Context: an optimization exercise on an open-source flow, tuned for small area. The choices shown serve that exercise and are no tape-out recipe. In this exercise RTL edits were held to simulation tests only and were not proved equivalent to the original. Some runs may be left out. An edit can pass the tests and still lose a function that they never use.

$ cat flow/run.sh
#!/bin/bash
# synth_recipe.tcl (not shown) runs the flow's synth.tcl, then flattens the netlist and writes it again
# the make line also repeats each setting of config.mk as NAME=value (left out here)
make -C /OpenROAD-flow-scripts/flow DESIGN_CONFIG=/design/flow/config.mk WORK_HOME=/design/flow/orfs CLKGATE_MAP_FILE= SYNTH_SCRIPT=/design/flow/synth_recipe.tcl finish
$ cat flow/config.mk
export PLATFORM = sky130hd
export DESIGN_NAME = peripheral_gpio_apb4
export DESIGN_NICKNAME = peripheral_gpio_apb4
export VERILOG_FILES = /design/flow/design.v
export SDC_FILE = /design/flow/constraint.sdc
export NUM_CORES = 4
export LEC_CHECK = 0
export CAP_MARGIN = 20
export CORE_MARGIN = 2
export CORE_UTILIZATION = 40
export SLEW_MARGIN = 20
$ cat flow/constraint.sdc
create_clock -name core_clock -period 5.0 [get_ports {PCLK}]
set_input_delay 1.0000 -clock core_clock [delete_from_list [all_inputs] [get_ports {PCLK}]]
set_output_delay 1.0000 -clock core_clock [all_outputs]
set_load 0.01 [all_outputs]
$ cat flow/design.v
module peripheral_gpio_apb4 #(
  PDATA_SIZE = 32,   
  PADDR_SIZE = 8
) (
  input                         PRESETn,
  input                         PCLK,
  input                         PSEL,
  input                         PENABLE,
  input      [PADDR_SIZE  -1:0] PADDR,
  input                         PWRITE,
  input      [PDATA_SIZE/8-1:0] PSTRB,
  input      [PDATA_SIZE  -1:0] PWDATA,
  output reg [PDATA_SIZE  -1:0] PRDATA,
  output                        PREADY,
  output                        PSLVERR,
  output reg irq_o,
  input      [PDATA_SIZE  -1:0] gpio_i,
  output reg [PDATA_SIZE  -1:0] gpio_o,
  output reg [PDATA_SIZE  -1:0] gpio_oe
);
  localparam MODE = 0;
  localparam DIRECTION = 1;
  localparam OUTPUT = 2;
  localparam INPUT = 3;
  localparam TR_TYPE = 4;
  localparam TR_LVL0 = 5;
  localparam TR_LVL1 = 6;
  localparam TR_STAT = 7;
  localparam IRQ_ENA = 8;
  localparam INPUT_STAGES = 2;
  logic [PDATA_SIZE-1:0] mode_reg;
  logic [PDATA_SIZE-1:0] dir_reg;
  logic [PDATA_SIZE-1:0] out_reg;
  logic [PDATA_SIZE-1:0] in_reg;
  logic [PDATA_SIZE-1:0] tr_type_reg;
  logic [PDATA_SIZE-1:0] tr_lvl0_reg;
  logic [PDATA_SIZE-1:0] tr_lvl1_reg;
  logic [PDATA_SIZE-1:0] tr_stat_reg;
  logic [PDATA_SIZE-1:0] irq_ena_reg;
  logic [PDATA_SIZE-1:0] tr_in_dly_reg;
  logic [PDATA_SIZE-1:0] tr_rising_edge_reg;
  logic [PDATA_SIZE-1:0] tr_falling_edge_reg;
  logic [PDATA_SIZE-1:0] tr_status;
  logic [PDATA_SIZE-1:0] input_regs          [INPUT_STAGES];
  wire is_read = PSEL & PENABLE & ~PWRITE;
  wire is_write = PSEL & PENABLE & PWRITE;
  function automatic [PDATA_SIZE-1:0] get_write_value(input [PDATA_SIZE-1:0] orig_val);
    for (int n = 0; n < PDATA_SIZE / 8; n++) begin
      get_write_value[n*8+:8] = PSTRB[n] ? PWDATA[n*8+:8] : orig_val[n*8+:8];
    end
  endfunction
  function automatic [PDATA_SIZE-1:0] get_clearonwrite_value(input [PDATA_SIZE-1:0] orig_val);
    for (int n = 0; n < PDATA_SIZE / 8; n++) begin
      get_clearonwrite_value[n*8 +: 8] = PSTRB[n] ? orig_val[n*8 +: 8] & ~PWDATA[n*8 +: 8] : orig_val[n*8 +: 8];
    end
  endfunction
  assign PREADY  = 1'b1;   
  assign PSLVERR = 1'b0;   
  always @(posedge PCLK, negedge PRESETn) begin
    if (!PRESETn) begin
      mode_reg <= {PDATA_SIZE{1'b0}};
    end else if ((is_write & (PADDR == MODE))) begin
      mode_reg <= get_write_value(mode_reg);
    end
  end
  always @(posedge PCLK, negedge PRESETn) begin
    if (!PRESETn) begin
      dir_reg <= {PDATA_SIZE{1'b0}};
    end else if ((is_write & (PADDR == DIRECTION))) begin
      dir_reg <= get_write_value(dir_reg);
    end
  end
  always @(posedge PCLK, negedge PRESETn) begin
    if (!PRESETn) begin
      out_reg <= {PDATA_SIZE{1'b0}};
    end else if ((is_write & (PADDR == OUTPUT)) || (is_write & (PADDR == INPUT))) begin
      out_reg <= get_write_value(out_reg);
    end
  end
  always @(posedge PCLK, negedge PRESETn) begin
    if (!PRESETn) begin
      tr_type_reg <= {PDATA_SIZE{1'b0}};
    end else if ((is_write & (PADDR == TR_TYPE))) begin
      tr_type_reg <= get_write_value(tr_type_reg);
    end
  end
  always @(posedge PCLK, negedge PRESETn) begin
    if (!PRESETn) begin
      tr_lvl0_reg <= {PDATA_SIZE{1'b0}};
    end else if ((is_write & (PADDR == TR_LVL0))) begin
      tr_lvl0_reg <= get_write_value(tr_lvl0_reg);
    end
  end
  always @(posedge PCLK, negedge PRESETn) begin
    if (!PRESETn) begin
      tr_lvl1_reg <= {PDATA_SIZE{1'b0}};
    end else if ((is_write & (PADDR == TR_LVL1))) begin
      tr_lvl1_reg <= get_write_value(tr_lvl1_reg);
    end
  end
  always @(posedge PCLK, negedge PRESETn) begin
    if (!PRESETn) begin
      tr_stat_reg <= {PDATA_SIZE{1'b0}};
    end else if ((is_write & (PADDR == TR_STAT))) begin
      tr_stat_reg <= get_clearonwrite_value(tr_stat_reg) | tr_status;
    end else begin
      tr_stat_reg <= tr_stat_reg | tr_status;
    end
  end
  always @(posedge PCLK, negedge PRESETn) begin
    if (!PRESETn) begin
      irq_ena_reg <= {PDATA_SIZE{1'b0}};
    end else if ((is_write & (PADDR == IRQ_ENA))) begin
      irq_ena_reg <= get_write_value(irq_ena_reg);
    end
  end
  always @(posedge PCLK) begin
    case (PADDR)
      MODE:      PRDATA <= mode_reg;
      DIRECTION: PRDATA <= dir_reg;
      OUTPUT:    PRDATA <= out_reg;
      INPUT:     PRDATA <= in_reg;
      TR_TYPE:   PRDATA <= tr_type_reg;
      TR_LVL0:   PRDATA <= tr_lvl0_reg;
      TR_LVL1:   PRDATA <= tr_lvl1_reg;
      TR_STAT:   PRDATA <= tr_stat_reg;
      IRQ_ENA:   PRDATA <= irq_ena_reg;
      default:   PRDATA <= {PDATA_SIZE{1'b0}};
    endcase
  end
  always @(posedge PCLK) begin
    for (int n = 0; n < INPUT_STAGES; n++) begin
      if (n == 0) begin
        input_regs[n] <= gpio_i;
      end else begin
        input_regs[n] <= input_regs[n-1];
      end
    end
  end
  always @(posedge PCLK) begin
    in_reg <= input_regs[INPUT_STAGES-1];
  end
  always @(posedge PCLK) begin
    for (int n = 0; n < PDATA_SIZE; n++) begin
      gpio_o[n] <= mode_reg[n] ? 1'b0 : out_reg[n];
    end
  end
  always @(posedge PCLK) begin
    for (int n = 0; n < PDATA_SIZE; n++) begin
      gpio_oe[n] <= dir_reg[n] & ~(mode_reg[n] ? out_reg[n] : 1'b0);
    end
  end
  always @(posedge PCLK) begin
    tr_in_dly_reg <= in_reg;
  end
  always @(posedge PCLK, negedge PRESETn) begin
    if (!PRESETn) begin
      tr_rising_edge_reg <= {PDATA_SIZE{1'b0}};
    end else begin
      tr_rising_edge_reg <= in_reg & ~tr_in_dly_reg;
    end
  end
  always @(posedge PCLK, negedge PRESETn) begin
    if (!PRESETn) begin
      tr_falling_edge_reg <= {PDATA_SIZE{1'b0}};
    end else begin
      tr_falling_edge_reg <= tr_in_dly_reg & ~in_reg;
    end
  end
  always_comb begin
    for (int n = 0; n < PDATA_SIZE; n++) begin
      case (tr_type_reg[n])
        0: tr_status[n] = (tr_lvl0_reg[n] & ~in_reg[n]) | (tr_lvl1_reg[n] & in_reg[n]);
        1: tr_status[n] = (tr_lvl0_reg[n] & tr_falling_edge_reg[n]) | (tr_lvl1_reg[n] & tr_rising_edge_reg[n]);
      endcase
    end
  end
  always @(posedge PCLK, negedge PRESETn) begin
    if (!PRESETn) begin
      irq_o <= 1'b0;
    end else begin
      irq_o <= |(irq_ena_reg & tr_stat_reg);
    end
  end
endmodule
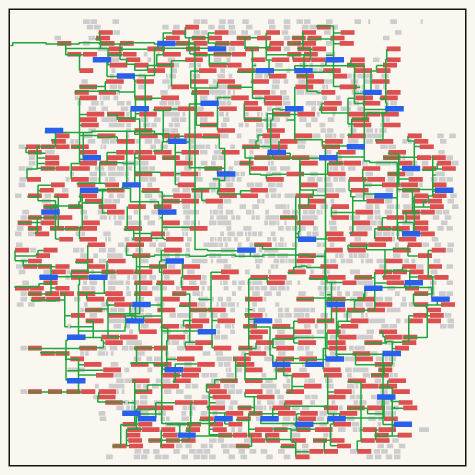
Fig. 1. Clock distribution (run 1).
Scale: 2 px per µm.
clock drivers -> blue  # count 56
clock wires -> green  # length 6520 µm
flip-flops -> red  # count 545
routed clock nets = 57

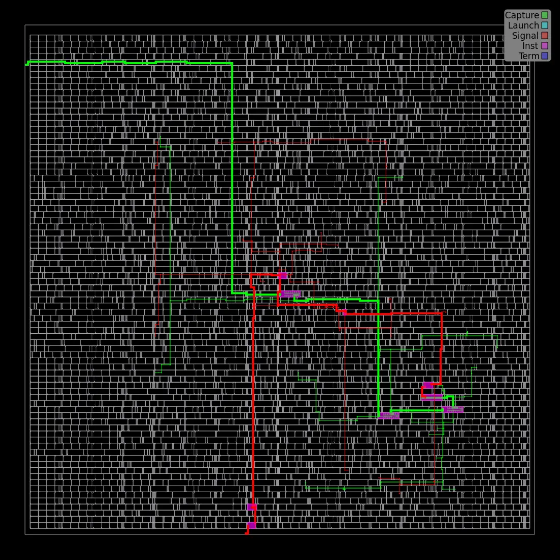
Fig. 2. Critical path on the layout (run 1).
Worst Setup Slack, final: 1.733 ns
clock period minus worst slack: 3.267 ns

==> summary.txt, run 1 <==
GRT met3 Usage: 0.04220
HPWL after detailed placement: 34.94 mm
Worst-path clk slew: 0.06 ns
Storage cell area: 12520 µm²
Final clock-cell share: 0.07966
Reg2Reg Setup Slack: 3.31 ns
Global routing usage on met2: 0.3156
Sequential area share after synthesis: 0.6264
Worst Setup EP: dir_reg[30]$_DFFE_PN0P_
Met3 WL: 3.548 mm
CTS Buf Count: 56
Area occupied by multi-input gates: 7253 µm²
Max Freq: 306.1 MHz
Die Wd: 227.5 µm
Largest cells by area after synthesis: dfrtp_1 (40%), dfxtp_1 (22%), mux2_2 (14%), mux4_2 (3.4%), nor2b_1 (3.1%)
Routed WL: 52.20 mm
Max incr delay on CP: 0.78 ns
Post-synthesis adder-cell area fraction: 0
Commonest cells after routing, fill and taps aside: dfrtp_1 (321), mux2_2 (255), dfxtp_1 (224)
Highest-delay cell along the critical path: or4_4
Top cells by count, synth: dfrtp_1 (321), mux2_2 (255), dfxtp_1 (224)
Crit. End Element: flop
Status: finished clean
CTS tree: yes
Post-CTS Setup Bufs: 0
Syn Std Cell Area: 19980 µm²
Root Buffer: clkbuf_16
Clk_skew: 0.01544 ns
Final hold slack: 0.3206 ns
WHS Endpoint: in_reg[15]$_DFF_P_
GRT Max-Usage Layer: met2
Dpl ws: 1.194 ns
Die area: 51760 µm²
Post-synthesis compound-gate area fraction: 0.1007
Worst reg2reg path depth: 3
First-pass GRT wire length: 79.24 mm
Via-per-instance ratio: 5.312
WL/cell: 22.66 µm
Least-Margin Pin Slew: 1.002 ns
Hold Crit Start: input_regs[1][15]$_DFF_P_
Buffering overhead: 0.08042
Top routing layer used: met5
Clock sinks: 545
Synth cell types: 59
Total core area: 49150 µm²
Async set-or-reset flop fraction in the synthesized netlist: 0.5890
Area Growth Syn to Fin: 22.85%
CTS max path bufs: 3
M1 WL: 22.87 mm
Non-clock inverter count: 1
DP Area: 22580 µm²
Clkbuf count: 85
Number of global-route vias before repair: 12730
Critical Path RT: 5.47 ns
Largest family of logic cells by synthesized area: multiplexers
Fillcell total: 4230
CP Class: in2reg
Buffers outside the clock class: 202
Crit path from: PADDR[7]
CP bufs+invs: 1
Synth warnings: 2
Final setup violation count: 0
Hold-critical path depth: 0
Cell taking the most area after synthesis: dfrtp_1
Port-buffer cells: 177
Worst skew pair latency: 0.60 ns
CP Depth: 5
Tapcell Cnt: 664
Yosys reg bits: 545
Rows: 81
Setup TNS Final: 0 ns
Drt pass-1 iters: 8
Fin nets: 1669
CP delay by family, top: simple AND/OR/NAND/NOR gates
Gpl congestion: 0.8288
Startpoint types: input pin
Largest net degree at the start of global routing: 111
# IOs: 180
Top reg by flops: input_regs
Top FF cell, synth: dfrtp_1
Worst Path Max Fanout: 29
Worst hold path type: reg2reg
CP arrival: 3.74 ns
Routed Antenna Nets: 0
Number of remaining DRC errors: 0
Slew Viols, Final: 0
Largest class: registers
Initial Utilization: 0.4065
Met2 WL: 23.95 mm
Comb_multi_in: 782
R2r endpoint: irq_o$_DFF_PN0_
Syn nets: 1456
Max_cap viols: 0
Most frequent cell after synthesis: dfrtp_1
Post-synth EDFFs: 0
Hold Buf Count CTS: 0
CTS H-tree depth: 2
Finished Core Util: 0.4995
GRT Total Usage: 0.2063
Share of layout cells above drive strength 1: 0.2809
Post-synthesis mux area share: 0.1916
Yosys top cell area share: 0.4020
Met1 Usage GRT: 0.2832
CP cell instances: clkdlybuf4s50_1 > or4_4 > nor3_2 > nand2_1 > mux2_2
Cts repair resizes: 0
Initial antenna violation count: 6
Via count: 12239
Max reg flops: 64
Seq/total area: 0.5099
Drt first-iter violations: 929
Slew margin rel.: 0.3311
Post-synthesis simple-gate area fraction: 0.07013
Die H: 227.5 µm
Final Hold Vio Count: 0
Grt total ovfl: 0
Avg Synthesized Cell Area: 14.53 µm²
Cells after DPL: 2194
N_diodes: 6
Fin crit share: 0.6535
Post-Layout Inst Area: 24550 µm²
Post-Synth XOR/XNOR Area: 0
Worst R2R Start: tr_stat_reg[2]$_DFF_PN0_
Seq_cells: 545
Post-Syn Instances: 1375
RSZ-0062 raised after global routing: no
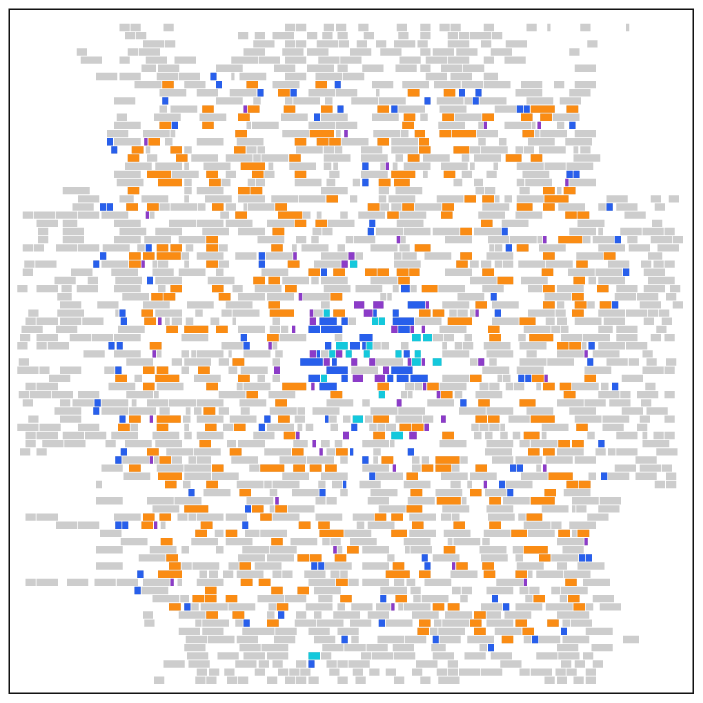
Fig. 3. Logic cells by family (run 1).
Scale: 3 px per µm.
and/or cells -> cyan  # cells 20, where middle
mux cells -> orange  # cells 305
nand cells -> purple  # cells 67
nor cells -> blue  # cells 128, where widely spread
multi-input gate share of total cell area: 0.2954
Final Non-Filler Cells: 2304
commonest non-fill, non-tap cell in the layout: dfrtp_1

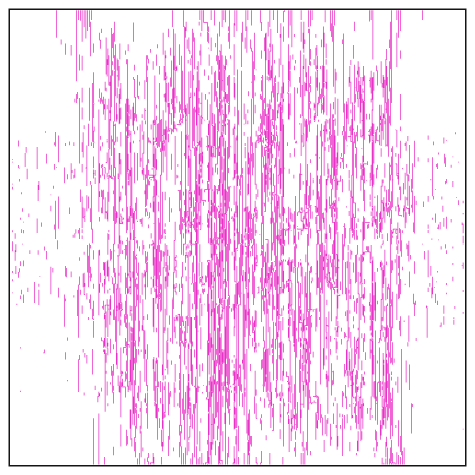
Fig. 4. The metal 2 layer (run 1).
Scale: 2 px per µm.
wire length on this layer = 23.9 mm
share of all routed wire = 46%
nets with wire on the layer = 1480

## Run 2: what changed since run 1
==> flow/design.v (replaced) <==
module peripheral_gpio_apb4 #(
  PDATA_SIZE = 32,   
  PADDR_SIZE = 8
) (
  input                         PRESETn,
  input                         PCLK,
  input                         PSEL,
  input                         PENABLE,
  input      [PADDR_SIZE  -1:0] PADDR,
  input                         PWRITE,
  input      [PDATA_SIZE/8-1:0] PSTRB,
  input      [PDATA_SIZE  -1:0] PWDATA,
  output reg [PDATA_SIZE  -1:0] PRDATA,
  output                        PREADY,
  output                        PSLVERR,
  output reg irq_o,
  input      [PDATA_SIZE  -1:0] gpio_i,
  output reg [PDATA_SIZE  -1:0] gpio_o,
  output reg [PDATA_SIZE  -1:0] gpio_oe
);
  localparam W  = PDATA_SIZE;
  localparam NB = PDATA_SIZE / 8;
  assign PREADY  = 1'b1;
  assign PSLVERR = 1'b0;
  wire rst = ~PRESETn;
  wire wr  = PSEL & PENABLE & PWRITE;
  wire a_mode = (PADDR == 0);
  wire a_dir  = (PADDR == 1);
  wire a_out  = (PADDR == 2) | (PADDR == 3);
  wire a_type = (PADDR == 4);
  wire a_lvl0 = (PADDR == 5);
  wire a_lvl1 = (PADDR == 6);
  wire a_stat = (PADDR == 7);
  wire a_ena  = (PADDR == 8);
  wire [W-1:0] wdat = PWDATA & {W{PRESETn}};
  reg  [W-1:0] rd_q;
  wire [W-1:0] rdat = rd_q & {W{PRESETn}};
  reg          pw_mode, pw_dir, pw_out;
  reg [NB-1:0] pw_strb;
  reg [W-1:0] mode_q, dir_q, out_q;   
  reg [W-1:0] type_q, lvl0_q, lvl1_q, stat_q, ena_q;
  reg [W-1:0] s1, s2, in_q, dly1, dly2;
  wire [W-1:0] mode_d, dir_d, out_d, type_d, lvl0_d, lvl1_d, ena_d;
  genvar b;
  generate
    for (b = 0; b < NB; b = b + 1) begin : g_byte
      wire e_mode = rst | (pw_mode & pw_strb[b]);
      wire e_dir  = rst | (pw_dir  & pw_strb[b]);
      wire e_out  = rst | (pw_out  & pw_strb[b]);
      wire e_type = rst | (wr & a_type & PSTRB[b]);
      wire e_lvl0 = rst | (wr & a_lvl0 & PSTRB[b]);
      wire e_lvl1 = rst | (wr & a_lvl1 & PSTRB[b]);
      wire e_ena  = rst | (wr & a_ena  & PSTRB[b]);
      assign mode_d[b*8+:8] = e_mode ? rdat[b*8+:8] : mode_q[b*8+:8];
      assign dir_d [b*8+:8] = e_dir  ? rdat[b*8+:8] : dir_q [b*8+:8];
      assign out_d [b*8+:8] = e_out  ? rdat[b*8+:8] : out_q [b*8+:8];
      assign type_d[b*8+:8] = e_type ? wdat[b*8+:8] : type_q[b*8+:8];
      assign lvl0_d[b*8+:8] = e_lvl0 ? wdat[b*8+:8] : lvl0_q[b*8+:8];
      assign lvl1_d[b*8+:8] = e_lvl1 ? wdat[b*8+:8] : lvl1_q[b*8+:8];
      assign ena_d [b*8+:8] = e_ena  ? wdat[b*8+:8] : ena_q [b*8+:8];
    end
  endgenerate
  wire [W-1:0] clr;
  generate
    for (b = 0; b < NB; b = b + 1) begin : g_clr
      assign clr[b*8+:8] = PWDATA[b*8+:8] & {8{wr & a_stat & PSTRB[b]}};
    end
  endgenerate
  wire [W-1:0] lvl_val = (type_q & dly1) | (~type_q & in_q);
  wire [W-1:0] hit     = (lvl1_q & lvl_val) | (lvl0_q & ~lvl_val);
  wire [W-1:0] tr      = hit & (~type_q | (dly1 ^ dly2));
  wire [W-1:0] stat_d  = ((stat_q & ~clr) | tr) & {W{PRESETn}};
  reg [W-1:0] rsel;
  always @(*) begin
    case (PADDR)
      0:       rsel = mode_d;
      1:       rsel = dir_d;
      2:       rsel = out_d;
      3:       rsel = in_q;
      4:       rsel = type_q;
      5:       rsel = lvl0_q;
      6:       rsel = lvl1_q;
      7:       rsel = stat_q;
      8:       rsel = ena_q;
      default: rsel = {W{1'b0}};
    endcase
  end
  always @(posedge PCLK) begin
    rd_q    <= wr ? PWDATA : rsel;
    pw_mode <= wr & a_mode;
    pw_dir  <= wr & a_dir;
    pw_out  <= wr & a_out;
    pw_strb <= PSTRB;
    mode_q <= mode_d;
    dir_q  <= dir_d;
    out_q  <= out_d;
    type_q <= type_d;
    lvl0_q <= lvl0_d;
    lvl1_q <= lvl1_d;
    ena_q  <= ena_d;
    stat_q <= stat_d;
    s1   <= gpio_i;
    s2   <= s1;
    in_q <= s2;
    dly1 <= in_q;
    dly2 <= dly1;
  end
  always @(*) begin
    PRDATA  = rd_q;
    gpio_o  = out_q & ~mode_q;
    gpio_oe = dir_q & ~(mode_q & out_q);
  end
  always @(posedge PCLK, negedge PRESETn) begin
    if (!PRESETn) irq_o <= 1'b0;
    else          irq_o <= |(ena_q & stat_q);
  end
endmodule
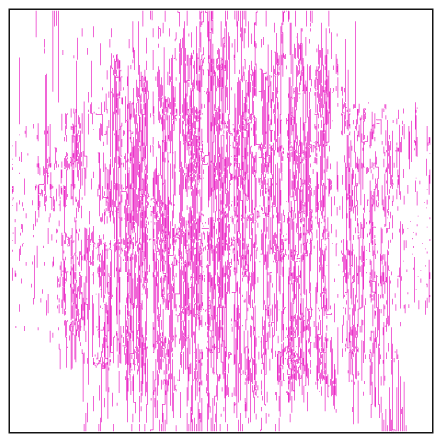
Fig. 5. The metal 2 layer (run 2).
Scale: 2 px per µm.
longest straight run = 84.1 µm
nets with wire on the layer = 1587
via count: 14380
Routed WL: 61.82 mm
global routing usage on met2: 0.4185

==> summary.txt, run 2 <==
Status: finished clean (unchanged)
CTS Buf Count: 48 (was 56)
Reg2Reg Setup Slack: 2.16 ns (was 3.31 ns)
Met1 Usage GRT: 0.3720 (was 0.2832)
Final Hold Vio Count: 0 (unchanged)
CTS max path bufs: 3 (unchanged)
Post-synthesis adder-cell area fraction: 0 (unchanged)
Post-synth EDFFs: 128 (was 0)
Max Freq: 288.8 MHz (was 306.1 MHz)
Yosys top cell area share: 0.3821 (was 0.4020)
Cell taking the most area after synthesis: dfxtp_1 (was dfrtp_1)
GRT met3 Usage: 0.06467 (was 0.04220)
Routed Antenna Nets: 0 (unchanged)
Root Buffer: clkbuf_16 (unchanged)
CP bufs+invs: 3 (was 1)
Seq/total area: 0.4902 (was 0.5099)
Met3 WL: 6.730 mm (was 3.548 mm)
Worst hold path type: reg2reg (unchanged)
Post-Layout Inst Area: 21250 µm² (was 24550 µm²)
Final hold slack: 0.3254 ns (was 0.3206 ns)
Fin nets: 1872 (was 1669)
Final Non-Filler Cells: 2369 (was 2304)
Buffers outside the clock class: 235 (was 202)
GRT Total Usage: 0.2749 (was 0.2063)
CP cell instances: clkdlybuf4s50_1 > inv_2 > nor3_4 > nand2_1 > o21ai_0 > buf_4 (was clkdlybuf4s50_1 > or4_4 > nor3_2 > nand2_1 > mux2_2)
Finished Core Util: 0.5042 (was 0.4995)
WL/cell: 26.09 µm (was 22.66 µm)
CP Class: in2reg (unchanged)
CTS tree: yes (unchanged)
Total core area: 42130 µm² (was 49150 µm²)
First-pass GRT wire length: 89.70 mm (was 79.24 mm)
Critical Path RT: 5.28 ns (was 5.47 ns)
Final setup violation count: 0 (unchanged)
Sequential area share after synthesis: 0.6080 (was 0.6264)
GRT Max-Usage Layer: met2 (unchanged)
Crit. End Element: flop (unchanged)
Commonest cells after routing, fill and taps aside: dfxtp_1 (327), nand2_1 (178), clkdlybuf4s50_1 (174) (was dfrtp_1 (321), mux2_2 (255), dfxtp_1 (224))
Dpl ws: 1.025 ns (was 1.194 ns)
Via-per-instance ratio: 6.070 (was 5.312)
Worst R2R Start: pw_mode$_DFF_P_ (was tr_stat_reg[2]$_DFF_PN0_)
Number of global-route vias before repair: 13709 (was 12730)
Rows: 75 (was 81)
Storage cell area: 10420 µm² (was 12520 µm²)
Tapcell Cnt: 539 (was 664)
Worst skew pair latency: 0.59 ns (was 0.60 ns)
Post-CTS Setup Bufs: 0 (unchanged)
Die H: 210.9 µm (was 227.5 µm)
DP Area: 19590 µm² (was 22580 µm²)
Crit path from: PADDR[2] (was PADDR[7])
Non-clock inverter count: 35 (was 1)
CP arrival: 3.74 ns (about the same)
Post-synthesis simple-gate area fraction: 0.1483 (was 0.07013)
Top cells by count, synth: dfxtp_1 (327), nand2_1 (178), edfxtp_1 (128) (was dfrtp_1 (321), mux2_2 (255), dfxtp_1 (224))
Post-Synth XOR/XNOR Area: 0 (unchanged)
Slew Viols, Final: 0 (unchanged)
Async set-or-reset flop fraction in the synthesized netlist: 0.002193 (was 0.5890)
Max incr delay on CP: 0.94 ns (was 0.78 ns)
Largest class: registers (unchanged)
Hold-critical path depth: 0 (unchanged)
Initial Utilization: 0.4066 (was 0.4065)
CP delay by family, top: buffers and inverters (was simple AND/OR/NAND/NOR gates)
Worst Path Max Fanout: 15 (was 29)
CTS H-tree depth: 2 (unchanged)
HPWL after detailed placement: 44.62 mm (was 34.94 mm)
Cts repair resizes: 0 (unchanged)
Post-synthesis mux area share: 0.03491 (was 0.1916)
Cells after DPL: 2280 (was 2194)
Final clock-cell share: 0.07786 (was 0.07966)
M1 WL: 25.38 mm (was 22.87 mm)
Die Wd: 210.9 µm (was 227.5 µm)
Setup TNS Final: 0 ns (unchanged)
Drt pass-1 iters: 9 (was 8)
Least-Margin Pin Slew: 0.9490 ns (was 1.002 ns)
Clock sinks: 456 (was 545)
Fin crit share: 0.6926 (was 0.6535)
Area occupied by multi-input gates: 6150 µm² (was 7253 µm²)
Gpl congestion: 0.9625 (was 0.8288)
Startpoint types: input pin (unchanged)
Synth cell types: 64 (was 59)
Port-buffer cells: 177 (unchanged)
WHS Endpoint: s2[31]$_DFF_P_ (was in_reg[15]$_DFF_P_)
Syn Std Cell Area: 17130 µm² (was 19980 µm²)
Hold Buf Count CTS: 0 (unchanged)
Clock period minus worst slack: 3.463 ns (was 3.267 ns)
Fillcell total: 3788 (was 4230)
Comb_multi_in: 1015 (was 782)
Hold Crit Start: s1[31]$_DFF_P_ (was input_regs[1][15]$_DFF_P_)
# IOs: 180 (unchanged)
Worst-path clk slew: 0.06 ns (about the same)
Worst Setup Slack, final: 1.537 ns (was 1.733 ns)
N_diodes: 1 (was 6)
Avg Synthesized Cell Area: 10.68 µm² (was 14.53 µm²)
Multi-input gate share of total cell area: 0.2895 (was 0.2954)
Clk_skew: 0.01337 ns (was 0.01544 ns)
Largest net degree at the start of global routing: 83 (was 111)
Die area: 44500 µm² (was 51760 µm²)
Commonest non-fill, non-tap cell in the layout: dfxtp_1 (was dfrtp_1)
Drt first-iter violations: 1896 (was 929)
Synth warnings: 1 (was 2)
Syn nets: 1685 (was 1456)
Number of remaining DRC errors: 0 (unchanged)
Slew margin rel.: 0.3650 (was 0.3311)
Initial antenna violation count: 3 (was 6)
Worst reg2reg path depth: 7 (was 3)
Most frequent cell after synthesis: dfxtp_1 (was dfrtp_1)
Top routing layer used: met5 (unchanged)
Worst Setup EP: lvl0_q[27]$_DFFE_PP_ (was dir_reg[30]$_DFFE_PN0P_)
Clkbuf count: 71 (was 85)
Yosys reg bits: 456 (was 545)
Seq_cells: 456 (was 545)
Post-synthesis compound-gate area fraction: 0.1752 (was 0.1007)
RSZ-0062 raised after global routing: no (unchanged)
Largest cells by area after synthesis: dfxtp_1 (38%), edfxtp_1 (22%), nand2_1 (3.9%), a22oi_1 (2.6%), mux2i_1 (2.6%) (was dfrtp_1 (40%), dfxtp_1 (22%), mux2_2 (14%), mux4_2 (3.4%), nor2b_1 (3.1%))
Grt total ovfl: 0 (unchanged)
Largest family of logic cells by synthesized area: compound AO/OA/AOI/OAI gates (was multiplexers)
Post-Syn Instances: 1604 (was 1375)
Highest-delay cell along the critical path: clkdlybuf4s50_1 (was or4_4)
Max_cap viols: 0 (unchanged)
Area Growth Syn to Fin: 24.02% (was 22.85%)
R2r endpoint: rd_q[24]$_DFF_P_ (was irq_o$_DFF_PN0_)
CP Depth: 6 (was 5)
Top FF cell, synth: dfxtp_1 (was dfrtp_1)
Met2 WL: 27.04 mm (was 23.95 mm)
Buffering overhead: 0.1044 (was 0.08042)
Share of layout cells above drive strength 1: 0.09349 (was 0.2809)
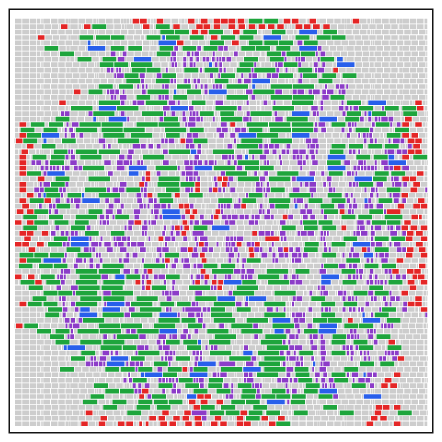
Fig. 6. Cells coloured by class (run 2).
Scale: 2 px per µm. Fill, decap, tap and diode cells in grey.
sequential cells -> green  # cells 456
clock drivers and dummy loads -> blue  # cells 88
remaining buffers and delay cells -> red  # cells 235
combinational and other logic -> purple  # cells 1050

## Run 3: what changed since run 2
--- a/flow/config.mk
+++ b/flow/config.mk
@@ -7,2 +7,3 @@
 export LEC_CHECK = 0
+export ABC_AREA = 1
 export CAP_MARGIN = 20
@@ -10,2 +11,3 @@
 export CORE_UTILIZATION = 40
+export CTS_BUF_LIST = sky130_fd_sc_hd__clkbuf_4
 export SLEW_MARGIN = 20
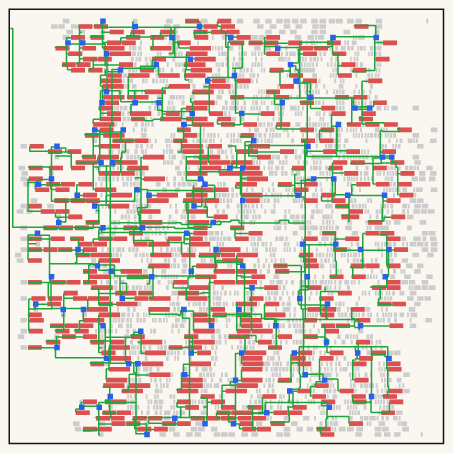
Fig. 7. Clock distribution (run 3).
Scale: 2 px per µm.
clock drivers -> blue  # count 115
flip-flops -> red  # count 456
clock wires -> green  # length 6070 µm
flops lie = widely spread
worst skew pair latency: 0.83 ns
clk_skew: 0.03181 ns

==> summary.txt, run 3 <==
Commonest cells after routing, fill and taps aside: nand2_1 (612), nand3_1 (335), dfxtp_1 (327) (was dfxtp_1 (327), nand2_1 (178), clkdlybuf4s50_1 (174))
Worst Path Max Fanout: 2 (was 15)
Die area: 46810 µm² (was 44500 µm²)
Crit path from: dir_q[15]$_DFF_P_ (was PADDR[2])
Cells after DPL: 2886 (was 2280)
Fin crit share: 0.6401 (was 0.6926)
Least-Margin Pin Slew: 0.9002 ns (was 0.9490 ns)
Crit. End Element: output port (was flop)
Non-clock inverter count: 228 (was 35)
Final clock-cell share: 0.07230 (was 0.07786)
Root Buffer: clkbuf_4 (was clkbuf_16)
Multi-input gate share of total cell area: 0.2867 (was 0.2895)
Highest-delay cell along the critical path: clkdlybuf4s50_1 (unchanged)
Hold Crit Start: s2[17]$_DFF_P_ (was s1[31]$_DFF_P_)
Total core area: 44320 µm² (was 42130 µm²)
Async set-or-reset flop fraction in the synthesized netlist: 0.002193 (unchanged)
CP cell instances: a21boi_0 > clkdlybuf4s50_1 (was clkdlybuf4s50_1 > inv_2 > nor3_4 > nand2_1 > o21ai_0 > buf_4)
Initial Utilization: 0.4070 (was 0.4066)
Initial antenna violation count: 1 (was 3)
N_diodes: 1 (unchanged)
Most frequent cell after synthesis: nand2_1 (was dfxtp_1)
HPWL after detailed placement: 38.39 mm (was 44.62 mm)
WHS Endpoint: in_q[17]$_DFF_P_ (was s2[31]$_DFF_P_)
Port-buffer cells: 177 (unchanged)
Drt pass-1 iters: 6 (was 9)
Cell taking the most area after synthesis: dfxtp_1 (unchanged)
Worst R2R Start: pw_mode$_DFF_P_ (unchanged)
Post-Syn Instances: 2161 (was 1604)
Yosys reg bits: 456 (unchanged)
Global routing usage on met2: 0.3255 (was 0.4185)
RSZ-0062 raised after global routing: no (unchanged)
Worst reg2reg path depth: 9 (was 7)
First-pass GRT wire length: 84.10 mm (was 89.70 mm)
Sequential area share after synthesis: 0.5774 (was 0.6080)
Commonest non-fill, non-tap cell in the layout: nand2_1 (was dfxtp_1)
Number of global-route vias before repair: 14453 (was 13709)
Synth warnings: 1 (unchanged)
Max incr delay on CP: 0.63 ns (was 0.94 ns)
Clock sinks: 456 (unchanged)
Grt total ovfl: 0 (unchanged)
Cts repair resizes: 0 (unchanged)
Top routing layer used: met4 (was met5)
Post-Layout Inst Area: 22000 µm² (was 21250 µm²)
Post-synth EDFFs: 128 (unchanged)
Dpl ws: 1.452 ns (was 1.025 ns)
Rows: 77 (was 75)
Hold-critical path depth: 0 (unchanged)
R2r endpoint: rd_q[29]$_DFF_P_ (was rd_q[24]$_DFF_P_)
Via-per-instance ratio: 4.978 (was 6.070)
Critical Path RT: 4.00 ns (was 5.28 ns)
Seq_cells: 456 (unchanged)
Buffers outside the clock class: 217 (was 235)
Post-synthesis simple-gate area fraction: 0.2765 (was 0.1483)
Final setup violation count: 0 (unchanged)
Worst-path clk slew: 0.06 ns (about the same)
Status: finished clean (unchanged)
Via count: 15433 (was 14380)
Post-synthesis compound-gate area fraction: 0.06770 (was 0.1752)
GRT Max-Usage Layer: met1 (was met2)
Syn nets: 2242 (was 1685)
CTS Buf Count: 115 (was 48)
Slew margin rel.: 0.3985 (was 0.3650)
Routed Antenna Nets: 0 (unchanged)
Area Growth Syn to Fin: 21.95% (was 24.02%)
Comb_multi_in: 1393 (was 1015)
Post-CTS Setup Bufs: 0 (unchanged)
Startpoint types: flop (was input pin)
Synth cell types: 39 (was 64)
Slew Viols, Final: 0 (unchanged)
Seq/total area: 0.4735 (was 0.4902)
Drt first-iter violations: 1599 (was 1896)
Post-synthesis mux area share: 0.001110 (was 0.03491)
CTS max path bufs: 3 (unchanged)
Clkbuf count: 189 (was 71)
Met3 WL: 5.629 mm (was 6.730 mm)
Post-synthesis adder-cell area fraction: 0 (unchanged)
Die Wd: 216.4 µm (was 210.9 µm)
Hold Buf Count CTS: 0 (unchanged)
Met2 WL: 22.39 mm (was 27.04 mm)
CP Depth: 2 (was 6)
CP delay by family, top: buffers and inverters (unchanged)
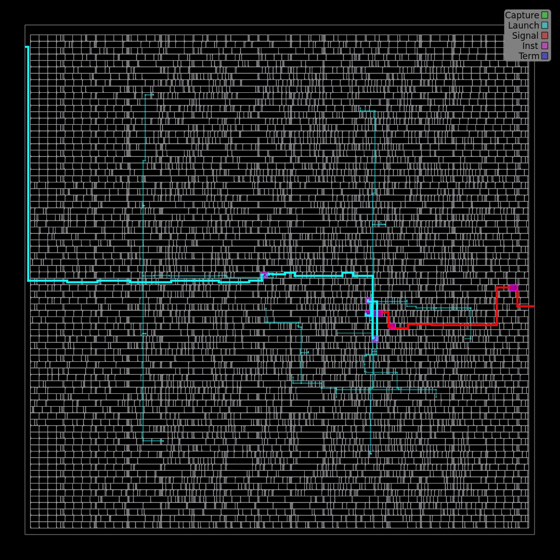
Fig. 8. Critical path on the layout (run 3).
Finished Core Util: 0.4963
Final Non-Filler Cells: 3100
Setup TNS Final: 0 ns

--- run 4 (changed files replaced; the others as in run 3) ---
removed: flow/run.sh
==> flow/design.v <==
module peripheral_gpio_apb4 #(
  PDATA_SIZE = 32,   
  PADDR_SIZE = 8
) (
  input                         PRESETn,
  input                         PCLK,
  input                         PSEL,
  input                         PENABLE,
  input      [PADDR_SIZE  -1:0] PADDR,
  input                         PWRITE,
  input      [PDATA_SIZE/8-1:0] PSTRB,
  input      [PDATA_SIZE  -1:0] PWDATA,
  output reg [PDATA_SIZE  -1:0] PRDATA,
  output                        PREADY,
  output                        PSLVERR,
  output reg irq_o,
  input      [PDATA_SIZE  -1:0] gpio_i,
  output reg [PDATA_SIZE  -1:0] gpio_o,
  output reg [PDATA_SIZE  -1:0] gpio_oe
);
  localparam W  = PDATA_SIZE;
  localparam NB = PDATA_SIZE / 8;
  assign PREADY  = 1'b1;
  assign PSLVERR = 1'b0;
  wire rst = ~PRESETn;
  wire wr  = PSEL & PENABLE & PWRITE;
  wire a_mode = (PADDR == 0);
  wire a_dir  = (PADDR == 1);
  wire a_out  = (PADDR == 2) | (PADDR == 3);
  wire a_type = (PADDR == 4);
  wire a_lvl0 = (PADDR == 5);
  wire a_lvl1 = (PADDR == 6);
  wire a_stat = (PADDR == 7);
  wire a_ena  = (PADDR == 8);
  reg  [W-1:0] rd_q;
  wire [W-1:0] rdat = rd_q & {W{PRESETn}};   
  reg          pw_mode, pw_dir, pw_out, pw_type, pw_lvl0, pw_lvl1, pw_ena;
  reg [NB-1:0] pw_strb;
  reg [W-1:0] mode_q, dir_q, out_q, type_q, lvl0_q, lvl1_q, ena_q;
  reg [W-1:0] stat_q;
  reg [W-1:0] s1, s2, in_q, dly1, dly2;
  wire [W-1:0] mode_d, dir_d, out_d, type_d, lvl0_d, lvl1_d, ena_d;
  genvar b;
  generate
    for (b = 0; b < NB; b = b + 1) begin : g_byte
      wire e_mode = rst | (pw_mode & pw_strb[b]);
      wire e_dir  = rst | (pw_dir  & pw_strb[b]);
      wire e_out  = rst | (pw_out  & pw_strb[b]);
      wire e_type = rst | (pw_type & pw_strb[b]);
      wire e_lvl0 = rst | (pw_lvl0 & pw_strb[b]);
      wire e_lvl1 = rst | (pw_lvl1 & pw_strb[b]);
      wire e_ena  = rst | (pw_ena  & pw_strb[b]);
      assign mode_d[b*8+:8] = e_mode ? rdat[b*8+:8] : mode_q[b*8+:8];
      assign dir_d [b*8+:8] = e_dir  ? rdat[b*8+:8] : dir_q [b*8+:8];
      assign out_d [b*8+:8] = e_out  ? rdat[b*8+:8] : out_q [b*8+:8];
      assign type_d[b*8+:8] = e_type ? rdat[b*8+:8] : type_q[b*8+:8];
      assign lvl0_d[b*8+:8] = e_lvl0 ? rdat[b*8+:8] : lvl0_q[b*8+:8];
      assign lvl1_d[b*8+:8] = e_lvl1 ? rdat[b*8+:8] : lvl1_q[b*8+:8];
      assign ena_d [b*8+:8] = e_ena  ? rdat[b*8+:8] : ena_q [b*8+:8];
    end
  endgenerate
  wire [W-1:0] clr;
  generate
    for (b = 0; b < NB; b = b + 1) begin : g_clr
      assign clr[b*8+:8] = PWDATA[b*8+:8] & {8{wr & a_stat & PSTRB[b]}};
    end
  endgenerate
  wire [W-1:0] lvl_val = (type_d & dly1) | (~type_d & in_q);
  wire [W-1:0] hit     = (lvl1_d & lvl_val) | (lvl0_d & ~lvl_val);
  wire [W-1:0] tr      = hit & (~type_d | (dly1 ^ dly2));
  wire [W-1:0] stat_d  = (stat_q & ~(clr | {W{rst}})) | tr;
  reg [W-1:0] rsel;
  always @(*) begin
    case (PADDR)
      0:       rsel = mode_d;
      1:       rsel = dir_d;
      2:       rsel = out_d;
      3:       rsel = in_q;
      4:       rsel = type_d;
      5:       rsel = lvl0_d;
      6:       rsel = lvl1_d;
      7:       rsel = stat_q;
      8:       rsel = ena_d;
      default: rsel = {W{1'b0}};
    endcase
  end
  always @(posedge PCLK) begin
    rd_q    <= wr ? PWDATA : rsel;
    pw_mode <= wr & a_mode;
    pw_dir  <= wr & a_dir;
    pw_out  <= wr & a_out;
    pw_type <= wr & a_type;
    pw_lvl0 <= wr & a_lvl0;
    pw_lvl1 <= wr & a_lvl1;
    pw_ena  <= wr & a_ena;
    pw_strb <= PSTRB;
    mode_q <= mode_d;
    dir_q  <= dir_d;
    out_q  <= out_d;
    type_q <= type_d;
    lvl0_q <= lvl0_d;
    lvl1_q <= lvl1_d;
    ena_q  <= ena_d;
    stat_q <= stat_d;
    s1   <= gpio_i;
    s2   <= s1;
    in_q <= s2;
    dly1 <= in_q;
    dly2 <= dly1;
  end
  always @(*) begin
    PRDATA  = rd_q;
    gpio_o  = out_q & ~mode_q;
    gpio_oe = dir_q & ~(mode_q & out_q);
  end
  always @(posedge PCLK, negedge PRESETn) begin
    if (!PRESETn) irq_o <= 1'b0;
    else          irq_o <= |(ena_d & stat_q);
  end
endmodule
==> flow/flow/run.sh <==
#!/bin/bash
set -euo pipefail
export BUFFER_PORTS_ARGS="-buffer_cell sky130_fd_sc_hd__buf_1"
export CTS_ARGS="-sink_clustering_enable -repair_clock_nets -buf_list sky130_fd_sc_hd__clkbuf_4 -dont_use_dummy_load"
bash standard.sh finish > flow_make.log 2>&1
==> flow/standard.sh <==
#!/bin/bash
# synth_recipe.tcl (not shown) runs the flow's synth.tcl, then flattens the netlist and writes it again
# the make line also repeats each setting of config.mk as NAME=value (left out here)
make -C /OpenROAD-flow-scripts/flow DESIGN_CONFIG=/design/flow/config.mk WORK_HOME=/design/flow/orfs CLKGATE_MAP_FILE= SYNTH_SCRIPT=/design/flow/synth_recipe.tcl "${@:-finish}"
==> flow/config.mk <==
export PLATFORM = sky130hd
export DESIGN_NAME = peripheral_gpio_apb4
export DESIGN_NICKNAME = peripheral_gpio_apb4
export VERILOG_FILES = /design/flow/design.v
export SDC_FILE = /design/flow/constraint.sdc
export NUM_CORES = 4
export LEC_CHECK = 0
export CAP_MARGIN = 20
export CORE_MARGIN = 2
export CORE_UTILIZATION = 40
export SLEW_MARGIN = 20
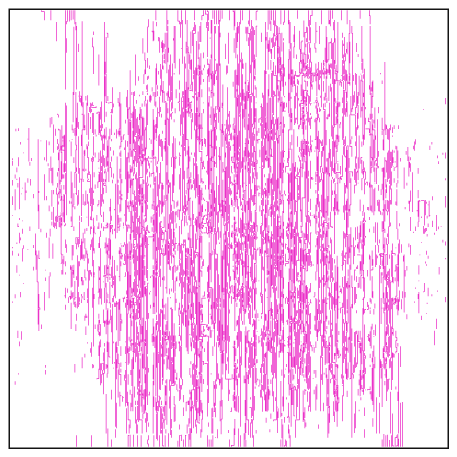
Fig. 9. The metal 2 layer (run 4).
Scale: 2 px per µm.
wire length on this layer = 29.3 mm
main direction = vertical
Routed WL: 67.17 mm
global routing usage on met2: 0.4227
via count: 16585

==> summary.txt, run 4 <==
Storage cell area: 9214 µm² (was 10420 µm²)
Largest class: registers (unchanged)
N_diodes: 2 (was 1)
Fillcell total: 4549 (was 4305)
Post-CTS Setup Bufs: 0 (unchanged)
Critical Path RT: 5.73 ns (was 4.00 ns)
Top cells by count, synth: dfxtp_1 (459), nand2_1 (264), a21oi_1 (150) (was nand2_1 (612), nand3_1 (335), dfxtp_1 (327))
Clock period minus worst slack: 3.038 ns (was 3.200 ns)
Root Buffer: clkbuf_4 (unchanged)
CTS max path bufs: 3 (unchanged)
Seq_cells: 460 (was 456)
Top FF cell, synth: dfxtp_1 (unchanged)
Slew Viols, Final: 0 (unchanged)
Cts repair resizes: 0 (unchanged)
Final clock-cell share: 0.04325 (was 0.07230)
Number of remaining DRC errors: 0 (unchanged)
Seq/total area: 0.4498 (was 0.4735)
Comb_multi_in: 1355 (was 1393)
Syn Std Cell Area: 18440 µm² (was 18040 µm²)
Top routing layer used: met5 (was met4)
First-pass GRT wire length: 98.82 mm (was 84.10 mm)
Tapcell Cnt: 600 (was 592)
Met3 WL: 6.269 mm (was 5.629 mm)
Largest cells by area after synthesis: dfxtp_1 (50%), mux2i_1 (5.7%), nand2_1 (5.4%), a21oi_1 (4.1%), mux2_2 (4.0%) (was dfxtp_1 (36%), edfxtp_1 (21%), nand2_1 (13%), nand3_1 (9.3%), inv_1 (4.6%))
Worst Setup EP: irq_o$_DFF_PN0_ (was gpio_oe[15])
DP Area: 19590 µm² (was 20400 µm²)
Syn nets: 2090 (was 2242)
Reg2Reg Setup Slack: 1.96 ns (was 3.00 ns)
WL/cell: 23.82 µm (was 17.87 µm)
Commonest non-fill, non-tap cell in the layout: dfxtp_1 (was nand2_1)
Die H: 218.7 µm (was 216.4 µm)
Synth warnings: 1 (unchanged)
CP Depth: 6 (was 2)
CP Class: reg2reg (was reg2out)
Synth cell types: 72 (was 39)
CTS tree: yes (unchanged)
Share of layout cells above drive strength 1: 0.1177 (was 0.1073)
GRT met3 Usage: 0.06166 (was 0.05895)
Clock sinks: 460 (was 456)
# IOs: 180 (unchanged)
Post-synthesis mux area share: 0.09670 (was 0.001110)
Highest-delay cell along the critical path: dfxtp_1 (was clkdlybuf4s50_1)
Crit. End Element: flop (was output port)
Area Growth Syn to Fin: 11.09% (was 21.95%)
Worst Setup Slack, final: 1.962 ns (was 1.800 ns)
Via-per-instance ratio: 5.881 (was 4.978)
Status: finished clean (unchanged)
Max Freq: 329.2 MHz (was 312.5 MHz)
Buffers outside the clock class: 208 (was 217)
Post-synthesis simple-gate area fraction: 0.1797 (was 0.2765)
Cells after DPL: 2700 (was 2886)
Fin crit share: 0.6076 (was 0.6401)
Post-Syn Instances: 2009 (was 2161)
Die Wd: 218.7 µm (was 216.4 µm)
CTS H-tree depth: 3 (unchanged)
Post-synthesis adder-cell area fraction: 0 (unchanged)
Worst-path clk slew: 0.06 ns (about the same)
Max incr delay on CP: 0.76 ns (was 0.63 ns)
Met2 WL: 29.34 mm (was 22.39 mm)
Gpl congestion: 0.9344 (was 0.8979)
Worst hold path type: in2async (was reg2reg)
Initial antenna violation count: 5 (was 1)
Final Non-Filler Cells: 2820 (was 3100)
Total core area: 45480 µm² (was 44320 µm²)
Dpl ws: 1.254 ns (was 1.452 ns)
Post-Synth XOR/XNOR Area: 0 (was 0.003399)
Final hold slack: 0.1274 ns (was 0.3154 ns)
Fin nets: 2301 (was 2492)
Area occupied by multi-input gates: 8404 µm² (was 6307 µm²)
Avg Synthesized Cell Area: 9.178 µm² (was 8.347 µm²)
Async set-or-reset flop fraction in the synthesized netlist: 0.002174 (was 0.002193)
M1 WL: 28.68 mm (was 25.62 mm)
Final Hold Vio Count: 0 (unchanged)
Met1 Usage GRT: 0.3683 (was 0.3441)
CTS Buf Count: 118 (was 115)
Finished Core Util: 0.4504 (was 0.4963)
Crit path from: pw_ena$_DFF_P_ (was dir_q[15]$_DFF_P_)
Rows: 78 (was 77)
CP cell instances: nand2_1 > mux2i_1 > o22ai_1 > nor4_1 > a41o_1 > nand4_1 (was a21boi_0 > clkdlybuf4s50_1)
Worst reg2reg path depth: 6 (was 9)
Die area: 47830 µm² (was 46810 µm²)
Slew margin rel.: 0.2138 (was 0.3985)
CP delay by family, top: simple AND/OR/NAND/NOR gates (was buffers and inverters)
Buffering overhead: 0.04539 (was 0.09465)
GRT Max-Usage Layer: met2 (was met1)
Hold Buf Count CTS: 0 (unchanged)
GRT Total Usage: 0.2764 (was 0.2351)
Worst R2R Start: pw_ena$_DFF_P_ (was pw_mode$_DFF_P_)
Multi-input gate share of total cell area: 0.4103 (was 0.2867)
Post-synth EDFFs: 0 (was 128)
HPWL after detailed placement: 46.56 mm (was 38.39 mm)
Cell taking the most area after synthesis: dfxtp_1 (unchanged)
Setup TNS Final: 0 ns (unchanged)
Largest family of logic cells by synthesized area: simple AND/OR/NAND/NOR gates (unchanged)
Yosys top cell area share: 0.4983 (was 0.3629)
Port-buffer cells: 177 (unchanged)
Drt first-iter violations: 1863 (was 1599)
Routed Antenna Nets: 0 (unchanged)
CP arrival: 3.76 ns (was 2.20 ns)
Startpoint types: flop (unchanged)
Worst skew pair latency: 0.87 ns (was 0.83 ns)
Clkbuf count: 118 (was 189)
Sequential area share after synthesis: 0.4997 (was 0.5774)
Grt total ovfl: 0 (unchanged)
Clk_skew: 0.02947 ns (was 0.03181 ns)
Post-synthesis compound-gate area fraction: 0.1786 (was 0.06770)
Most frequent cell after synthesis: dfxtp_1 (was nand2_1)
Worst Path Max Fanout: 10 (was 2)
Commonest cells after routing, fill and taps aside: dfxtp_1 (459), nand2_1 (264), buf_1 (173) (was nand2_1 (612), nand3_1 (335), dfxtp_1 (327))
Non-clock inverter count: 77 (was 228)
Least-Margin Pin Slew: 1.175 ns (was 0.9002 ns)
Initial Utilization: 0.4054 (was 0.4070)
Largest net degree at the start of global routing: 116 (was 93)
Max_cap viols: 0 (unchanged)
Drt pass-1 iters: 6 (unchanged)
Yosys reg bits: 460 (was 456)
Post-Layout Inst Area: 20480 µm² (was 22000 µm²)
R2r endpoint: irq_o$_DFF_PN0_ (was rd_q[29]$_DFF_P_)
RSZ-0062 raised after global routing: no (unchanged)
CP bufs+invs: 0 (was 1)
Final setup violation count: 0 (unchanged)
Number of global-route vias before repair: 15858 (was 14453)
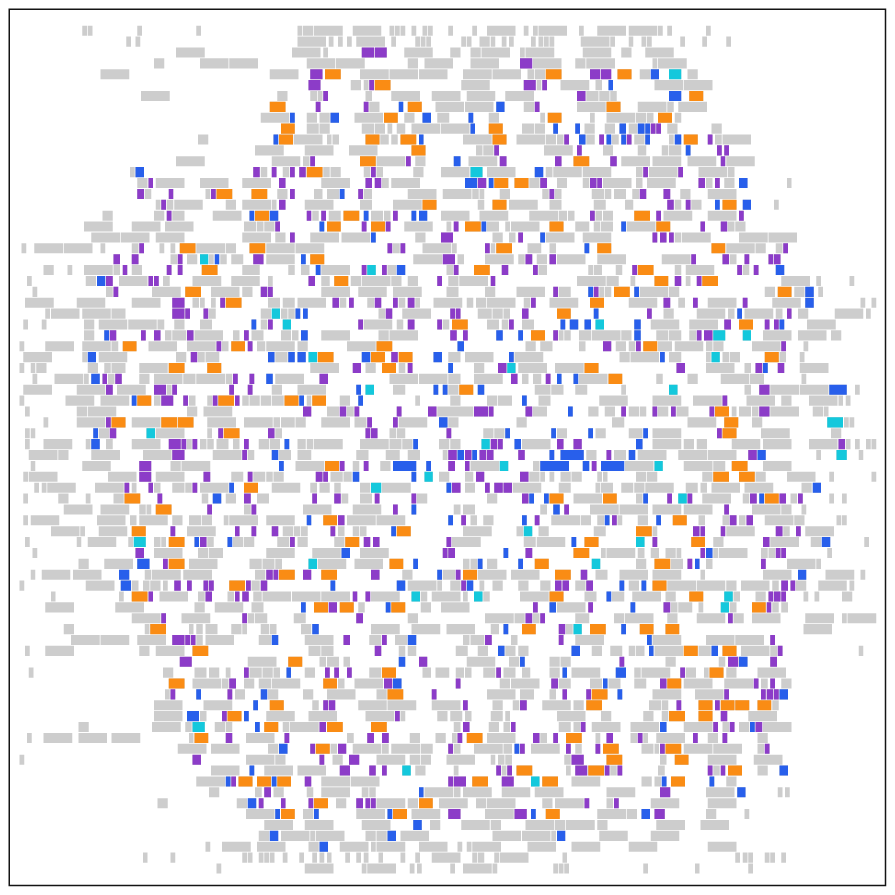
Fig. 10. Logic cells by family (run 4).
Scale: 4 px per µm.
nor cells -> blue  # cells 210
nand cells -> purple  # cells 443, where widely spread
mux cells -> orange  # cells 170
and/or cells -> cyan  # cells 36

## Run 5: what changed since run 4
==> flow/flow/run.sh (replaced) <==
#!/bin/bash
# The standard layout (standard.sh), with these changes to how it is made:
# - synthesis: the same script, but ABC maps the logic with flow/area.abc
#   (Yosys's own ABC script) instead of the flow's speed script;
# - port buffers are buf_1 cells instead of the cell buffer_ports picks;
# - the clock tree uses one buffer type, set clustering, and no dummy loads.
# Each tool's output is in the ORFS logs under orfs/logs; make's own output
# is in flow_make.log.
set -euo pipefail
W=$(pwd)
CTS_BUF=${CTS_BUF:-sky130_fd_sc_hd__clkbuf_4}
CTS_SIZE=${CTS_SIZE:-10}
CTS_DIAM=${CTS_DIAM:-60}

cat > "$W/area_synth.tcl" <<EOT
# ABC with another script; everything else as in synth_recipe.tcl
proc abc {args} {
  set i [lsearch -exact \$args -script]
  if { \$i >= 0 } { set args [lreplace \$args \$i [expr { \$i + 1 }]] }
  yosys abc -script $W/flow/area.abc {*}\$args
}
source $W/synth_recipe.tcl
EOT
sed "s#SYNTH_SCRIPT=[^ ]*#SYNTH_SCRIPT=$W/area_synth.tcl#" standard.sh > area_standard.sh
grep -q "SYNTH_SCRIPT=$W/area_synth.tcl" area_standard.sh

export BUFFER_PORTS_ARGS="-buffer_cell sky130_fd_sc_hd__buf_1"
export CTS_ARGS="-sink_clustering_enable -repair_clock_nets -sink_clustering_size $CTS_SIZE -sink_clustering_max_diameter $CTS_DIAM -buf_list $CTS_BUF -dont_use_dummy_load"
bash area_standard.sh finish > flow_make.log 2>&1
==> flow/flow/area.abc (new file) <==
strash
&get -n
&fraig -x
&put
scorr
dc2
dretime
strash
&get -n
&dch -f
&nf -R 1000
&put
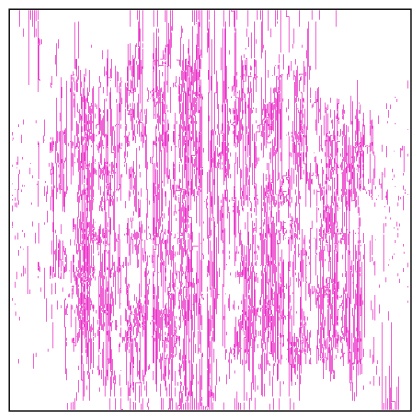
Fig. 11. The metal 2 layer (run 5).
Scale: 2 px per µm.
nets with wire on the layer = 1629
share of all routed wire = 47%
main direction = vertical
wire length on this layer = 23.3 mm
global routing usage on met2: 0.3982
Routed WL: 50.09 mm
via count: 13472

==> summary.txt, run 5 <==
# IOs: 180 (unchanged)
Met3 WL: 3.931 mm (was 6.269 mm)
Seq/total area: 0.5329 (was 0.4498)
Gpl congestion: 0.8752 (was 0.9344)
First-pass GRT wire length: 75.78 mm (was 98.82 mm)
Number of remaining DRC errors: 0 (unchanged)
Drt pass-1 iters: 8 (was 6)
Yosys top cell area share: 0.5969 (was 0.4983)
Drt first-iter violations: 1291 (was 1863)
RSZ-0062 raised after global routing: no (unchanged)
Post-synthesis adder-cell area fraction: 0 (unchanged)
Largest family of logic cells by synthesized area: compound AO/OA/AOI/OAI gates (was simple AND/OR/NAND/NOR gates)
CP cell instances: clkbuf_4 > and2_0 > o21ai_0 > a222oi_1 > nand2_1 > a221oi_1 > nand4_1 > or3_1 (was nand2_1 > mux2i_1 > o22ai_1 > nor4_1 > a41o_1 > nand4_1)
Initial antenna violation count: 2 (was 5)
Post-Layout Inst Area: 17290 µm² (was 20480 µm²)
Commonest non-fill, non-tap cell in the layout: dfxtp_1 (unchanged)
Post-synth EDFFs: 0 (unchanged)
Routed Antenna Nets: 0 (unchanged)
Grt total ovfl: 0 (unchanged)
Post-synthesis compound-gate area fraction: 0.2284 (was 0.1786)
Worst Setup EP: irq_o$_DFF_PN0_ (unchanged)
Port-buffer cells: 177 (unchanged)
Rows: 71 (was 78)
Largest net degree at the start of global routing: 37 (was 116)
Slew margin rel.: 0.3983 (was 0.2138)
CTS H-tree depth: 2 (was 3)
Largest class: registers (unchanged)
Worst R2R Start: pw_ena$_DFF_P_ (unchanged)
Share of layout cells above drive strength 1: 0.04246 (was 0.1177)
CP delay by family, top: simple AND/OR/NAND/NOR gates (unchanged)
Top routing layer used: met4 (was met5)
Worst-path clk slew: 0.11 ns (was 0.06 ns)
Slew Viols, Final: 0 (unchanged)
Max incr delay on CP: 0.66 ns (was 0.76 ns)
Max Freq: 328.0 MHz (was 329.2 MHz)
Worst Path Max Fanout: 35 (was 10)
Fin nets: 1967 (was 2301)
Met1 Usage GRT: 0.3145 (was 0.3683)
Critical Path RT: 5.64 ns (was 5.73 ns)
Seq_cells: 460 (unchanged)
Crit path from: PRESETn (was pw_ena$_DFF_P_)
Setup TNS Final: 0 ns (unchanged)
Final hold slack: 0.3126 ns (was 0.1274 ns)
Die H: 200.2 µm (was 218.7 µm)
Fillcell total: 3757 (was 4549)
Storage cell area: 9214 µm² (unchanged)
Syn Std Cell Area: 15390 µm² (was 18440 µm²)
Area Growth Syn to Fin: 12.31% (was 11.09%)
Buffers outside the clock class: 200 (was 208)
Yosys reg bits: 460 (unchanged)
CP Class: in2reg (was reg2reg)
Tapcell Cnt: 511 (was 600)
Post-synthesis mux area share: 0 (was 0.09670)
Largest cells by area after synthesis: dfxtp_1 (60%), o21ai_0 (9.2%), nand2_1 (8.4%), a221oi_1 (2.7%), nand3_1 (2.5%) (was dfxtp_1 (50%), mux2i_1 (5.7%), nand2_1 (5.4%), a21oi_1 (4.1%), mux2_2 (4.0%))
Final Hold Vio Count: 0 (unchanged)
Highest-delay cell along the critical path: and2_0 (was dfxtp_1)
M1 WL: 20.96 mm (was 28.68 mm)
DP Area: 16900 µm² (was 19590 µm²)
Cell taking the most area after synthesis: dfxtp_1 (unchanged)
N_diodes: 1 (was 2)
Commonest cells after routing, fill and taps aside: dfxtp_1 (459), nand2_1 (345), o21ai_0 (284) (was dfxtp_1 (459), nand2_1 (264), buf_1 (173))
Avg Synthesized Cell Area: 9.422 µm² (was 9.178 µm²)
Synth warnings: 1 (unchanged)
Hold Buf Count CTS: 0 (unchanged)
Least-Margin Pin Slew: 0.9025 ns (was 1.175 ns)
Post-synthesis simple-gate area fraction: 0.1597 (was 0.1797)
Post-Synth XOR/XNOR Area: 0 (unchanged)
Non-clock inverter count: 49 (was 77)
Total core area: 37760 µm² (was 45480 µm²)
Max_cap viols: 0 (unchanged)
Synth cell types: 35 (was 72)
Most frequent cell after synthesis: dfxtp_1 (unchanged)
Cells after DPL: 2343 (was 2700)
WHS Endpoint: in_q[18]$_DFF_P_
GRT Total Usage: 0.2424 (was 0.2764)
Final clock-cell share: 0.02258 (was 0.04325)
Worst Setup Slack, final: 1.952 ns (was 1.962 ns)
Top cells by count, synth: dfxtp_1 (459), nand2_1 (345), o21ai_0 (284) (was dfxtp_1 (459), nand2_1 (264), a21oi_1 (150))
Worst hold path type: reg2reg (was in2async)
Post-Syn Instances: 1634 (was 2009)
Cts repair resizes: 0 (unchanged)
Root Buffer: clkbuf_4 (unchanged)
Post-CTS Setup Bufs: 0 (unchanged)
CP bufs+invs: 1 (was 0)
Top FF cell, synth: dfxtp_1 (unchanged)
Status: finished clean (unchanged)
Area occupied by multi-input gates: 6007 µm² (was 8404 µm²)
Initial Utilization: 0.4078 (was 0.4054)
CP arrival: 3.69 ns (was 3.76 ns)
Startpoint types: input pin (was flop)
Worst reg2reg path depth: 8 (was 6)
Clkbuf count: 52 (was 118)
Comb_multi_in: 1123 (was 1355)
CTS max path bufs: 3 (unchanged)
Sequential area share after synthesis: 0.5985 (was 0.4997)
Finished Core Util: 0.4580 (was 0.4504)
Hold Crit Start: s2[18]$_DFF_P_
Final setup violation count: 0 (unchanged)
Buffering overhead: 0.04935 (was 0.04539)
GRT met3 Usage: 0.04263 (was 0.06166)
Via-per-instance ratio: 5.623 (was 5.881)
Clock period minus worst slack: 3.048 ns (was 3.038 ns)
Fin crit share: 0.6097 (was 0.6076)
HPWL after detailed placement: 33.43 mm (was 46.56 mm)
Die Wd: 200.2 µm (was 218.7 µm)
CTS tree: yes (unchanged)
Number of global-route vias before repair: 12983 (was 15858)
WL/cell: 20.91 µm (was 23.82 µm)
CP Depth: 8 (was 6)
Die area: 40070 µm² (was 47830 µm²)
Hold-critical path depth: 0
Dpl ws: 1.214 ns (was 1.254 ns)
Crit. End Element: flop (unchanged)
Multi-input gate share of total cell area: 0.3474 (was 0.4103)
Clock sinks: 460 (unchanged)
Final Non-Filler Cells: 2396 (was 2820)
Reg2Reg Setup Slack: 2.22 ns (was 1.96 ns)
GRT Max-Usage Layer: met2 (unchanged)
Async set-or-reset flop fraction in the synthesized netlist: 0.002174 (unchanged)
R2r endpoint: irq_o$_DFF_PN0_ (unchanged)
CTS Buf Count: 52 (was 118)
Met2 WL: 23.29 mm (was 29.34 mm)
Syn nets: 1715 (was 2090)
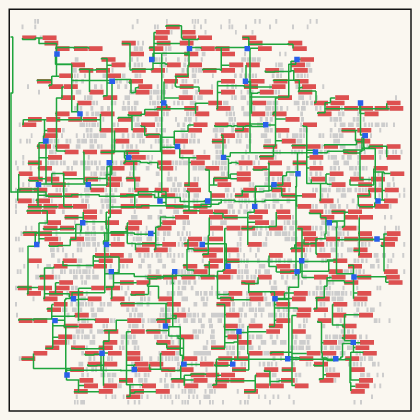
Fig. 12. Clock distribution (run 5).
Scale: 2 px per µm.
flip-flops -> red  # count 460
clock drivers -> blue  # count 52
clock wires -> green  # length 5230 µm
flops lie = widely spread
routed clock nets = 53
clk_skew: 0.03195 ns
worst skew pair latency: 0.76 ns

## Run 6: what changed since run 5
--- a/flow/flow/run.sh
+++ b/flow/flow/run.sh
@@ -10,5 +10,5 @@
 W=$(pwd)
-CTS_BUF=${CTS_BUF:-sky130_fd_sc_hd__clkbuf_4}
-CTS_SIZE=${CTS_SIZE:-10}
-CTS_DIAM=${CTS_DIAM:-60}
+CTS_BUF=${CTS_BUF:-sky130_fd_sc_hd__clkbuf_16}
+CTS_SIZE=${CTS_SIZE:-30}
+CTS_DIAM=${CTS_DIAM:-100}
 
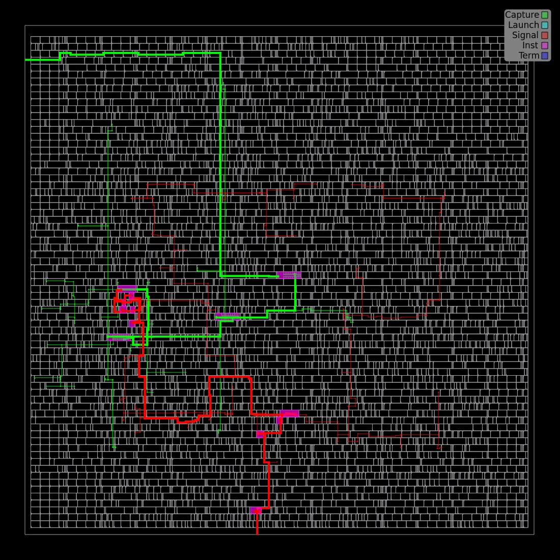
Fig. 13. Critical path on the layout (run 6).
Worst Setup Slack, final: 1.725 ns
Final Non-Filler Cells: 2362
Finished Core Util: 0.4601
clock period minus worst slack: 3.275 ns

==> summary.txt, run 6 <==
Max_cap viols: 0 (unchanged)
Worst Setup EP: stat_q[22]$_DFF_P_ (was irq_o$_DFF_PN0_)
Reg2Reg Setup Slack: 2.26 ns (was 2.22 ns)
Post-Syn Instances: 1634 (unchanged)
Clock sinks: 460 (unchanged)
Post-CTS Setup Bufs: 0 (unchanged)
Fillcell total: 3722 (was 3757)
Avg Synthesized Cell Area: 9.422 µm² (unchanged)
CTS max path bufs: 3 (unchanged)
Synth warnings: 1 (unchanged)
Area occupied by multi-input gates: 6007 µm² (unchanged)
Post-synthesis mux area share: 0 (unchanged)
Gpl congestion: 0.8752 (unchanged)
Slew Viols, Final: 0 (unchanged)
Status: finished clean (unchanged)
Hold Crit Start: s1[11]$_DFF_P_ (was s2[18]$_DFF_P_)
Critical Path RT: 5.45 ns (was 5.64 ns)
First-pass GRT wire length: 74.55 mm (was 75.78 mm)
CTS Buf Count: 19 (was 52)
Final Hold Vio Count: 0 (unchanged)
Startpoint types: input pin (unchanged)
Share of layout cells above drive strength 1: 0.02539 (was 0.04246)
Crit. End Element: flop (unchanged)
Fin crit share: 0.6550 (was 0.6097)
Clk_skew: 0.04597 ns (was 0.03195 ns)
Storage cell area: 9214 µm² (unchanged)
Comb_multi_in: 1123 (unchanged)
Largest class: registers (unchanged)
CP delay by family, top: simple AND/OR/NAND/NOR gates (unchanged)
Yosys reg bits: 460 (unchanged)
Cts repair resizes: 0 (unchanged)
Number of remaining DRC errors: 0 (unchanged)
Top routing layer used: met4 (unchanged)
WHS Endpoint: s2[11]$_DFF_P_ (was in_q[18]$_DFF_P_)
Buffers outside the clock class: 200 (unchanged)
GRT Max-Usage Layer: met2 (unchanged)
M1 WL: 21.27 mm (was 20.96 mm)
Post-synthesis adder-cell area fraction: 0 (unchanged)
Post-synthesis compound-gate area fraction: 0.2284 (unchanged)
Die H: 200.2 µm (unchanged)
Final hold slack: 0.3347 ns (was 0.3126 ns)
CTS tree: yes (unchanged)
Met1 Usage GRT: 0.3135 (was 0.3145)
Syn nets: 1715 (unchanged)
# IOs: 180 (unchanged)
Worst Path Max Fanout: 36 (was 35)
Commonest non-fill, non-tap cell in the layout: dfxtp_1 (unchanged)
Clkbuf count: 19 (was 52)
CP Depth: 10 (was 8)
Cell taking the most area after synthesis: dfxtp_1 (unchanged)
Hold Buf Count CTS: 0 (unchanged)
Die Wd: 200.2 µm (unchanged)
R2r endpoint: rd_q[21]$_DFF_P_ (was irq_o$_DFF_PN0_)
Worst hold path type: reg2reg (unchanged)
Cells after DPL: 2343 (unchanged)
Grt total ovfl: 0 (unchanged)
Tapcell Cnt: 511 (unchanged)
Hold-critical path depth: 0 (unchanged)
DP Area: 16900 µm² (unchanged)
Sequential area share after synthesis: 0.5985 (unchanged)
RSZ-0062 raised after global routing: no (unchanged)
Non-clock inverter count: 49 (unchanged)
Area Growth Syn to Fin: 12.85% (was 12.31%)
Worst R2R Start: pw_strb[2]$_DFF_P_ (was pw_ena$_DFF_P_)
N_diodes: 0 (was 1)
Max incr delay on CP: 0.63 ns (was 0.66 ns)
Worst skew pair latency: 0.54 ns (was 0.76 ns)
HPWL after detailed placement: 33.43 mm (unchanged)
Top FF cell, synth: dfxtp_1 (unchanged)
Drt pass-1 iters: 8 (unchanged)
Fin nets: 1934 (was 1967)
Dpl ws: 1.214 ns (unchanged)
Rows: 71 (unchanged)
Met2 WL: 23.16 mm (was 23.29 mm)
Post-synth EDFFs: 0 (unchanged)
Routed Antenna Nets: 0 (unchanged)
CP bufs+invs: 2 (was 1)
GRT Total Usage: 0.2372 (was 0.2424)
CP cell instances: buf_1 > or4_1 > nor3b_1 > and3_1 > buf_12 > and3_1 > nand2_1 > nand3_1 > o21ai_0 > a21o_1 (was clkbuf_4 > and2_0 > o21ai_0 > a222oi_1 > nand2_1 > a221oi_1 > nand4_1 > or3_1)
Die area: 40070 µm² (unchanged)
Synth cell types: 35 (unchanged)
GRT met3 Usage: 0.03026 (was 0.04263)
Worst-path clk slew: 0.11 ns (about the same)
Initial Utilization: 0.4078 (unchanged)
Yosys top cell area share: 0.5969 (unchanged)
Async set-or-reset flop fraction in the synthesized netlist: 0.002174 (unchanged)
Slew margin rel.: 0.3938 (was 0.3983)
Post-synthesis simple-gate area fraction: 0.1597 (unchanged)
Least-Margin Pin Slew: 0.9093 ns (was 0.9025 ns)
Largest net degree at the start of global routing: 37 (unchanged)
Via-per-instance ratio: 5.639 (was 5.623)
Port-buffer cells: 177 (unchanged)
Drt first-iter violations: 1215 (was 1291)
WL/cell: 20.91 µm (about the same)
Met3 WL: 3.128 mm (was 3.931 mm)
Final clock-cell share: 0.02737 (was 0.02258)
Root Buffer: clkbuf_16 (was clkbuf_4)
Post-Synth XOR/XNOR Area: 0 (unchanged)
Top cells by count, synth: dfxtp_1 (459), nand2_1 (345), o21ai_0 (284) (unchanged)
CP Class: in2reg (unchanged)
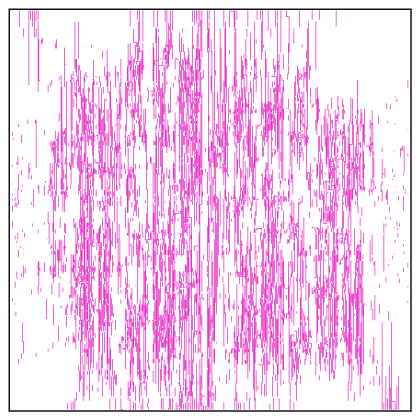
Fig. 14. The metal 2 layer (run 6).
Scale: 2 px per µm.
longest straight run = 89.1 µm
nets with wire on the layer = 1591
global routing usage on met2: 0.3983
Routed WL: 49.39 mm
via count: 13319

## Run 7: what changed since run 6
--- a/flow/flow/run.sh
+++ b/flow/flow/run.sh
@@ -10,5 +10,5 @@
 W=$(pwd)
-CTS_BUF=${CTS_BUF:-sky130_fd_sc_hd__clkbuf_16}
-CTS_SIZE=${CTS_SIZE:-30}
-CTS_DIAM=${CTS_DIAM:-100}
+CTS_BUF=${CTS_BUF:-sky130_fd_sc_hd__clkbuf_8}
+CTS_SIZE=${CTS_SIZE:-16}
+CTS_DIAM=${CTS_DIAM:-80}
 
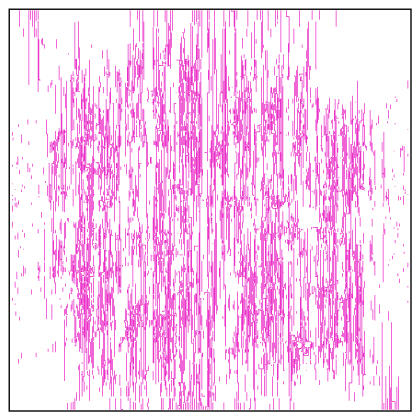
Fig. 15. The metal 2 layer (run 7).
Scale: 2 px per µm.
share of all routed wire = 47%
longest straight run = 79.6 µm
via count: 13385
global routing usage on met2: 0.3989
Routed WL: 49.87 mm

==> summary.txt, run 7 <==
N_diodes: 0 (unchanged)
Total core area: 37760 µm² (unchanged)
Share of layout cells above drive strength 1: 0.03323 (was 0.02539)
# IOs: 180 (unchanged)
CP bufs+invs: 2 (unchanged)
Grt total ovfl: 0 (unchanged)
Buffers outside the clock class: 200 (unchanged)
Seq_cells: 460 (unchanged)
Post-Layout Inst Area: 17370 µm² (about the same)
Final Hold Vio Count: 0 (unchanged)
Startpoint types: input pin (unchanged)
Sequential area share after synthesis: 0.5985 (unchanged)
CP delay by family, top: simple AND/OR/NAND/NOR gates (unchanged)
Slew margin rel.: 0.3982 (was 0.3938)
Most frequent cell after synthesis: dfxtp_1 (unchanged)
CTS max path bufs: 3 (unchanged)
Via-per-instance ratio: 5.631 (was 5.639)
M1 WL: 21.34 mm (was 21.27 mm)
Cts repair resizes: 0 (unchanged)
Met2 WL: 23.35 mm (was 23.16 mm)
Worst R2R Start: pw_ena$_DFF_P_ (was pw_strb[2]$_DFF_P_)
Worst hold path type: reg2reg (unchanged)
Clk_skew: 0.02505 ns (was 0.04597 ns)
Storage cell area: 9214 µm² (unchanged)
GRT Total Usage: 0.2410 (was 0.2372)
Number of global-route vias before repair: 12789 (was 12648)
DP Area: 16900 µm² (unchanged)
WHS Endpoint: in_q[5]$_DFF_P_ (was s2[11]$_DFF_P_)
Post-Syn Instances: 1634 (unchanged)
Number of remaining DRC errors: 0 (unchanged)
Post-synthesis mux area share: 0 (unchanged)
Least-Margin Pin Slew: 0.9027 ns (was 0.9093 ns)
Largest cells by area after synthesis: dfxtp_1 (60%), o21ai_0 (9.2%), nand2_1 (8.4%), a221oi_1 (2.7%), nand3_1 (2.5%) (unchanged)
Tapcell Cnt: 511 (unchanged)
Hold Buf Count CTS: 0 (unchanged)
CP Class: in2reg (unchanged)
Commonest non-fill, non-tap cell in the layout: dfxtp_1 (unchanged)
Yosys reg bits: 460 (unchanged)
Largest net degree at the start of global routing: 37 (unchanged)
CP arrival: 3.68 ns (was 3.72 ns)
Met1 Usage GRT: 0.3154 (was 0.3135)
Final setup violation count: 0 (unchanged)
Buffering overhead: 0.04914 (was 0.04912)
Comb_multi_in: 1123 (unchanged)
First-pass GRT wire length: 75.18 mm (was 74.55 mm)
Initial Utilization: 0.4078 (unchanged)
Post-synthesis simple-gate area fraction: 0.1597 (unchanged)
Drt first-iter violations: 1258 (was 1215)
GRT Max-Usage Layer: met2 (unchanged)
Async set-or-reset flop fraction in the synthesized netlist: 0.002174 (unchanged)
Final clock-cell share: 0.02695 (was 0.02737)
Seq/total area: 0.5306 (was 0.5304)
Post-Synth XOR/XNOR Area: 0 (unchanged)
Final hold slack: 0.3176 ns (was 0.3347 ns)
Drt pass-1 iters: 9 (was 8)
Avg Synthesized Cell Area: 9.422 µm² (unchanged)
Crit path from: PADDR[5] (unchanged)
CTS Buf Count: 34 (was 19)
Non-clock inverter count: 49 (unchanged)
Yosys top cell area share: 0.5969 (unchanged)
Critical Path RT: 5.46 ns (was 5.45 ns)
Cell taking the most area after synthesis: dfxtp_1 (unchanged)
Max_cap viols: 0 (unchanged)
Reg2Reg Setup Slack: 2.23 ns (was 2.26 ns)
Port-buffer cells: 177 (unchanged)
Largest class: registers (unchanged)
Post-CTS Setup Bufs: 0 (unchanged)
R2r endpoint: irq_o$_DFF_PN0_ (was rd_q[21]$_DFF_P_)
Syn Std Cell Area: 15390 µm² (unchanged)
Fin nets: 1949 (was 1934)
Max Freq: 310.9 MHz (was 305.4 MHz)
Setup TNS Final: 0 ns (unchanged)
Die Wd: 200.2 µm (unchanged)
Top cells by count, synth: dfxtp_1 (459), nand2_1 (345), o21ai_0 (284) (unchanged)
Top FF cell, synth: dfxtp_1 (unchanged)
Area occupied by multi-input gates: 6007 µm² (unchanged)
Highest-delay cell along the critical path: or4_1 (unchanged)
Routed Antenna Nets: 0 (unchanged)
Fillcell total: 3747 (was 3722)
Worst Setup EP: stat_q[22]$_DFF_P_ (unchanged)
Synth warnings: 1 (unchanged)
Cells after DPL: 2343 (unchanged)
HPWL after detailed placement: 33.43 mm (unchanged)
Fin crit share: 0.6433 (was 0.6550)
Post-synthesis compound-gate area fraction: 0.2284 (unchanged)
Worst reg2reg path depth: 8 (was 9)
Hold-critical path depth: 0 (unchanged)
Area Growth Syn to Fin: 12.80% (was 12.85%)
Dpl ws: 1.214 ns (unchanged)
Met3 WL: 3.480 mm (was 3.128 mm)
Synth cell types: 35 (unchanged)
Die area: 40070 µm² (unchanged)
Worst skew pair latency: 0.58 ns (was 0.54 ns)
Largest family of logic cells by synthesized area: compound AO/OA/AOI/OAI gates (unchanged)
Top routing layer used: met4 (unchanged)
Post-synth EDFFs: 0 (unchanged)
Commonest cells after routing, fill and taps aside: dfxtp_1 (459), nand2_1 (345), o21ai_0 (284) (unchanged)
Syn nets: 1715 (unchanged)
Multi-input gate share of total cell area: 0.3459 (was 0.3458)
Crit. End Element: flop (unchanged)
Die H: 200.2 µm (unchanged)
CTS H-tree depth: 2 (was 1)
RSZ-0062 raised after global routing: no (unchanged)
CP dominant cell by count: and3_1 (unchanged)
Worst-path clk slew: 0.11 ns (about the same)
Slew Viols, Final: 0 (unchanged)
Clock sinks: 460 (unchanged)
CTS tree: yes (unchanged)
Post-synthesis adder-cell area fraction: 0 (unchanged)
Gpl congestion: 0.8752 (unchanged)
Max incr delay on CP: 0.62 ns (was 0.63 ns)
CP Depth: 10 (unchanged)
Hold Crit Start: s2[5]$_DFF_P_ (was s1[11]$_DFF_P_)
Initial antenna violation count: 1 (unchanged)
Root Buffer: clkbuf_8 (was clkbuf_16)
Worst Path Max Fanout: 36 (unchanged)
GRT met3 Usage: 0.03889 (was 0.03026)
Rows: 71 (unchanged)
Clkbuf count: 34 (was 19)
CP cell instances: buf_1 > or4_1 > nor3b_1 > and3_1 > buf_12 > and3_1 > nand2_1 > nand3_1 > o21ai_0 > a21o_1 (unchanged)
WL/cell: 20.98 µm (was 20.91 µm)
Status: finished clean (unchanged)
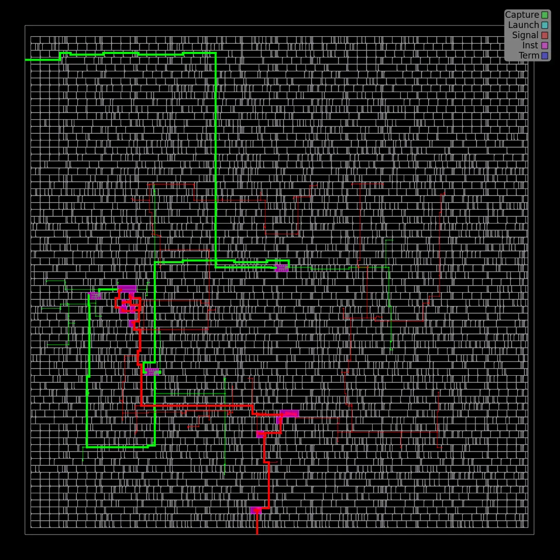
Fig. 16. Critical path on the layout (run 7).
clock period minus worst slack: 3.216 ns
Final Non-Filler Cells: 2377
Worst Setup Slack, final: 1.784 ns
Finished Core Util: 0.4600

## Run 8: what changed since run 7
--- a/flow/design.v
+++ b/flow/design.v
@@ -71,19 +71,17 @@
   wire [W-1:0] stat_d  = (stat_q & ~(clr | {W{rst}})) | tr;
-  reg [W-1:0] rsel;
-  always @(*) begin
-    case (PADDR)
-      0:       rsel = mode_d;
-      1:       rsel = dir_d;
-      2:       rsel = out_d;
-      3:       rsel = in_q;
-      4:       rsel = type_d;
-      5:       rsel = lvl0_d;
-      6:       rsel = lvl1_d;
-      7:       rsel = stat_q;
-      8:       rsel = ena_d;
-      default: rsel = {W{1'b0}};
-    endcase
-  end
+  wire        wsel = wr;
+  wire        rdok = ~wr;
+  wire [W-1:0] rsel =
+      ({W{rdok & (PADDR == 0)}} & mode_d) |
+      ({W{rdok & (PADDR == 1)}} & dir_d) |
+      ({W{rdok & (PADDR == 2)}} & out_d) |
+      ({W{rdok & (PADDR == 3)}} & in_q) |
+      ({W{rdok & (PADDR == 4)}} & type_d) |
+      ({W{rdok & (PADDR == 5)}} & lvl0_d) |
+      ({W{rdok & (PADDR == 6)}} & lvl1_d) |
+      ({W{rdok & (PADDR == 7)}} & stat_q) |
+      ({W{rdok & (PADDR == 8)}} & ena_d) |
+      ({W{wsel}} & PWDATA);
   always @(posedge PCLK) begin
-    rd_q    <= wr ? PWDATA : rsel;
+    rd_q    <= rsel;
     pw_mode <= wr & a_mode;
--- a/flow/config.mk
+++ b/flow/config.mk
@@ -7,5 +7,6 @@
 export LEC_CHECK = 0
-export CAP_MARGIN = 20
+export CAP_MARGIN = 10
 export CORE_MARGIN = 2
-export CORE_UTILIZATION = 40
-export SLEW_MARGIN = 20
+export CORE_UTILIZATION = 60
+export GPL_TIMING_DRIVEN = 0
+export SLEW_MARGIN = 10
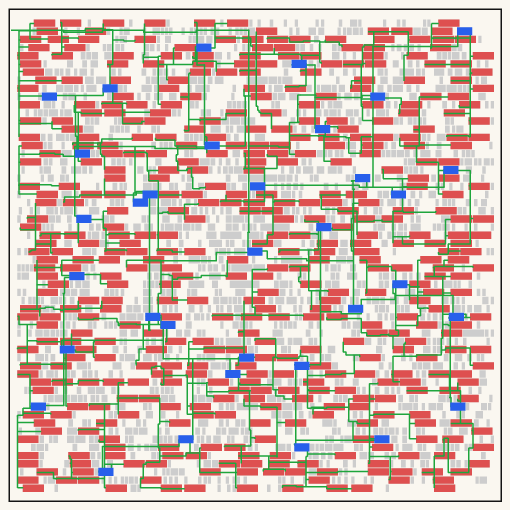
Fig. 17. Clock distribution (run 8).
Scale: 3 px per µm.
clock wires -> green  # length 4550 µm
clock drivers -> blue  # count 34
flip-flops -> red  # count 460
routed clock nets = 35
flops lie = widely spread

==> summary.txt, run 8 <==
Status: finished clean (unchanged)
Grt total ovfl: 0 (unchanged)
Gpl congestion: 0.8473 (was 0.8752)
Buffers outside the clock class: 198 (was 200)
Syn nets: 1688 (was 1715)
Drt pass-1 iters: 7 (was 9)
Commonest non-fill, non-tap cell in the layout: dfxtp_1 (unchanged)
Die Wd: 163.5 µm (was 200.2 µm)
Worst reg2reg path depth: 9 (was 8)
Top FF cell, synth: dfxtp_1 (unchanged)
Multi-input gate share of total cell area: 0.3438 (was 0.3459)
Drt first-iter violations: 1854 (was 1258)
Area Growth Syn to Fin: 12.53% (was 12.80%)
Fillcell total: 2157 (was 3747)
Storage cell area: 9214 µm² (unchanged)
CP Class: in2reg (unchanged)
Synth warnings: 1 (unchanged)
Syn Std Cell Area: 15260 µm² (was 15390 µm²)
Yosys top cell area share: 0.6021 (was 0.5969)
Die area: 26730 µm² (was 40070 µm²)
Final clock-cell share: 0.02725 (was 0.02695)
Post-synthesis simple-gate area fraction: 0.1626 (was 0.1597)
Port-buffer cells: 177 (unchanged)
DP Area: 16700 µm² (was 16900 µm²)
HPWL after detailed placement: 29.92 mm (was 33.43 mm)
Final Hold Vio Count: 0 (unchanged)
WL/cell: 21.08 µm (was 20.98 µm)
Cell taking the most area after synthesis: dfxtp_1 (unchanged)
Seq/total area: 0.5365 (was 0.5306)
Crit. End Element: flop (unchanged)
Top cells by count, synth: dfxtp_1 (459), nand2_1 (356), o21ai_0 (276) (was dfxtp_1 (459), nand2_1 (345), o21ai_0 (284))
Clk_skew: 0.03601 ns (was 0.02505 ns)
Root Buffer: clkbuf_8 (unchanged)
GRT met3 Usage: 0.06805 (was 0.03889)
CP cell instances: buf_1 > or4_1 > nor3_1 > nor3b_2 > buf_8 > buf_4 > a222oi_1 > clkinv_1 > a221oi_1 > nand3_1 (was buf_1 > or4_1 > nor3b_1 > and3_1 > buf_12 > and3_1 > nand2_1 > nand3_1 > o21ai_0 > a21o_1)
Final setup violation count: 0 (unchanged)
Worst skew pair latency: 0.57 ns (was 0.58 ns)
N_diodes: 4 (was 0)
Final hold slack: 0.3092 ns (was 0.3176 ns)
Most frequent cell after synthesis: dfxtp_1 (unchanged)
Post-synthesis mux area share: 0 (unchanged)
Tapcell Cnt: 330 (was 511)
CP bufs+invs: 4 (was 2)
Seq_cells: 460 (unchanged)
Clkbuf count: 34 (unchanged)
Yosys reg bits: 460 (unchanged)
Hold-critical path depth: 0 (unchanged)
Post-CTS Setup Bufs: 0 (unchanged)
Met3 WL: 5.124 mm (was 3.480 mm)
CTS max path bufs: 3 (unchanged)
Largest family of logic cells by synthesized area: compound AO/OA/AOI/OAI gates (unchanged)
WHS Endpoint: in_q[11]$_DFF_P_ (was in_q[5]$_DFF_P_)
Met1 Usage GRT: 0.4477 (was 0.3154)
# IOs: 180 (unchanged)
Initial Utilization: 0.6078 (was 0.4078)
CTS Buf Count: 34 (unchanged)
Initial antenna violation count: 4 (was 1)
Reg2Reg Setup Slack: 2.02 ns (was 2.23 ns)
Via-per-instance ratio: 6.175 (was 5.631)
Worst hold path type: reg2reg (unchanged)
RSZ-0062 raised after global routing: no (unchanged)
Post-Synth XOR/XNOR Area: 0 (unchanged)
Global routing usage on met2: 0.5395 (was 0.3989)
Slew margin rel.: 0.3195 (was 0.3982)
CP arrival: 3.89 ns (was 3.68 ns)
Post-Layout Inst Area: 17180 µm² (was 17370 µm²)
Largest class: registers (unchanged)
Via count: 13407 (was 13385)
Rows: 58 (was 71)
Max_cap viols: 0 (unchanged)
Crit path from: PADDR[5] (unchanged)
Slew Viols, Final: 0 (unchanged)
Avg Synthesized Cell Area: 9.497 µm² (was 9.422 µm²)
Number of global-route vias before repair: 12844 (was 12789)
Sequential area share after synthesis: 0.6037 (was 0.5985)
M1 WL: 18.34 mm (was 21.34 mm)
Max Freq: 294.4 MHz (was 310.9 MHz)
Area occupied by multi-input gates: 5906 µm² (was 6007 µm²)
Setup TNS Final: 0 ns (unchanged)
Comb_multi_in: 1098 (was 1123)
Share of layout cells above drive strength 1: 0.03593 (was 0.03323)
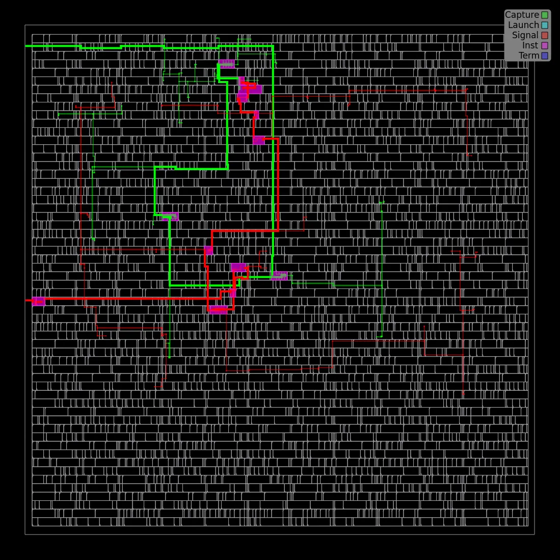
Fig. 18. Critical path on the layout (run 8).
clock period minus worst slack: 3.396 ns
Final Non-Filler Cells: 2171
Finished Core Util: 0.6840

## Run 9: what changed since run 8
--- a/flow/config.mk
+++ b/flow/config.mk
@@ -7,6 +7,6 @@
 export LEC_CHECK = 0
-export CAP_MARGIN = 10
+export CAP_MARGIN = 20
 export CORE_MARGIN = 2
-export CORE_UTILIZATION = 60
+export CORE_UTILIZATION = 70
 export GPL_TIMING_DRIVEN = 0
-export SLEW_MARGIN = 10
+export SLEW_MARGIN = 20
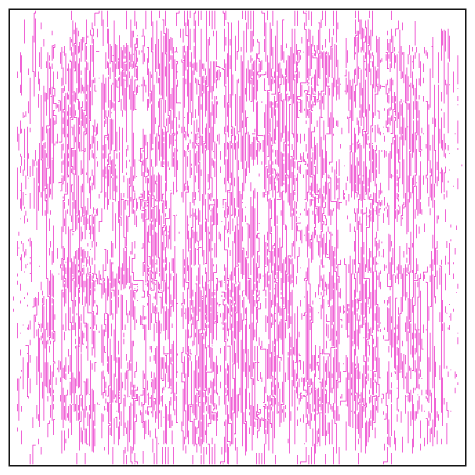
Fig. 19. The metal 2 layer (run 9).
Scale: 3 px per µm.
nets with wire on the layer = 1621
share of all routed wire = 45%

==> summary.txt, run 9 <==
Largest cells by area after synthesis: dfxtp_1 (60%), o21ai_0 (9.1%), nand2_1 (8.8%), a222oi_1 (3.9%), a22oi_1 (2.1%) (unchanged)
Status: finished clean (unchanged)
CP delay by family, top: simple AND/OR/NAND/NOR gates (unchanged)
Buffers outside the clock class: 198 (unchanged)
Global routing usage on met2: 0.5921 (was 0.5395)
GRT Max-Usage Layer: met2 (unchanged)
CP Depth: 12 (was 10)
M1 WL: 16.99 mm (was 18.34 mm)
Setup TNS Final: 0 ns (unchanged)
Clock sinks: 460 (unchanged)
Fin nets: 1920 (unchanged)
CP Class: in2reg (unchanged)
Syn Std Cell Area: 15260 µm² (unchanged)
Initial Utilization: 0.7059 (was 0.6078)
Fin crit share: 0.6900 (was 0.6793)
Max_cap viols: 0 (unchanged)
Number of global-route vias before repair: 12716 (was 12844)
Top FF cell, synth: dfxtp_1 (unchanged)
Avg Synthesized Cell Area: 9.497 µm² (unchanged)
Routed Antenna Nets: 0 (unchanged)
Worst-path clk slew: 0.10 ns (about the same)
Root Buffer: clkbuf_8 (unchanged)
Worst reg2reg path depth: 9 (unchanged)
Final Non-Filler Cells: 2118 (was 2171)
Initial antenna violation count: 3 (was 4)
Number of remaining DRC errors: 0 (unchanged)
CP cell instances: buf_2 > buf_16 > buf_16 > buf_12 > and2_0 > nand2_1 > o21ai_0 > a222oi_1 > nand2_1 > a221oi_1 > nand4_1 > or3_1 (was buf_1 > or4_1 > nor3_1 > nor3b_2 > buf_8 > buf_4 > a222oi_1 > clkinv_1 > a221oi_1 > nand3_1)
Seq_cells: 460 (unchanged)
Syn nets: 1688 (unchanged)
Top routing layer used: met5 (was met4)
CTS tree: yes (unchanged)
Sequential area share after synthesis: 0.6037 (unchanged)
Post-CTS Setup Bufs: 0 (unchanged)
R2r endpoint: irq_o$_DFF_PN0_ (unchanged)
Slew margin rel.: 0.3996 (was 0.3195)
Via count: 13732 (was 13407)
Worst hold path type: reg2reg (unchanged)
Cts repair resizes: 0 (unchanged)
Crit path from: PRESETn (was PADDR[5])
Hold-critical path depth: 0 (unchanged)
Worst R2R Start: pw_ena$_DFF_P_ (unchanged)
First-pass GRT wire length: 66.93 mm (was 69.45 mm)
Area occupied by multi-input gates: 5909 µm² (was 5906 µm²)
HPWL after detailed placement: 29.78 mm (was 29.92 mm)
Drt pass-1 iters: 11 (was 7)
Cells after DPL: 2083 (was 2133)
Routed WL: 44.80 mm (was 45.76 mm)
# IOs: 180 (unchanged)
Slew Viols, Final: 0 (unchanged)
Synth cell types: 34 (unchanged)
Reg2Reg Setup Slack: 2.04 ns (was 2.02 ns)
Comb_multi_in: 1098 (unchanged)
Post-Syn Instances: 1607 (unchanged)
Worst Setup EP: irq_o$_DFF_PN0_ (was rd_q[2]$_DFF_P_)
Area Growth Syn to Fin: 12.15% (was 12.53%)
Post-synthesis mux area share: 0 (unchanged)
Worst Setup Slack, final: 1.550 ns (was 1.604 ns)
Drt first-iter violations: 1944 (was 1854)
Most frequent cell after synthesis: dfxtp_1 (unchanged)
Largest net degree at the start of global routing: 43 (was 36)
Buffering overhead: 0.05819 (was 0.05755)
Die area: 23000 µm² (was 26730 µm²)
GRT Total Usage: 0.3771 (was 0.3372)
Max Freq: 289.8 MHz (was 294.4 MHz)
Port-buffer cells: 177 (unchanged)
Hold Crit Start: s2[5]$_DFF_P_ (was s2[11]$_DFF_P_)
Least-Margin Pin Slew: 0.8957 ns (was 1.016 ns)
Gpl congestion: 0.9161 (was 0.8473)
Commonest non-fill, non-tap cell in the layout: dfxtp_1 (unchanged)
Startpoint types: input pin (unchanged)
Synth warnings: 1 (unchanged)
Async set-or-reset flop fraction in the synthesized netlist: 0.002174 (unchanged)
Crit. End Element: flop (unchanged)
Met1 Usage GRT: 0.5046 (was 0.4477)
Post-synthesis adder-cell area fraction: 0 (unchanged)
Final clock-cell share: 0.02734 (was 0.02725)
Yosys reg bits: 460 (unchanged)
Fillcell total: 1537 (was 2157)
Final hold slack: 0.3239 ns (was 0.3092 ns)
Non-clock inverter count: 47 (unchanged)
CTS Buf Count: 34 (unchanged)
Hold Buf Count CTS: 0 (unchanged)
Max incr delay on CP: 0.43 ns (was 0.90 ns)
Dpl ws: 1.024 ns (was 1.137 ns)
Clkbuf count: 34 (unchanged)
Storage cell area: 9214 µm² (unchanged)
Die Wd: 151.7 µm (was 163.5 µm)
Met2 WL: 20.19 mm (was 20.70 mm)
Largest family of logic cells by synthesized area: compound AO/OA/AOI/OAI gates (unchanged)
Post-synth EDFFs: 0 (unchanged)
Post-synthesis simple-gate area fraction: 0.1626 (unchanged)
Die H: 151.7 µm (was 163.5 µm)
N_diodes: 1 (was 4)
Grt total ovfl: 0 (unchanged)
Critical Path RT: 5.44 ns (was 5.49 ns)
Met3 WL: 5.931 mm (was 5.124 mm)
Multi-input gate share of total cell area: 0.3452 (was 0.3438)
CTS H-tree depth: 2 (unchanged)
Final setup violation count: 0 (unchanged)
Worst skew pair latency: 0.56 ns (was 0.57 ns)
Final Hold Vio Count: 0 (unchanged)
Largest class: registers (unchanged)
DP Area: 16650 µm² (was 16700 µm²)
Worst Path Max Fanout: 36 (was 9)
WHS Endpoint: in_q[5]$_DFF_P_ (was in_q[11]$_DFF_P_)
Via-per-instance ratio: 6.483 (was 6.175)
WL/cell: 21.15 µm (was 21.08 µm)
CTS max path bufs: 3 (unchanged)
Top cells by count, synth: dfxtp_1 (459), nand2_1 (356), o21ai_0 (276) (unchanged)
CP arrival: 3.89 ns (about the same)
Tapcell Cnt: 280 (was 330)
CP bufs+invs: 4 (unchanged)
Clk_skew: 0.02378 ns (was 0.03601 ns)
Share of layout cells above drive strength 1: 0.03593 (unchanged)
Clock period minus worst slack: 3.450 ns (was 3.396 ns)
RSZ-0062 raised after global routing: no (unchanged)
Yosys top cell area share: 0.6021 (unchanged)
Post-Synth XOR/XNOR Area: 0 (unchanged)
Post-synthesis compound-gate area fraction: 0.2206 (unchanged)
Highest-delay cell along the critical path: a222oi_1 (was nor3b_2)
GRT met3 Usage: 0.07455 (was 0.06805)
Post-Layout Inst Area: 17120 µm² (was 17180 µm²)
Commonest cells after routing, fill and taps aside: dfxtp_1 (459), nand2_1 (356), o21ai_0 (276) (unchanged)
Cell taking the most area after synthesis: dfxtp_1 (unchanged)
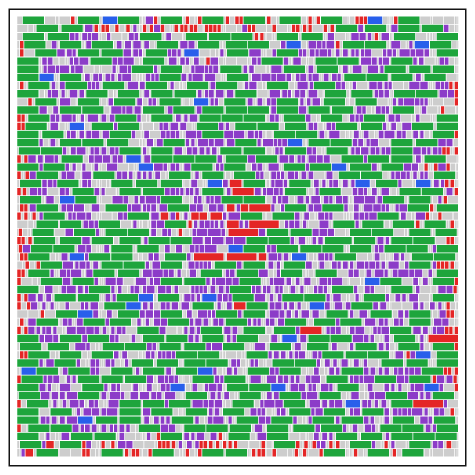
Fig. 20. Cells coloured by class (run 9).
Scale: 3 px per µm. Fill, decap, tap and diode cells in grey.
remaining buffers and delay cells -> red  # cells 198
clock drivers -> blue  # cells 34
sequential cells -> green  # cells 460
combinational and other logic -> purple  # cells 1145
Rows: 54
Finished Core Util: 0.7917
Seq/total area: 0.5383
total core area: 21620 µm²

## Run 10: what changed since run 9
--- a/flow/config.mk
+++ b/flow/config.mk
@@ -9,4 +9,3 @@
 export CORE_MARGIN = 2
-export CORE_UTILIZATION = 70
-export GPL_TIMING_DRIVEN = 0
+export CORE_UTILIZATION = 40
 export SLEW_MARGIN = 20
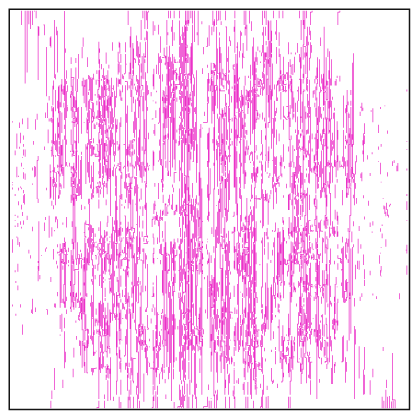
Fig. 21. The metal 2 layer (run 10).
Scale: 2 px per µm.
share of all routed wire = 43%
wire length on this layer = 21.3 mm
main direction = vertical
Routed WL: 49.39 mm
global routing usage on met2: 0.3700
via count: 13329

==> summary.txt, run 10 <==
Reg2Reg Setup Slack: 2.20 ns (was 2.04 ns)
Post-synthesis simple-gate area fraction: 0.1626 (unchanged)
Post-CTS Setup Bufs: 0 (unchanged)
Root Buffer: clkbuf_8 (unchanged)
CP Depth: 9 (was 12)
Largest net degree at the start of global routing: 33 (was 43)
Seq_cells: 460 (unchanged)
M1 WL: 21.19 mm (was 16.99 mm)
Critical Path RT: 5.47 ns (was 5.44 ns)
Die H: 199.3 µm (was 151.7 µm)
Via-per-instance ratio: 5.672 (was 6.483)
Setup TNS Final: 0 ns (unchanged)
Syn nets: 1688 (unchanged)
Highest-delay cell along the critical path: and2_0 (was a222oi_1)
Largest cells by area after synthesis: dfxtp_1 (60%), o21ai_0 (9.1%), nand2_1 (8.8%), a222oi_1 (3.9%), a22oi_1 (2.1%) (unchanged)
Cts repair resizes: 0 (unchanged)
Cells after DPL: 2315 (was 2083)
WL/cell: 21.02 µm (was 21.15 µm)
Slew Viols, Final: 0 (unchanged)
Worst skew pair latency: 0.58 ns (was 0.56 ns)
Slew margin rel.: 0.2555 (was 0.3996)
Max Freq: 311.9 MHz (was 289.8 MHz)
CTS H-tree depth: 2 (unchanged)
Met1 Usage GRT: 0.3374 (was 0.5046)
Grt total ovfl: 0 (unchanged)
DP Area: 16760 µm² (was 16650 µm²)
Synth cell types: 34 (unchanged)
CTS max path bufs: 3 (unchanged)
Max_cap viols: 0 (unchanged)
Yosys top cell area share: 0.6021 (unchanged)
Largest class: registers (unchanged)
CP bufs+invs: 1 (was 4)
Initial antenna violation count: 2 (was 3)
Final setup violation count: 0 (unchanged)
Avg Synthesized Cell Area: 9.497 µm² (unchanged)
Hold-critical path depth: 0 (unchanged)
Storage cell area: 9214 µm² (unchanged)
Post-synthesis adder-cell area fraction: 0 (unchanged)
Top FF cell, synth: dfxtp_1 (unchanged)
N_diodes: 1 (unchanged)
Worst-path clk slew: 0.10 ns (about the same)
Drt pass-1 iters: 6 (was 11)
Area occupied by multi-input gates: 5888 µm² (was 5909 µm²)
Top routing layer used: met5 (unchanged)
Final hold slack: 0.3262 ns (was 0.3239 ns)
Clkbuf count: 34 (unchanged)
Area Growth Syn to Fin: 12.92% (was 12.15%)
Syn Std Cell Area: 15260 µm² (unchanged)
GRT Total Usage: 0.2455 (was 0.3771)
CP delay by family, top: simple AND/OR/NAND/NOR gates (unchanged)
Number of remaining DRC errors: 0 (unchanged)
Status: finished clean (unchanged)
Hold Buf Count CTS: 0 (unchanged)
Share of layout cells above drive strength 1: 0.03536 (was 0.03593)
Non-clock inverter count: 47 (unchanged)
Async set-or-reset flop fraction in the synthesized netlist: 0.002174 (unchanged)
RSZ-0062 raised after global routing: no (unchanged)
Die area: 39730 µm² (was 23000 µm²)
Largest family of logic cells by synthesized area: compound AO/OA/AOI/OAI gates (unchanged)
Worst R2R Start: pw_ena$_DFF_P_ (unchanged)
Most frequent cell after synthesis: dfxtp_1 (unchanged)
CP cell instances: buf_1 > or4_1 > nor2_1 > nand2_1 > nor3_1 > and2_0 > nand2_1 > a32oi_1 > nand2_1 (was buf_2 > buf_16 > buf_16 > buf_12 > and2_0 > nand2_1 > o21ai_0 > a222oi_1 > nand2_1 > a221oi_1 > nand4_1 > or3_1)
Startpoint types: input pin (unchanged)
Buffering overhead: 0.04908 (was 0.05819)
Tapcell Cnt: 511 (was 280)
Gpl congestion: 0.8789 (was 0.9161)
CP arrival: 3.68 ns (was 3.89 ns)
Worst hold path type: reg2reg (unchanged)
Least-Margin Pin Slew: 1.114 ns (was 0.8957 ns)
CP Class: in2reg (unchanged)
Post-synth EDFFs: 0 (unchanged)
Seq/total area: 0.5346 (was 0.5383)
Met3 WL: 4.952 mm (was 5.931 mm)
Crit. End Element: flop (unchanged)
Post-synthesis compound-gate area fraction: 0.2206 (unchanged)
Max incr delay on CP: 0.68 ns (was 0.43 ns)
Sequential area share after synthesis: 0.6037 (unchanged)
# IOs: 180 (unchanged)
Rows: 71 (was 54)
Worst reg2reg path depth: 9 (unchanged)
HPWL after detailed placement: 32.91 mm (was 29.78 mm)
Buffers outside the clock class: 199 (was 198)
Fillcell total: 3666 (was 1537)
Post-synthesis mux area share: 0 (unchanged)
CP dominant cell by count: nand2_1
R2r endpoint: irq_o$_DFF_PN0_ (unchanged)
Initial Utilization: 0.4062 (was 0.7059)
Dpl ws: 1.280 ns (was 1.024 ns)
Post-Synth XOR/XNOR Area: 0 (unchanged)
Routed Antenna Nets: 0 (unchanged)
Worst Setup Slack, final: 1.794 ns (was 1.550 ns)
Hold Crit Start: s2[16]$_DFF_P_ (was s2[5]$_DFF_P_)
GRT Max-Usage Layer: met2 (unchanged)
Clock sinks: 460 (unchanged)
Clk_skew: 0.02467 ns (was 0.02378 ns)
Comb_multi_in: 1098 (unchanged)
Port-buffer cells: 177 (unchanged)
Cell taking the most area after synthesis: dfxtp_1 (unchanged)
CTS tree: yes (unchanged)
Fin nets: 1921 (was 1920)
Post-Syn Instances: 1607 (unchanged)
Fin crit share: 0.6412 (was 0.6900)
Final Non-Filler Cells: 2350 (was 2118)
Final Hold Vio Count: 0 (unchanged)
Die Wd: 199.3 µm (was 151.7 µm)
CTS Buf Count: 34 (unchanged)
Finished Core Util: 0.4586 (was 0.7917)
First-pass GRT wire length: 73.94 mm (was 66.93 mm)
Post-Layout Inst Area: 17230 µm² (was 17120 µm²)
Yosys reg bits: 460 (unchanged)
Total core area: 37580 µm² (was 21620 µm²)
Met2 WL: 21.31 mm (was 20.19 mm)
Synth warnings: 1 (unchanged)
Crit path from: PADDR[5] (was PRESETn)
Worst Setup EP: stat_q[12]$_DFF_P_ (was irq_o$_DFF_PN0_)
WHS Endpoint: in_q[16]$_DFF_P_ (was in_q[5]$_DFF_P_)
Number of global-route vias before repair: 12594 (was 12716)
Worst Path Max Fanout: 8 (was 36)
Top cells by count, synth: dfxtp_1 (459), nand2_1 (356), o21ai_0 (276) (unchanged)
GRT met3 Usage: 0.05603 (was 0.07455)
Multi-input gate share of total cell area: 0.3417 (was 0.3452)
Clock period minus worst slack: 3.206 ns (was 3.450 ns)
Drt first-iter violations: 1880 (was 1944)
Commonest cells after routing, fill and taps aside: dfxtp_1 (459), nand2_1 (356), o21ai_0 (276) (unchanged)
Commonest non-fill, non-tap cell in the layout: dfxtp_1 (unchanged)
Final clock-cell share: 0.02715 (was 0.02734)
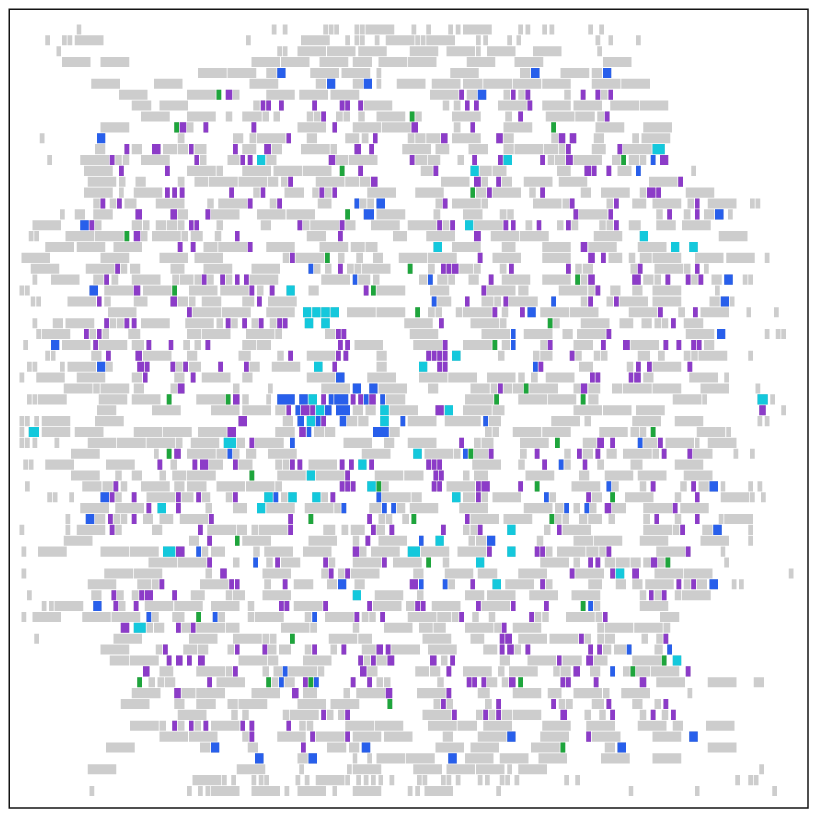
Fig. 22. Logic cells by family (run 10).
Scale: 4 px per µm.
inv cells -> green  # cells 47
and/or cells -> cyan  # cells 49
nand cells -> purple  # cells 428
nor cells -> blue  # cells 93

## Run 11: what changed since run 10
==> flow/flow/area.abc (replaced) <==
strash
&get -n
&fraig -x
&put
scorr
dc2
dretime
strash
&get -n
&dch -f
&nf -R 1000 -p -F 8 -A 4 -C 32
&put
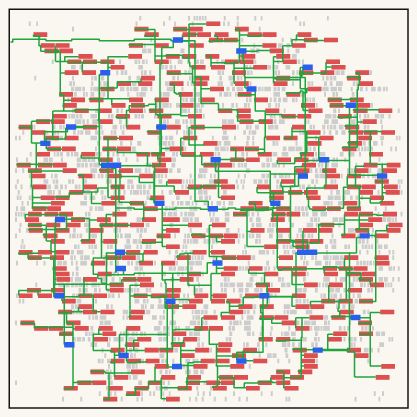
Fig. 23. Clock distribution (run 11).
Scale: 2 px per µm.
clock wires -> green  # length 5120 µm
flip-flops -> red  # count 460
clock drivers -> blue  # count 34
routed clock nets = 35
flops lie = widely spread

==> summary.txt, run 11 <==
DP Area: 16610 µm² (was 16760 µm²)
Rows: 71 (unchanged)
Post-synthesis simple-gate area fraction: 0.1632 (was 0.1626)
Critical Path RT: 5.52 ns (was 5.47 ns)
Final hold slack: 0.3188 ns (was 0.3262 ns)
Number of remaining DRC errors: 0 (unchanged)
Max Freq: 307.2 MHz (was 311.9 MHz)
Routed WL: 49.45 mm (was 49.39 mm)
Worst Path Max Fanout: 23 (was 8)
Post-synth EDFFs: 0 (unchanged)
Global routing usage on met2: 0.3925 (was 0.3700)
Fin nets: 1885 (was 1921)
Via count: 13281 (was 13329)
Post-synthesis compound-gate area fraction: 0.2170 (was 0.2206)
Port-buffer cells: 177 (unchanged)
Synth warnings: 1 (unchanged)
Die H: 198.6 µm (was 199.3 µm)
Syn Std Cell Area: 15150 µm² (was 15260 µm²)
Reg2Reg Setup Slack: 2.06 ns (was 2.20 ns)
Worst Setup Slack, final: 1.745 ns (was 1.794 ns)
Largest cells by area after synthesis: dfxtp_1 (61%), o21ai_0 (9.2%), nand2_1 (8.5%), a222oi_1 (5.3%), a21boi_0 (1.6%) (was dfxtp_1 (60%), o21ai_0 (9.1%), nand2_1 (8.8%), a222oi_1 (3.9%), a22oi_1 (2.1%))
CTS H-tree depth: 2 (unchanged)
Commonest cells after routing, fill and taps aside: dfxtp_1 (459), nand2_1 (345), o21ai_0 (278) (was dfxtp_1 (459), nand2_1 (356), o21ai_0 (276))
Hold Crit Start: dly1[12]$_DFF_P_ (was s2[16]$_DFF_P_)
CP Depth: 10 (was 9)
Clk_skew: 0.04873 ns (was 0.02467 ns)
First-pass GRT wire length: 73.74 mm (was 73.94 mm)
M1 WL: 20.71 mm (was 21.19 mm)
Max incr delay on CP: 0.86 ns (was 0.68 ns)
Top FF cell, synth: dfxtp_1 (unchanged)
Dpl ws: 1.229 ns (was 1.280 ns)
Least-Margin Pin Slew: 1.071 ns (was 1.114 ns)
Drt pass-1 iters: 9 (was 6)
Buffering overhead: 0.04705 (was 0.04908)
Slew margin rel.: 0.2857 (was 0.2555)
Async set-or-reset flop fraction in the synthesized netlist: 0.002174 (unchanged)
Synth cell types: 28 (was 34)
Met1 Usage GRT: 0.3265 (was 0.3374)
Gpl congestion: 0.8636 (was 0.8789)
Status: finished clean (unchanged)
Cell taking the most area after synthesis: dfxtp_1 (unchanged)
CTS Buf Count: 34 (unchanged)
Seq/total area: 0.5396 (was 0.5346)
Clock period minus worst slack: 3.255 ns (was 3.206 ns)
Clkbuf count: 34 (unchanged)
WL/cell: 21.38 µm (was 21.02 µm)
Root Buffer: clkbuf_8 (unchanged)
Worst-path clk slew: 0.11 ns (was 0.10 ns)
Largest net degree at the start of global routing: 44 (was 33)
Post-Syn Instances: 1575 (was 1607)
Worst R2R Start: pw_ena$_DFF_P_ (unchanged)
Commonest non-fill, non-tap cell in the layout: dfxtp_1 (unchanged)
Post-synthesis adder-cell area fraction: 0 (unchanged)
Number of global-route vias before repair: 12676 (was 12594)
Post-CTS Setup Bufs: 0 (unchanged)
Cts repair resizes: 0 (unchanged)
RSZ-0062 raised after global routing: no (unchanged)
Met2 WL: 22.01 mm (was 21.31 mm)
Slew Viols, Final: 0 (unchanged)
Top cells by count, synth: dfxtp_1 (459), nand2_1 (345), o21ai_0 (278) (was dfxtp_1 (459), nand2_1 (356), o21ai_0 (276))
N_diodes: 0 (was 1)
Die area: 39450 µm² (was 39730 µm²)
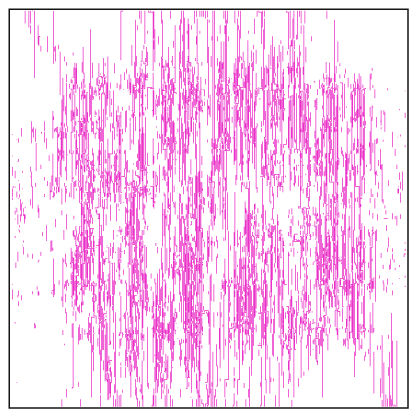
Fig. 24. The metal 2 layer (run 11).
Scale: 2 px per µm.
longest straight run = 82.4 µm
share of all routed wire = 45%
nets with wire on the layer = 1548
main direction = vertical

## Run 12: what changed since run 11
--- a/flow/design.v
+++ b/flow/design.v
@@ -25,3 +25,3 @@
   wire rst = ~PRESETn;
-  wire wr  = PSEL & PENABLE & PWRITE;
+  wire wr  = PSEL & PENABLE & PWRITE & PRESETn;   
   wire a_mode = (PADDR == 0);
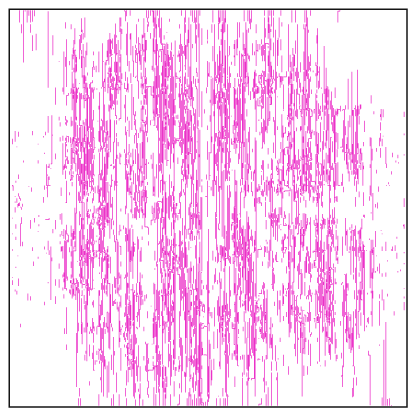
Fig. 25. The metal 2 layer (run 12).
Scale: 2 px per µm.
wire length on this layer = 21.6 mm
main direction = vertical
nets with wire on the layer = 1552

==> summary.txt, run 12 <==
Status: finished clean (unchanged)
Clk_skew: 0.03972 ns (was 0.04873 ns)
Buffers outside the clock class: 197 (was 195)
Total core area: 37400 µm² (was 37490 µm²)
DP Area: 16570 µm² (was 16610 µm²)
WHS Endpoint: in_q[13]$_DFF_P_ (was dly2[12]$_DFF_P_)
Worst reg2reg path depth: 7 (unchanged)
Via count: 13230 (was 13281)
GRT Total Usage: 0.2442 (was 0.2457)
Synth warnings: 1 (unchanged)
Post-CTS Setup Bufs: 0 (unchanged)
Slew Viols, Final: 0 (unchanged)
Die Wd: 198.1 µm (was 198.6 µm)
Fin nets: 1856 (was 1885)
Cells after DPL: 2249 (was 2279)
CP Class: in2reg (unchanged)
Syn Std Cell Area: 15070 µm² (was 15150 µm²)
Worst Setup EP: rd_q[10]$_DFF_P_ (was rd_q[25]$_DFF_P_)
Port-buffer cells: 177 (unchanged)
Number of remaining DRC errors: 0 (unchanged)
Non-clock inverter count: 20 (was 41)
R2r endpoint: irq_o$_DFF_PN0_ (unchanged)
Finished Core Util: 0.4563 (was 0.4554)
Area occupied by multi-input gates: 5822 µm² (was 5796 µm²)
Routed Antenna Nets: 0 (unchanged)
Root Buffer: clkbuf_8 (unchanged)
CTS tree: yes (unchanged)
Area Growth Syn to Fin: 13.23% (was 12.69%)
Synth cell types: 30 (was 28)
Seq_cells: 460 (unchanged)
GRT met3 Usage: 0.04803 (was 0.04323)
Met1 Usage GRT: 0.3349 (was 0.3265)
Setup TNS Final: 0 ns (unchanged)
Top cells by count, synth: dfxtp_1 (459), nand2_1 (370), o21ai_0 (283) (was dfxtp_1 (459), nand2_1 (345), o21ai_0 (278))
Grt total ovfl: 0 (unchanged)
N_diodes: 1 (was 0)
Startpoint types: input pin (unchanged)
Top FF cell, synth: dfxtp_1 (unchanged)
Crit. End Element: flop (unchanged)
CP cell instances: buf_1 > or4_1 > nor3_1 > nor3b_4 > buf_4 > a222oi_1 > nand4_1 (was buf_1 > or4_1 > nor2_1 > nand2_1 > nor3_2 > buf_4 > a22oi_1 > o21ai_0 > a21oi_1 > nand3_1)
CP arrival: 3.79 ns (was 3.78 ns)
Commonest non-fill, non-tap cell in the layout: dfxtp_1 (unchanged)
Critical Path RT: 5.49 ns (was 5.52 ns)
Yosys reg bits: 460 (unchanged)
Clock period minus worst slack: 3.299 ns (was 3.255 ns)
Initial antenna violation count: 2 (was 0)
Hold Crit Start: s2[13]$_DFF_P_ (was dly1[12]$_DFF_P_)
Tapcell Cnt: 511 (unchanged)
Via-per-instance ratio: 5.790 (was 5.742)
Met3 WL: 4.730 mm (was 4.833 mm)
Reg2Reg Setup Slack: 1.92 ns (was 2.06 ns)
Post-synthesis simple-gate area fraction: 0.1669 (was 0.1632)
Max_cap viols: 0 (unchanged)
Drt first-iter violations: 1677 (was 1654)
Post-synthesis compound-gate area fraction: 0.2153 (was 0.2170)
First-pass GRT wire length: 73.18 mm (was 73.74 mm)
Clkbuf count: 34 (unchanged)
Final Non-Filler Cells: 2285 (was 2313)
Multi-input gate share of total cell area: 0.3412 (was 0.3394)
Largest family of logic cells by synthesized area: compound AO/OA/AOI/OAI gates (unchanged)
Gpl congestion: 0.8641 (was 0.8636)
Post-synth EDFFs: 0 (unchanged)
Largest cells by area after synthesis: dfxtp_1 (61%), o21ai_0 (9.4%), nand2_1 (9.2%), a222oi_1 (6.0%), a21boi_0 (1.6%) (was dfxtp_1 (61%), o21ai_0 (9.2%), nand2_1 (8.5%), a222oi_1 (5.3%), a21boi_0 (1.6%))
HPWL after detailed placement: 32.74 mm (was 32.67 mm)
Post-Syn Instances: 1544 (was 1575)
Async set-or-reset flop fraction in the synthesized netlist: 0.002174 (unchanged)
Cts repair resizes: 0 (unchanged)
Avg Synthesized Cell Area: 9.761 µm² (was 9.620 µm²)
Met2 WL: 21.63 mm (was 22.01 mm)
Clock sinks: 460 (unchanged)
Slew margin rel.: 0.3606 (was 0.2857)
# IOs: 180 (unchanged)
Worst Path Max Fanout: 19 (was 23)
Most frequent cell after synthesis: dfxtp_1 (unchanged)
WL/cell: 21.34 µm (was 21.38 µm)
CTS H-tree depth: 2 (unchanged)
Top routing layer used: met5 (was met4)
Worst Setup Slack, final: 1.701 ns (was 1.745 ns)
GRT Max-Usage Layer: met2 (unchanged)
Hold Buf Count CTS: 0 (unchanged)
Highest-delay cell along the critical path: nor3b_4 (was nor3_2)
Final clock-cell share: 0.02742 (was 0.02741)
Die area: 39250 µm² (was 39450 µm²)
Share of layout cells above drive strength 1: 0.03666 (was 0.03441)
Worst-path clk slew: 0.10 ns (was 0.11 ns)
CP Depth: 7 (was 10)
CTS max path bufs: 3 (unchanged)
Rows: 71 (unchanged)
Drt pass-1 iters: 10 (was 9)
M1 WL: 20.69 mm (was 20.71 mm)
Post-Layout Inst Area: 17060 µm² (was 17070 µm²)
Dpl ws: 1.204 ns (was 1.229 ns)
Fin crit share: 0.6599 (was 0.6510)
Worst R2R Start: pw_ena$_DFF_P_ (unchanged)
Final setup violation count: 0 (unchanged)
Storage cell area: 9214 µm² (unchanged)
Yosys top cell area share: 0.6097 (was 0.6065)
Comb_multi_in: 1062 (was 1072)
Buffering overhead: 0.04942 (was 0.04705)
RSZ-0062 raised after global routing: no (unchanged)
Worst hold path type: reg2reg (unchanged)
Final Hold Vio Count: 0 (unchanged)
Syn nets: 1625 (was 1656)
Max Freq: 303.1 MHz (was 307.2 MHz)
Die H: 198.1 µm (was 198.6 µm)
Final hold slack: 0.3176 ns (was 0.3188 ns)
Commonest cells after routing, fill and taps aside: dfxtp_1 (459), nand2_1 (370), o21ai_0 (283) (was dfxtp_1 (459), nand2_1 (345), o21ai_0 (278))
Largest class: registers (unchanged)
CP bufs+invs: 2 (unchanged)
Initial Utilization: 0.4030 (was 0.4041)
Max incr delay on CP: 0.87 ns (was 0.86 ns)
Fillcell total: 3679 (was 3745)
Largest net degree at the start of global routing: 36 (was 44)
Post-Synth XOR/XNOR Area: 0 (unchanged)
CTS Buf Count: 34 (unchanged)
Sequential area share after synthesis: 0.6114 (was 0.6081)
Seq/total area: 0.5400 (was 0.5396)
Worst skew pair latency: 0.58 ns (was 0.59 ns)
Hold-critical path depth: 0 (unchanged)
CP delay by family, top: simple AND/OR/NAND/NOR gates (unchanged)
Post-synthesis mux area share: 0 (unchanged)
Crit path from: PADDR[5] (unchanged)
Post-synthesis adder-cell area fraction: 0 (unchanged)
Global routing usage on met2: 0.3737 (was 0.3925)
Number of global-route vias before repair: 12477 (was 12676)
Cell taking the most area after synthesis: dfxtp_1 (unchanged)
Routed WL: 48.76 mm (was 49.45 mm)
Least-Margin Pin Slew: 0.9591 ns (was 1.071 ns)
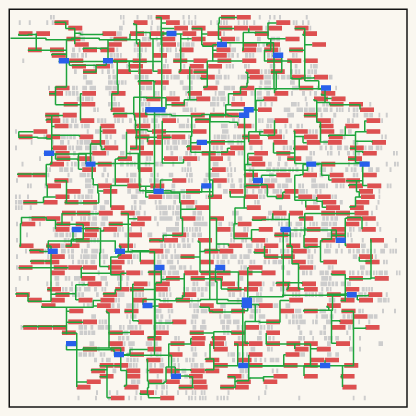
Fig. 26. Clock distribution (run 12).
Scale: 2 px per µm.
clock wires -> green  # length 5020 µm
clock drivers -> blue  # count 34
flip-flops -> red  # count 460
flops lie = widely spread
routed clock nets = 35


==> gallery <==
Clock distribution.
Plate I
Scale: 2 px per µm.
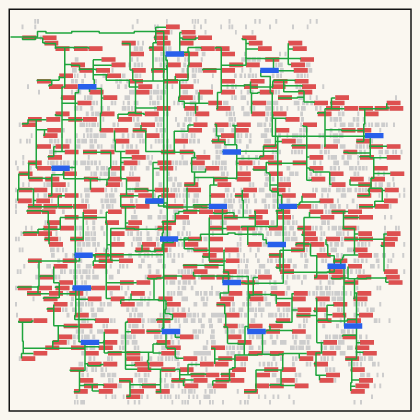
Plate II
Scale: 3 px per µm.
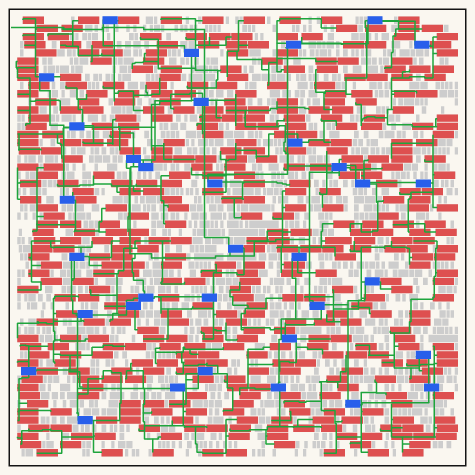
Plate III
Scale: 2 px per µm.
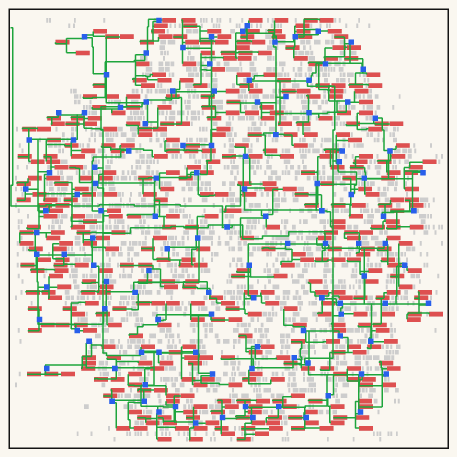
Plate IV
Scale: 2 px per µm.
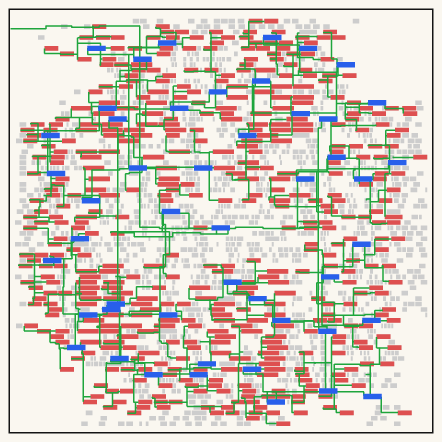
Plate V
Scale: 2 px per µm.
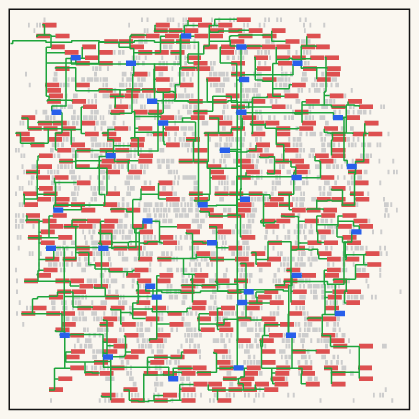
| picture | from |
|---|---|
| Plate IV | run 2 |
| Plate I | run 6 |
| Plate III | run 4 |
| Plate II | run 9 |
| Plate V | run 10 |
- smallest die: Plate II


==> screenshots <==
Critical path on the layout.
shot_01.png
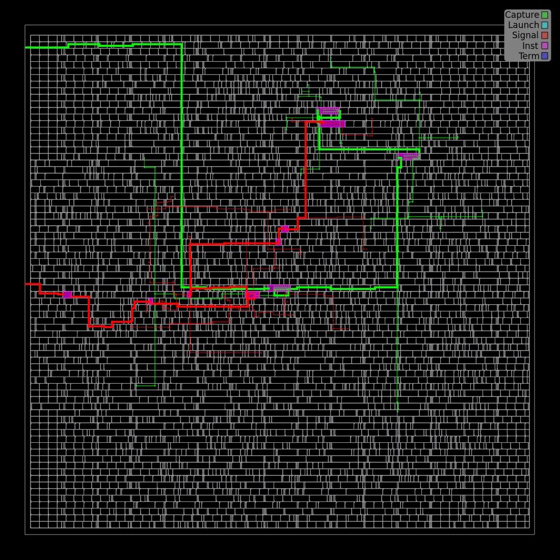
shot_02.png
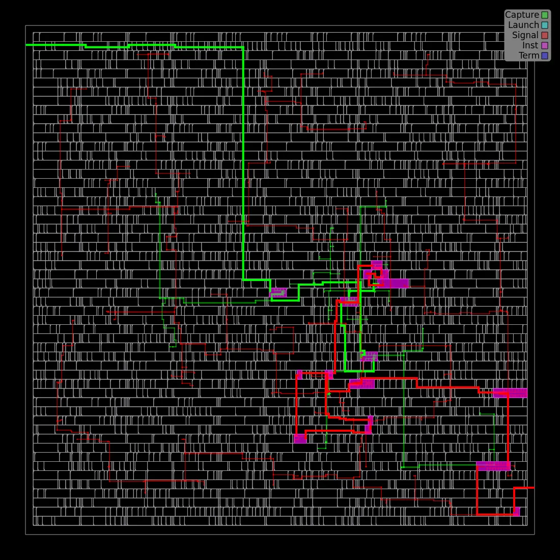
shot_02.png: run 9
shot_01.png: run 2
The one with the highest utilization is shot_02.png.

==> port drivers added, routing unchanged <==
The flow's constraints put no driver on any port. The routed layouts listed below were extracted and timed again, unchanged, in two steps. Step 1: set_driving_cell puts a clkbuf_16 on PCLK and a buf_2 on each other input, an assumption about the parent block. Step 2 times the ports against the registers' clock, not the clock port: input delays grow and output delays shrink by t, the midpoint of the rising clock arrivals with the driver on. Three values: ideal ports, drivers, drivers and shift; two values: the first two.
run | t, ns | setup slack, ns | slew at the worst register clock pin (ns)
run 1 | 0.649 | 1.733 / 1.755 / 1.106 | 0.07 / 0.07
run 2 | 0.638 | 1.537 / 1.559 / 0.921 | 0.07 / 0.07
run 3 | 0.859 | 1.800 / 1.754 / 1.422 | 0.07 / 0.07
run 4 | 0.911 | 1.962 / 1.962 / 1.140 | 0.07 / 0.07
run 5 | 0.784 | 1.952 / 1.970 / 1.186 | 0.12 / 0.12
run 6 | 0.573 | 1.725 / 1.756 / 1.184 | 0.12 / 0.12
run 7 | 0.621 | 1.784 / 1.812 / 1.191 | 0.11 / 0.11
run 8 | 0.602 | 1.604 / 1.631 / 1.029 | 0.10 / 0.10
run 9 | 0.593 | 1.550 / 1.572 / 0.979 | 0.10 / 0.10
run 10 | 0.619 | 1.794 / 1.819 / 1.201 | 0.11 / 0.11
run 11 | 0.609 | 1.745 / 1.770 / 1.160 | 0.11 / 0.11
run 12 | 0.607 | 1.701 / 1.730 / 1.122 | 0.11 / 0.11
After both steps setup and hold are still met in every run listed. For run 4, which loses most, drivers alone change the setup slack by 0.000 ns; drivers and shift together by -0.822 ns.
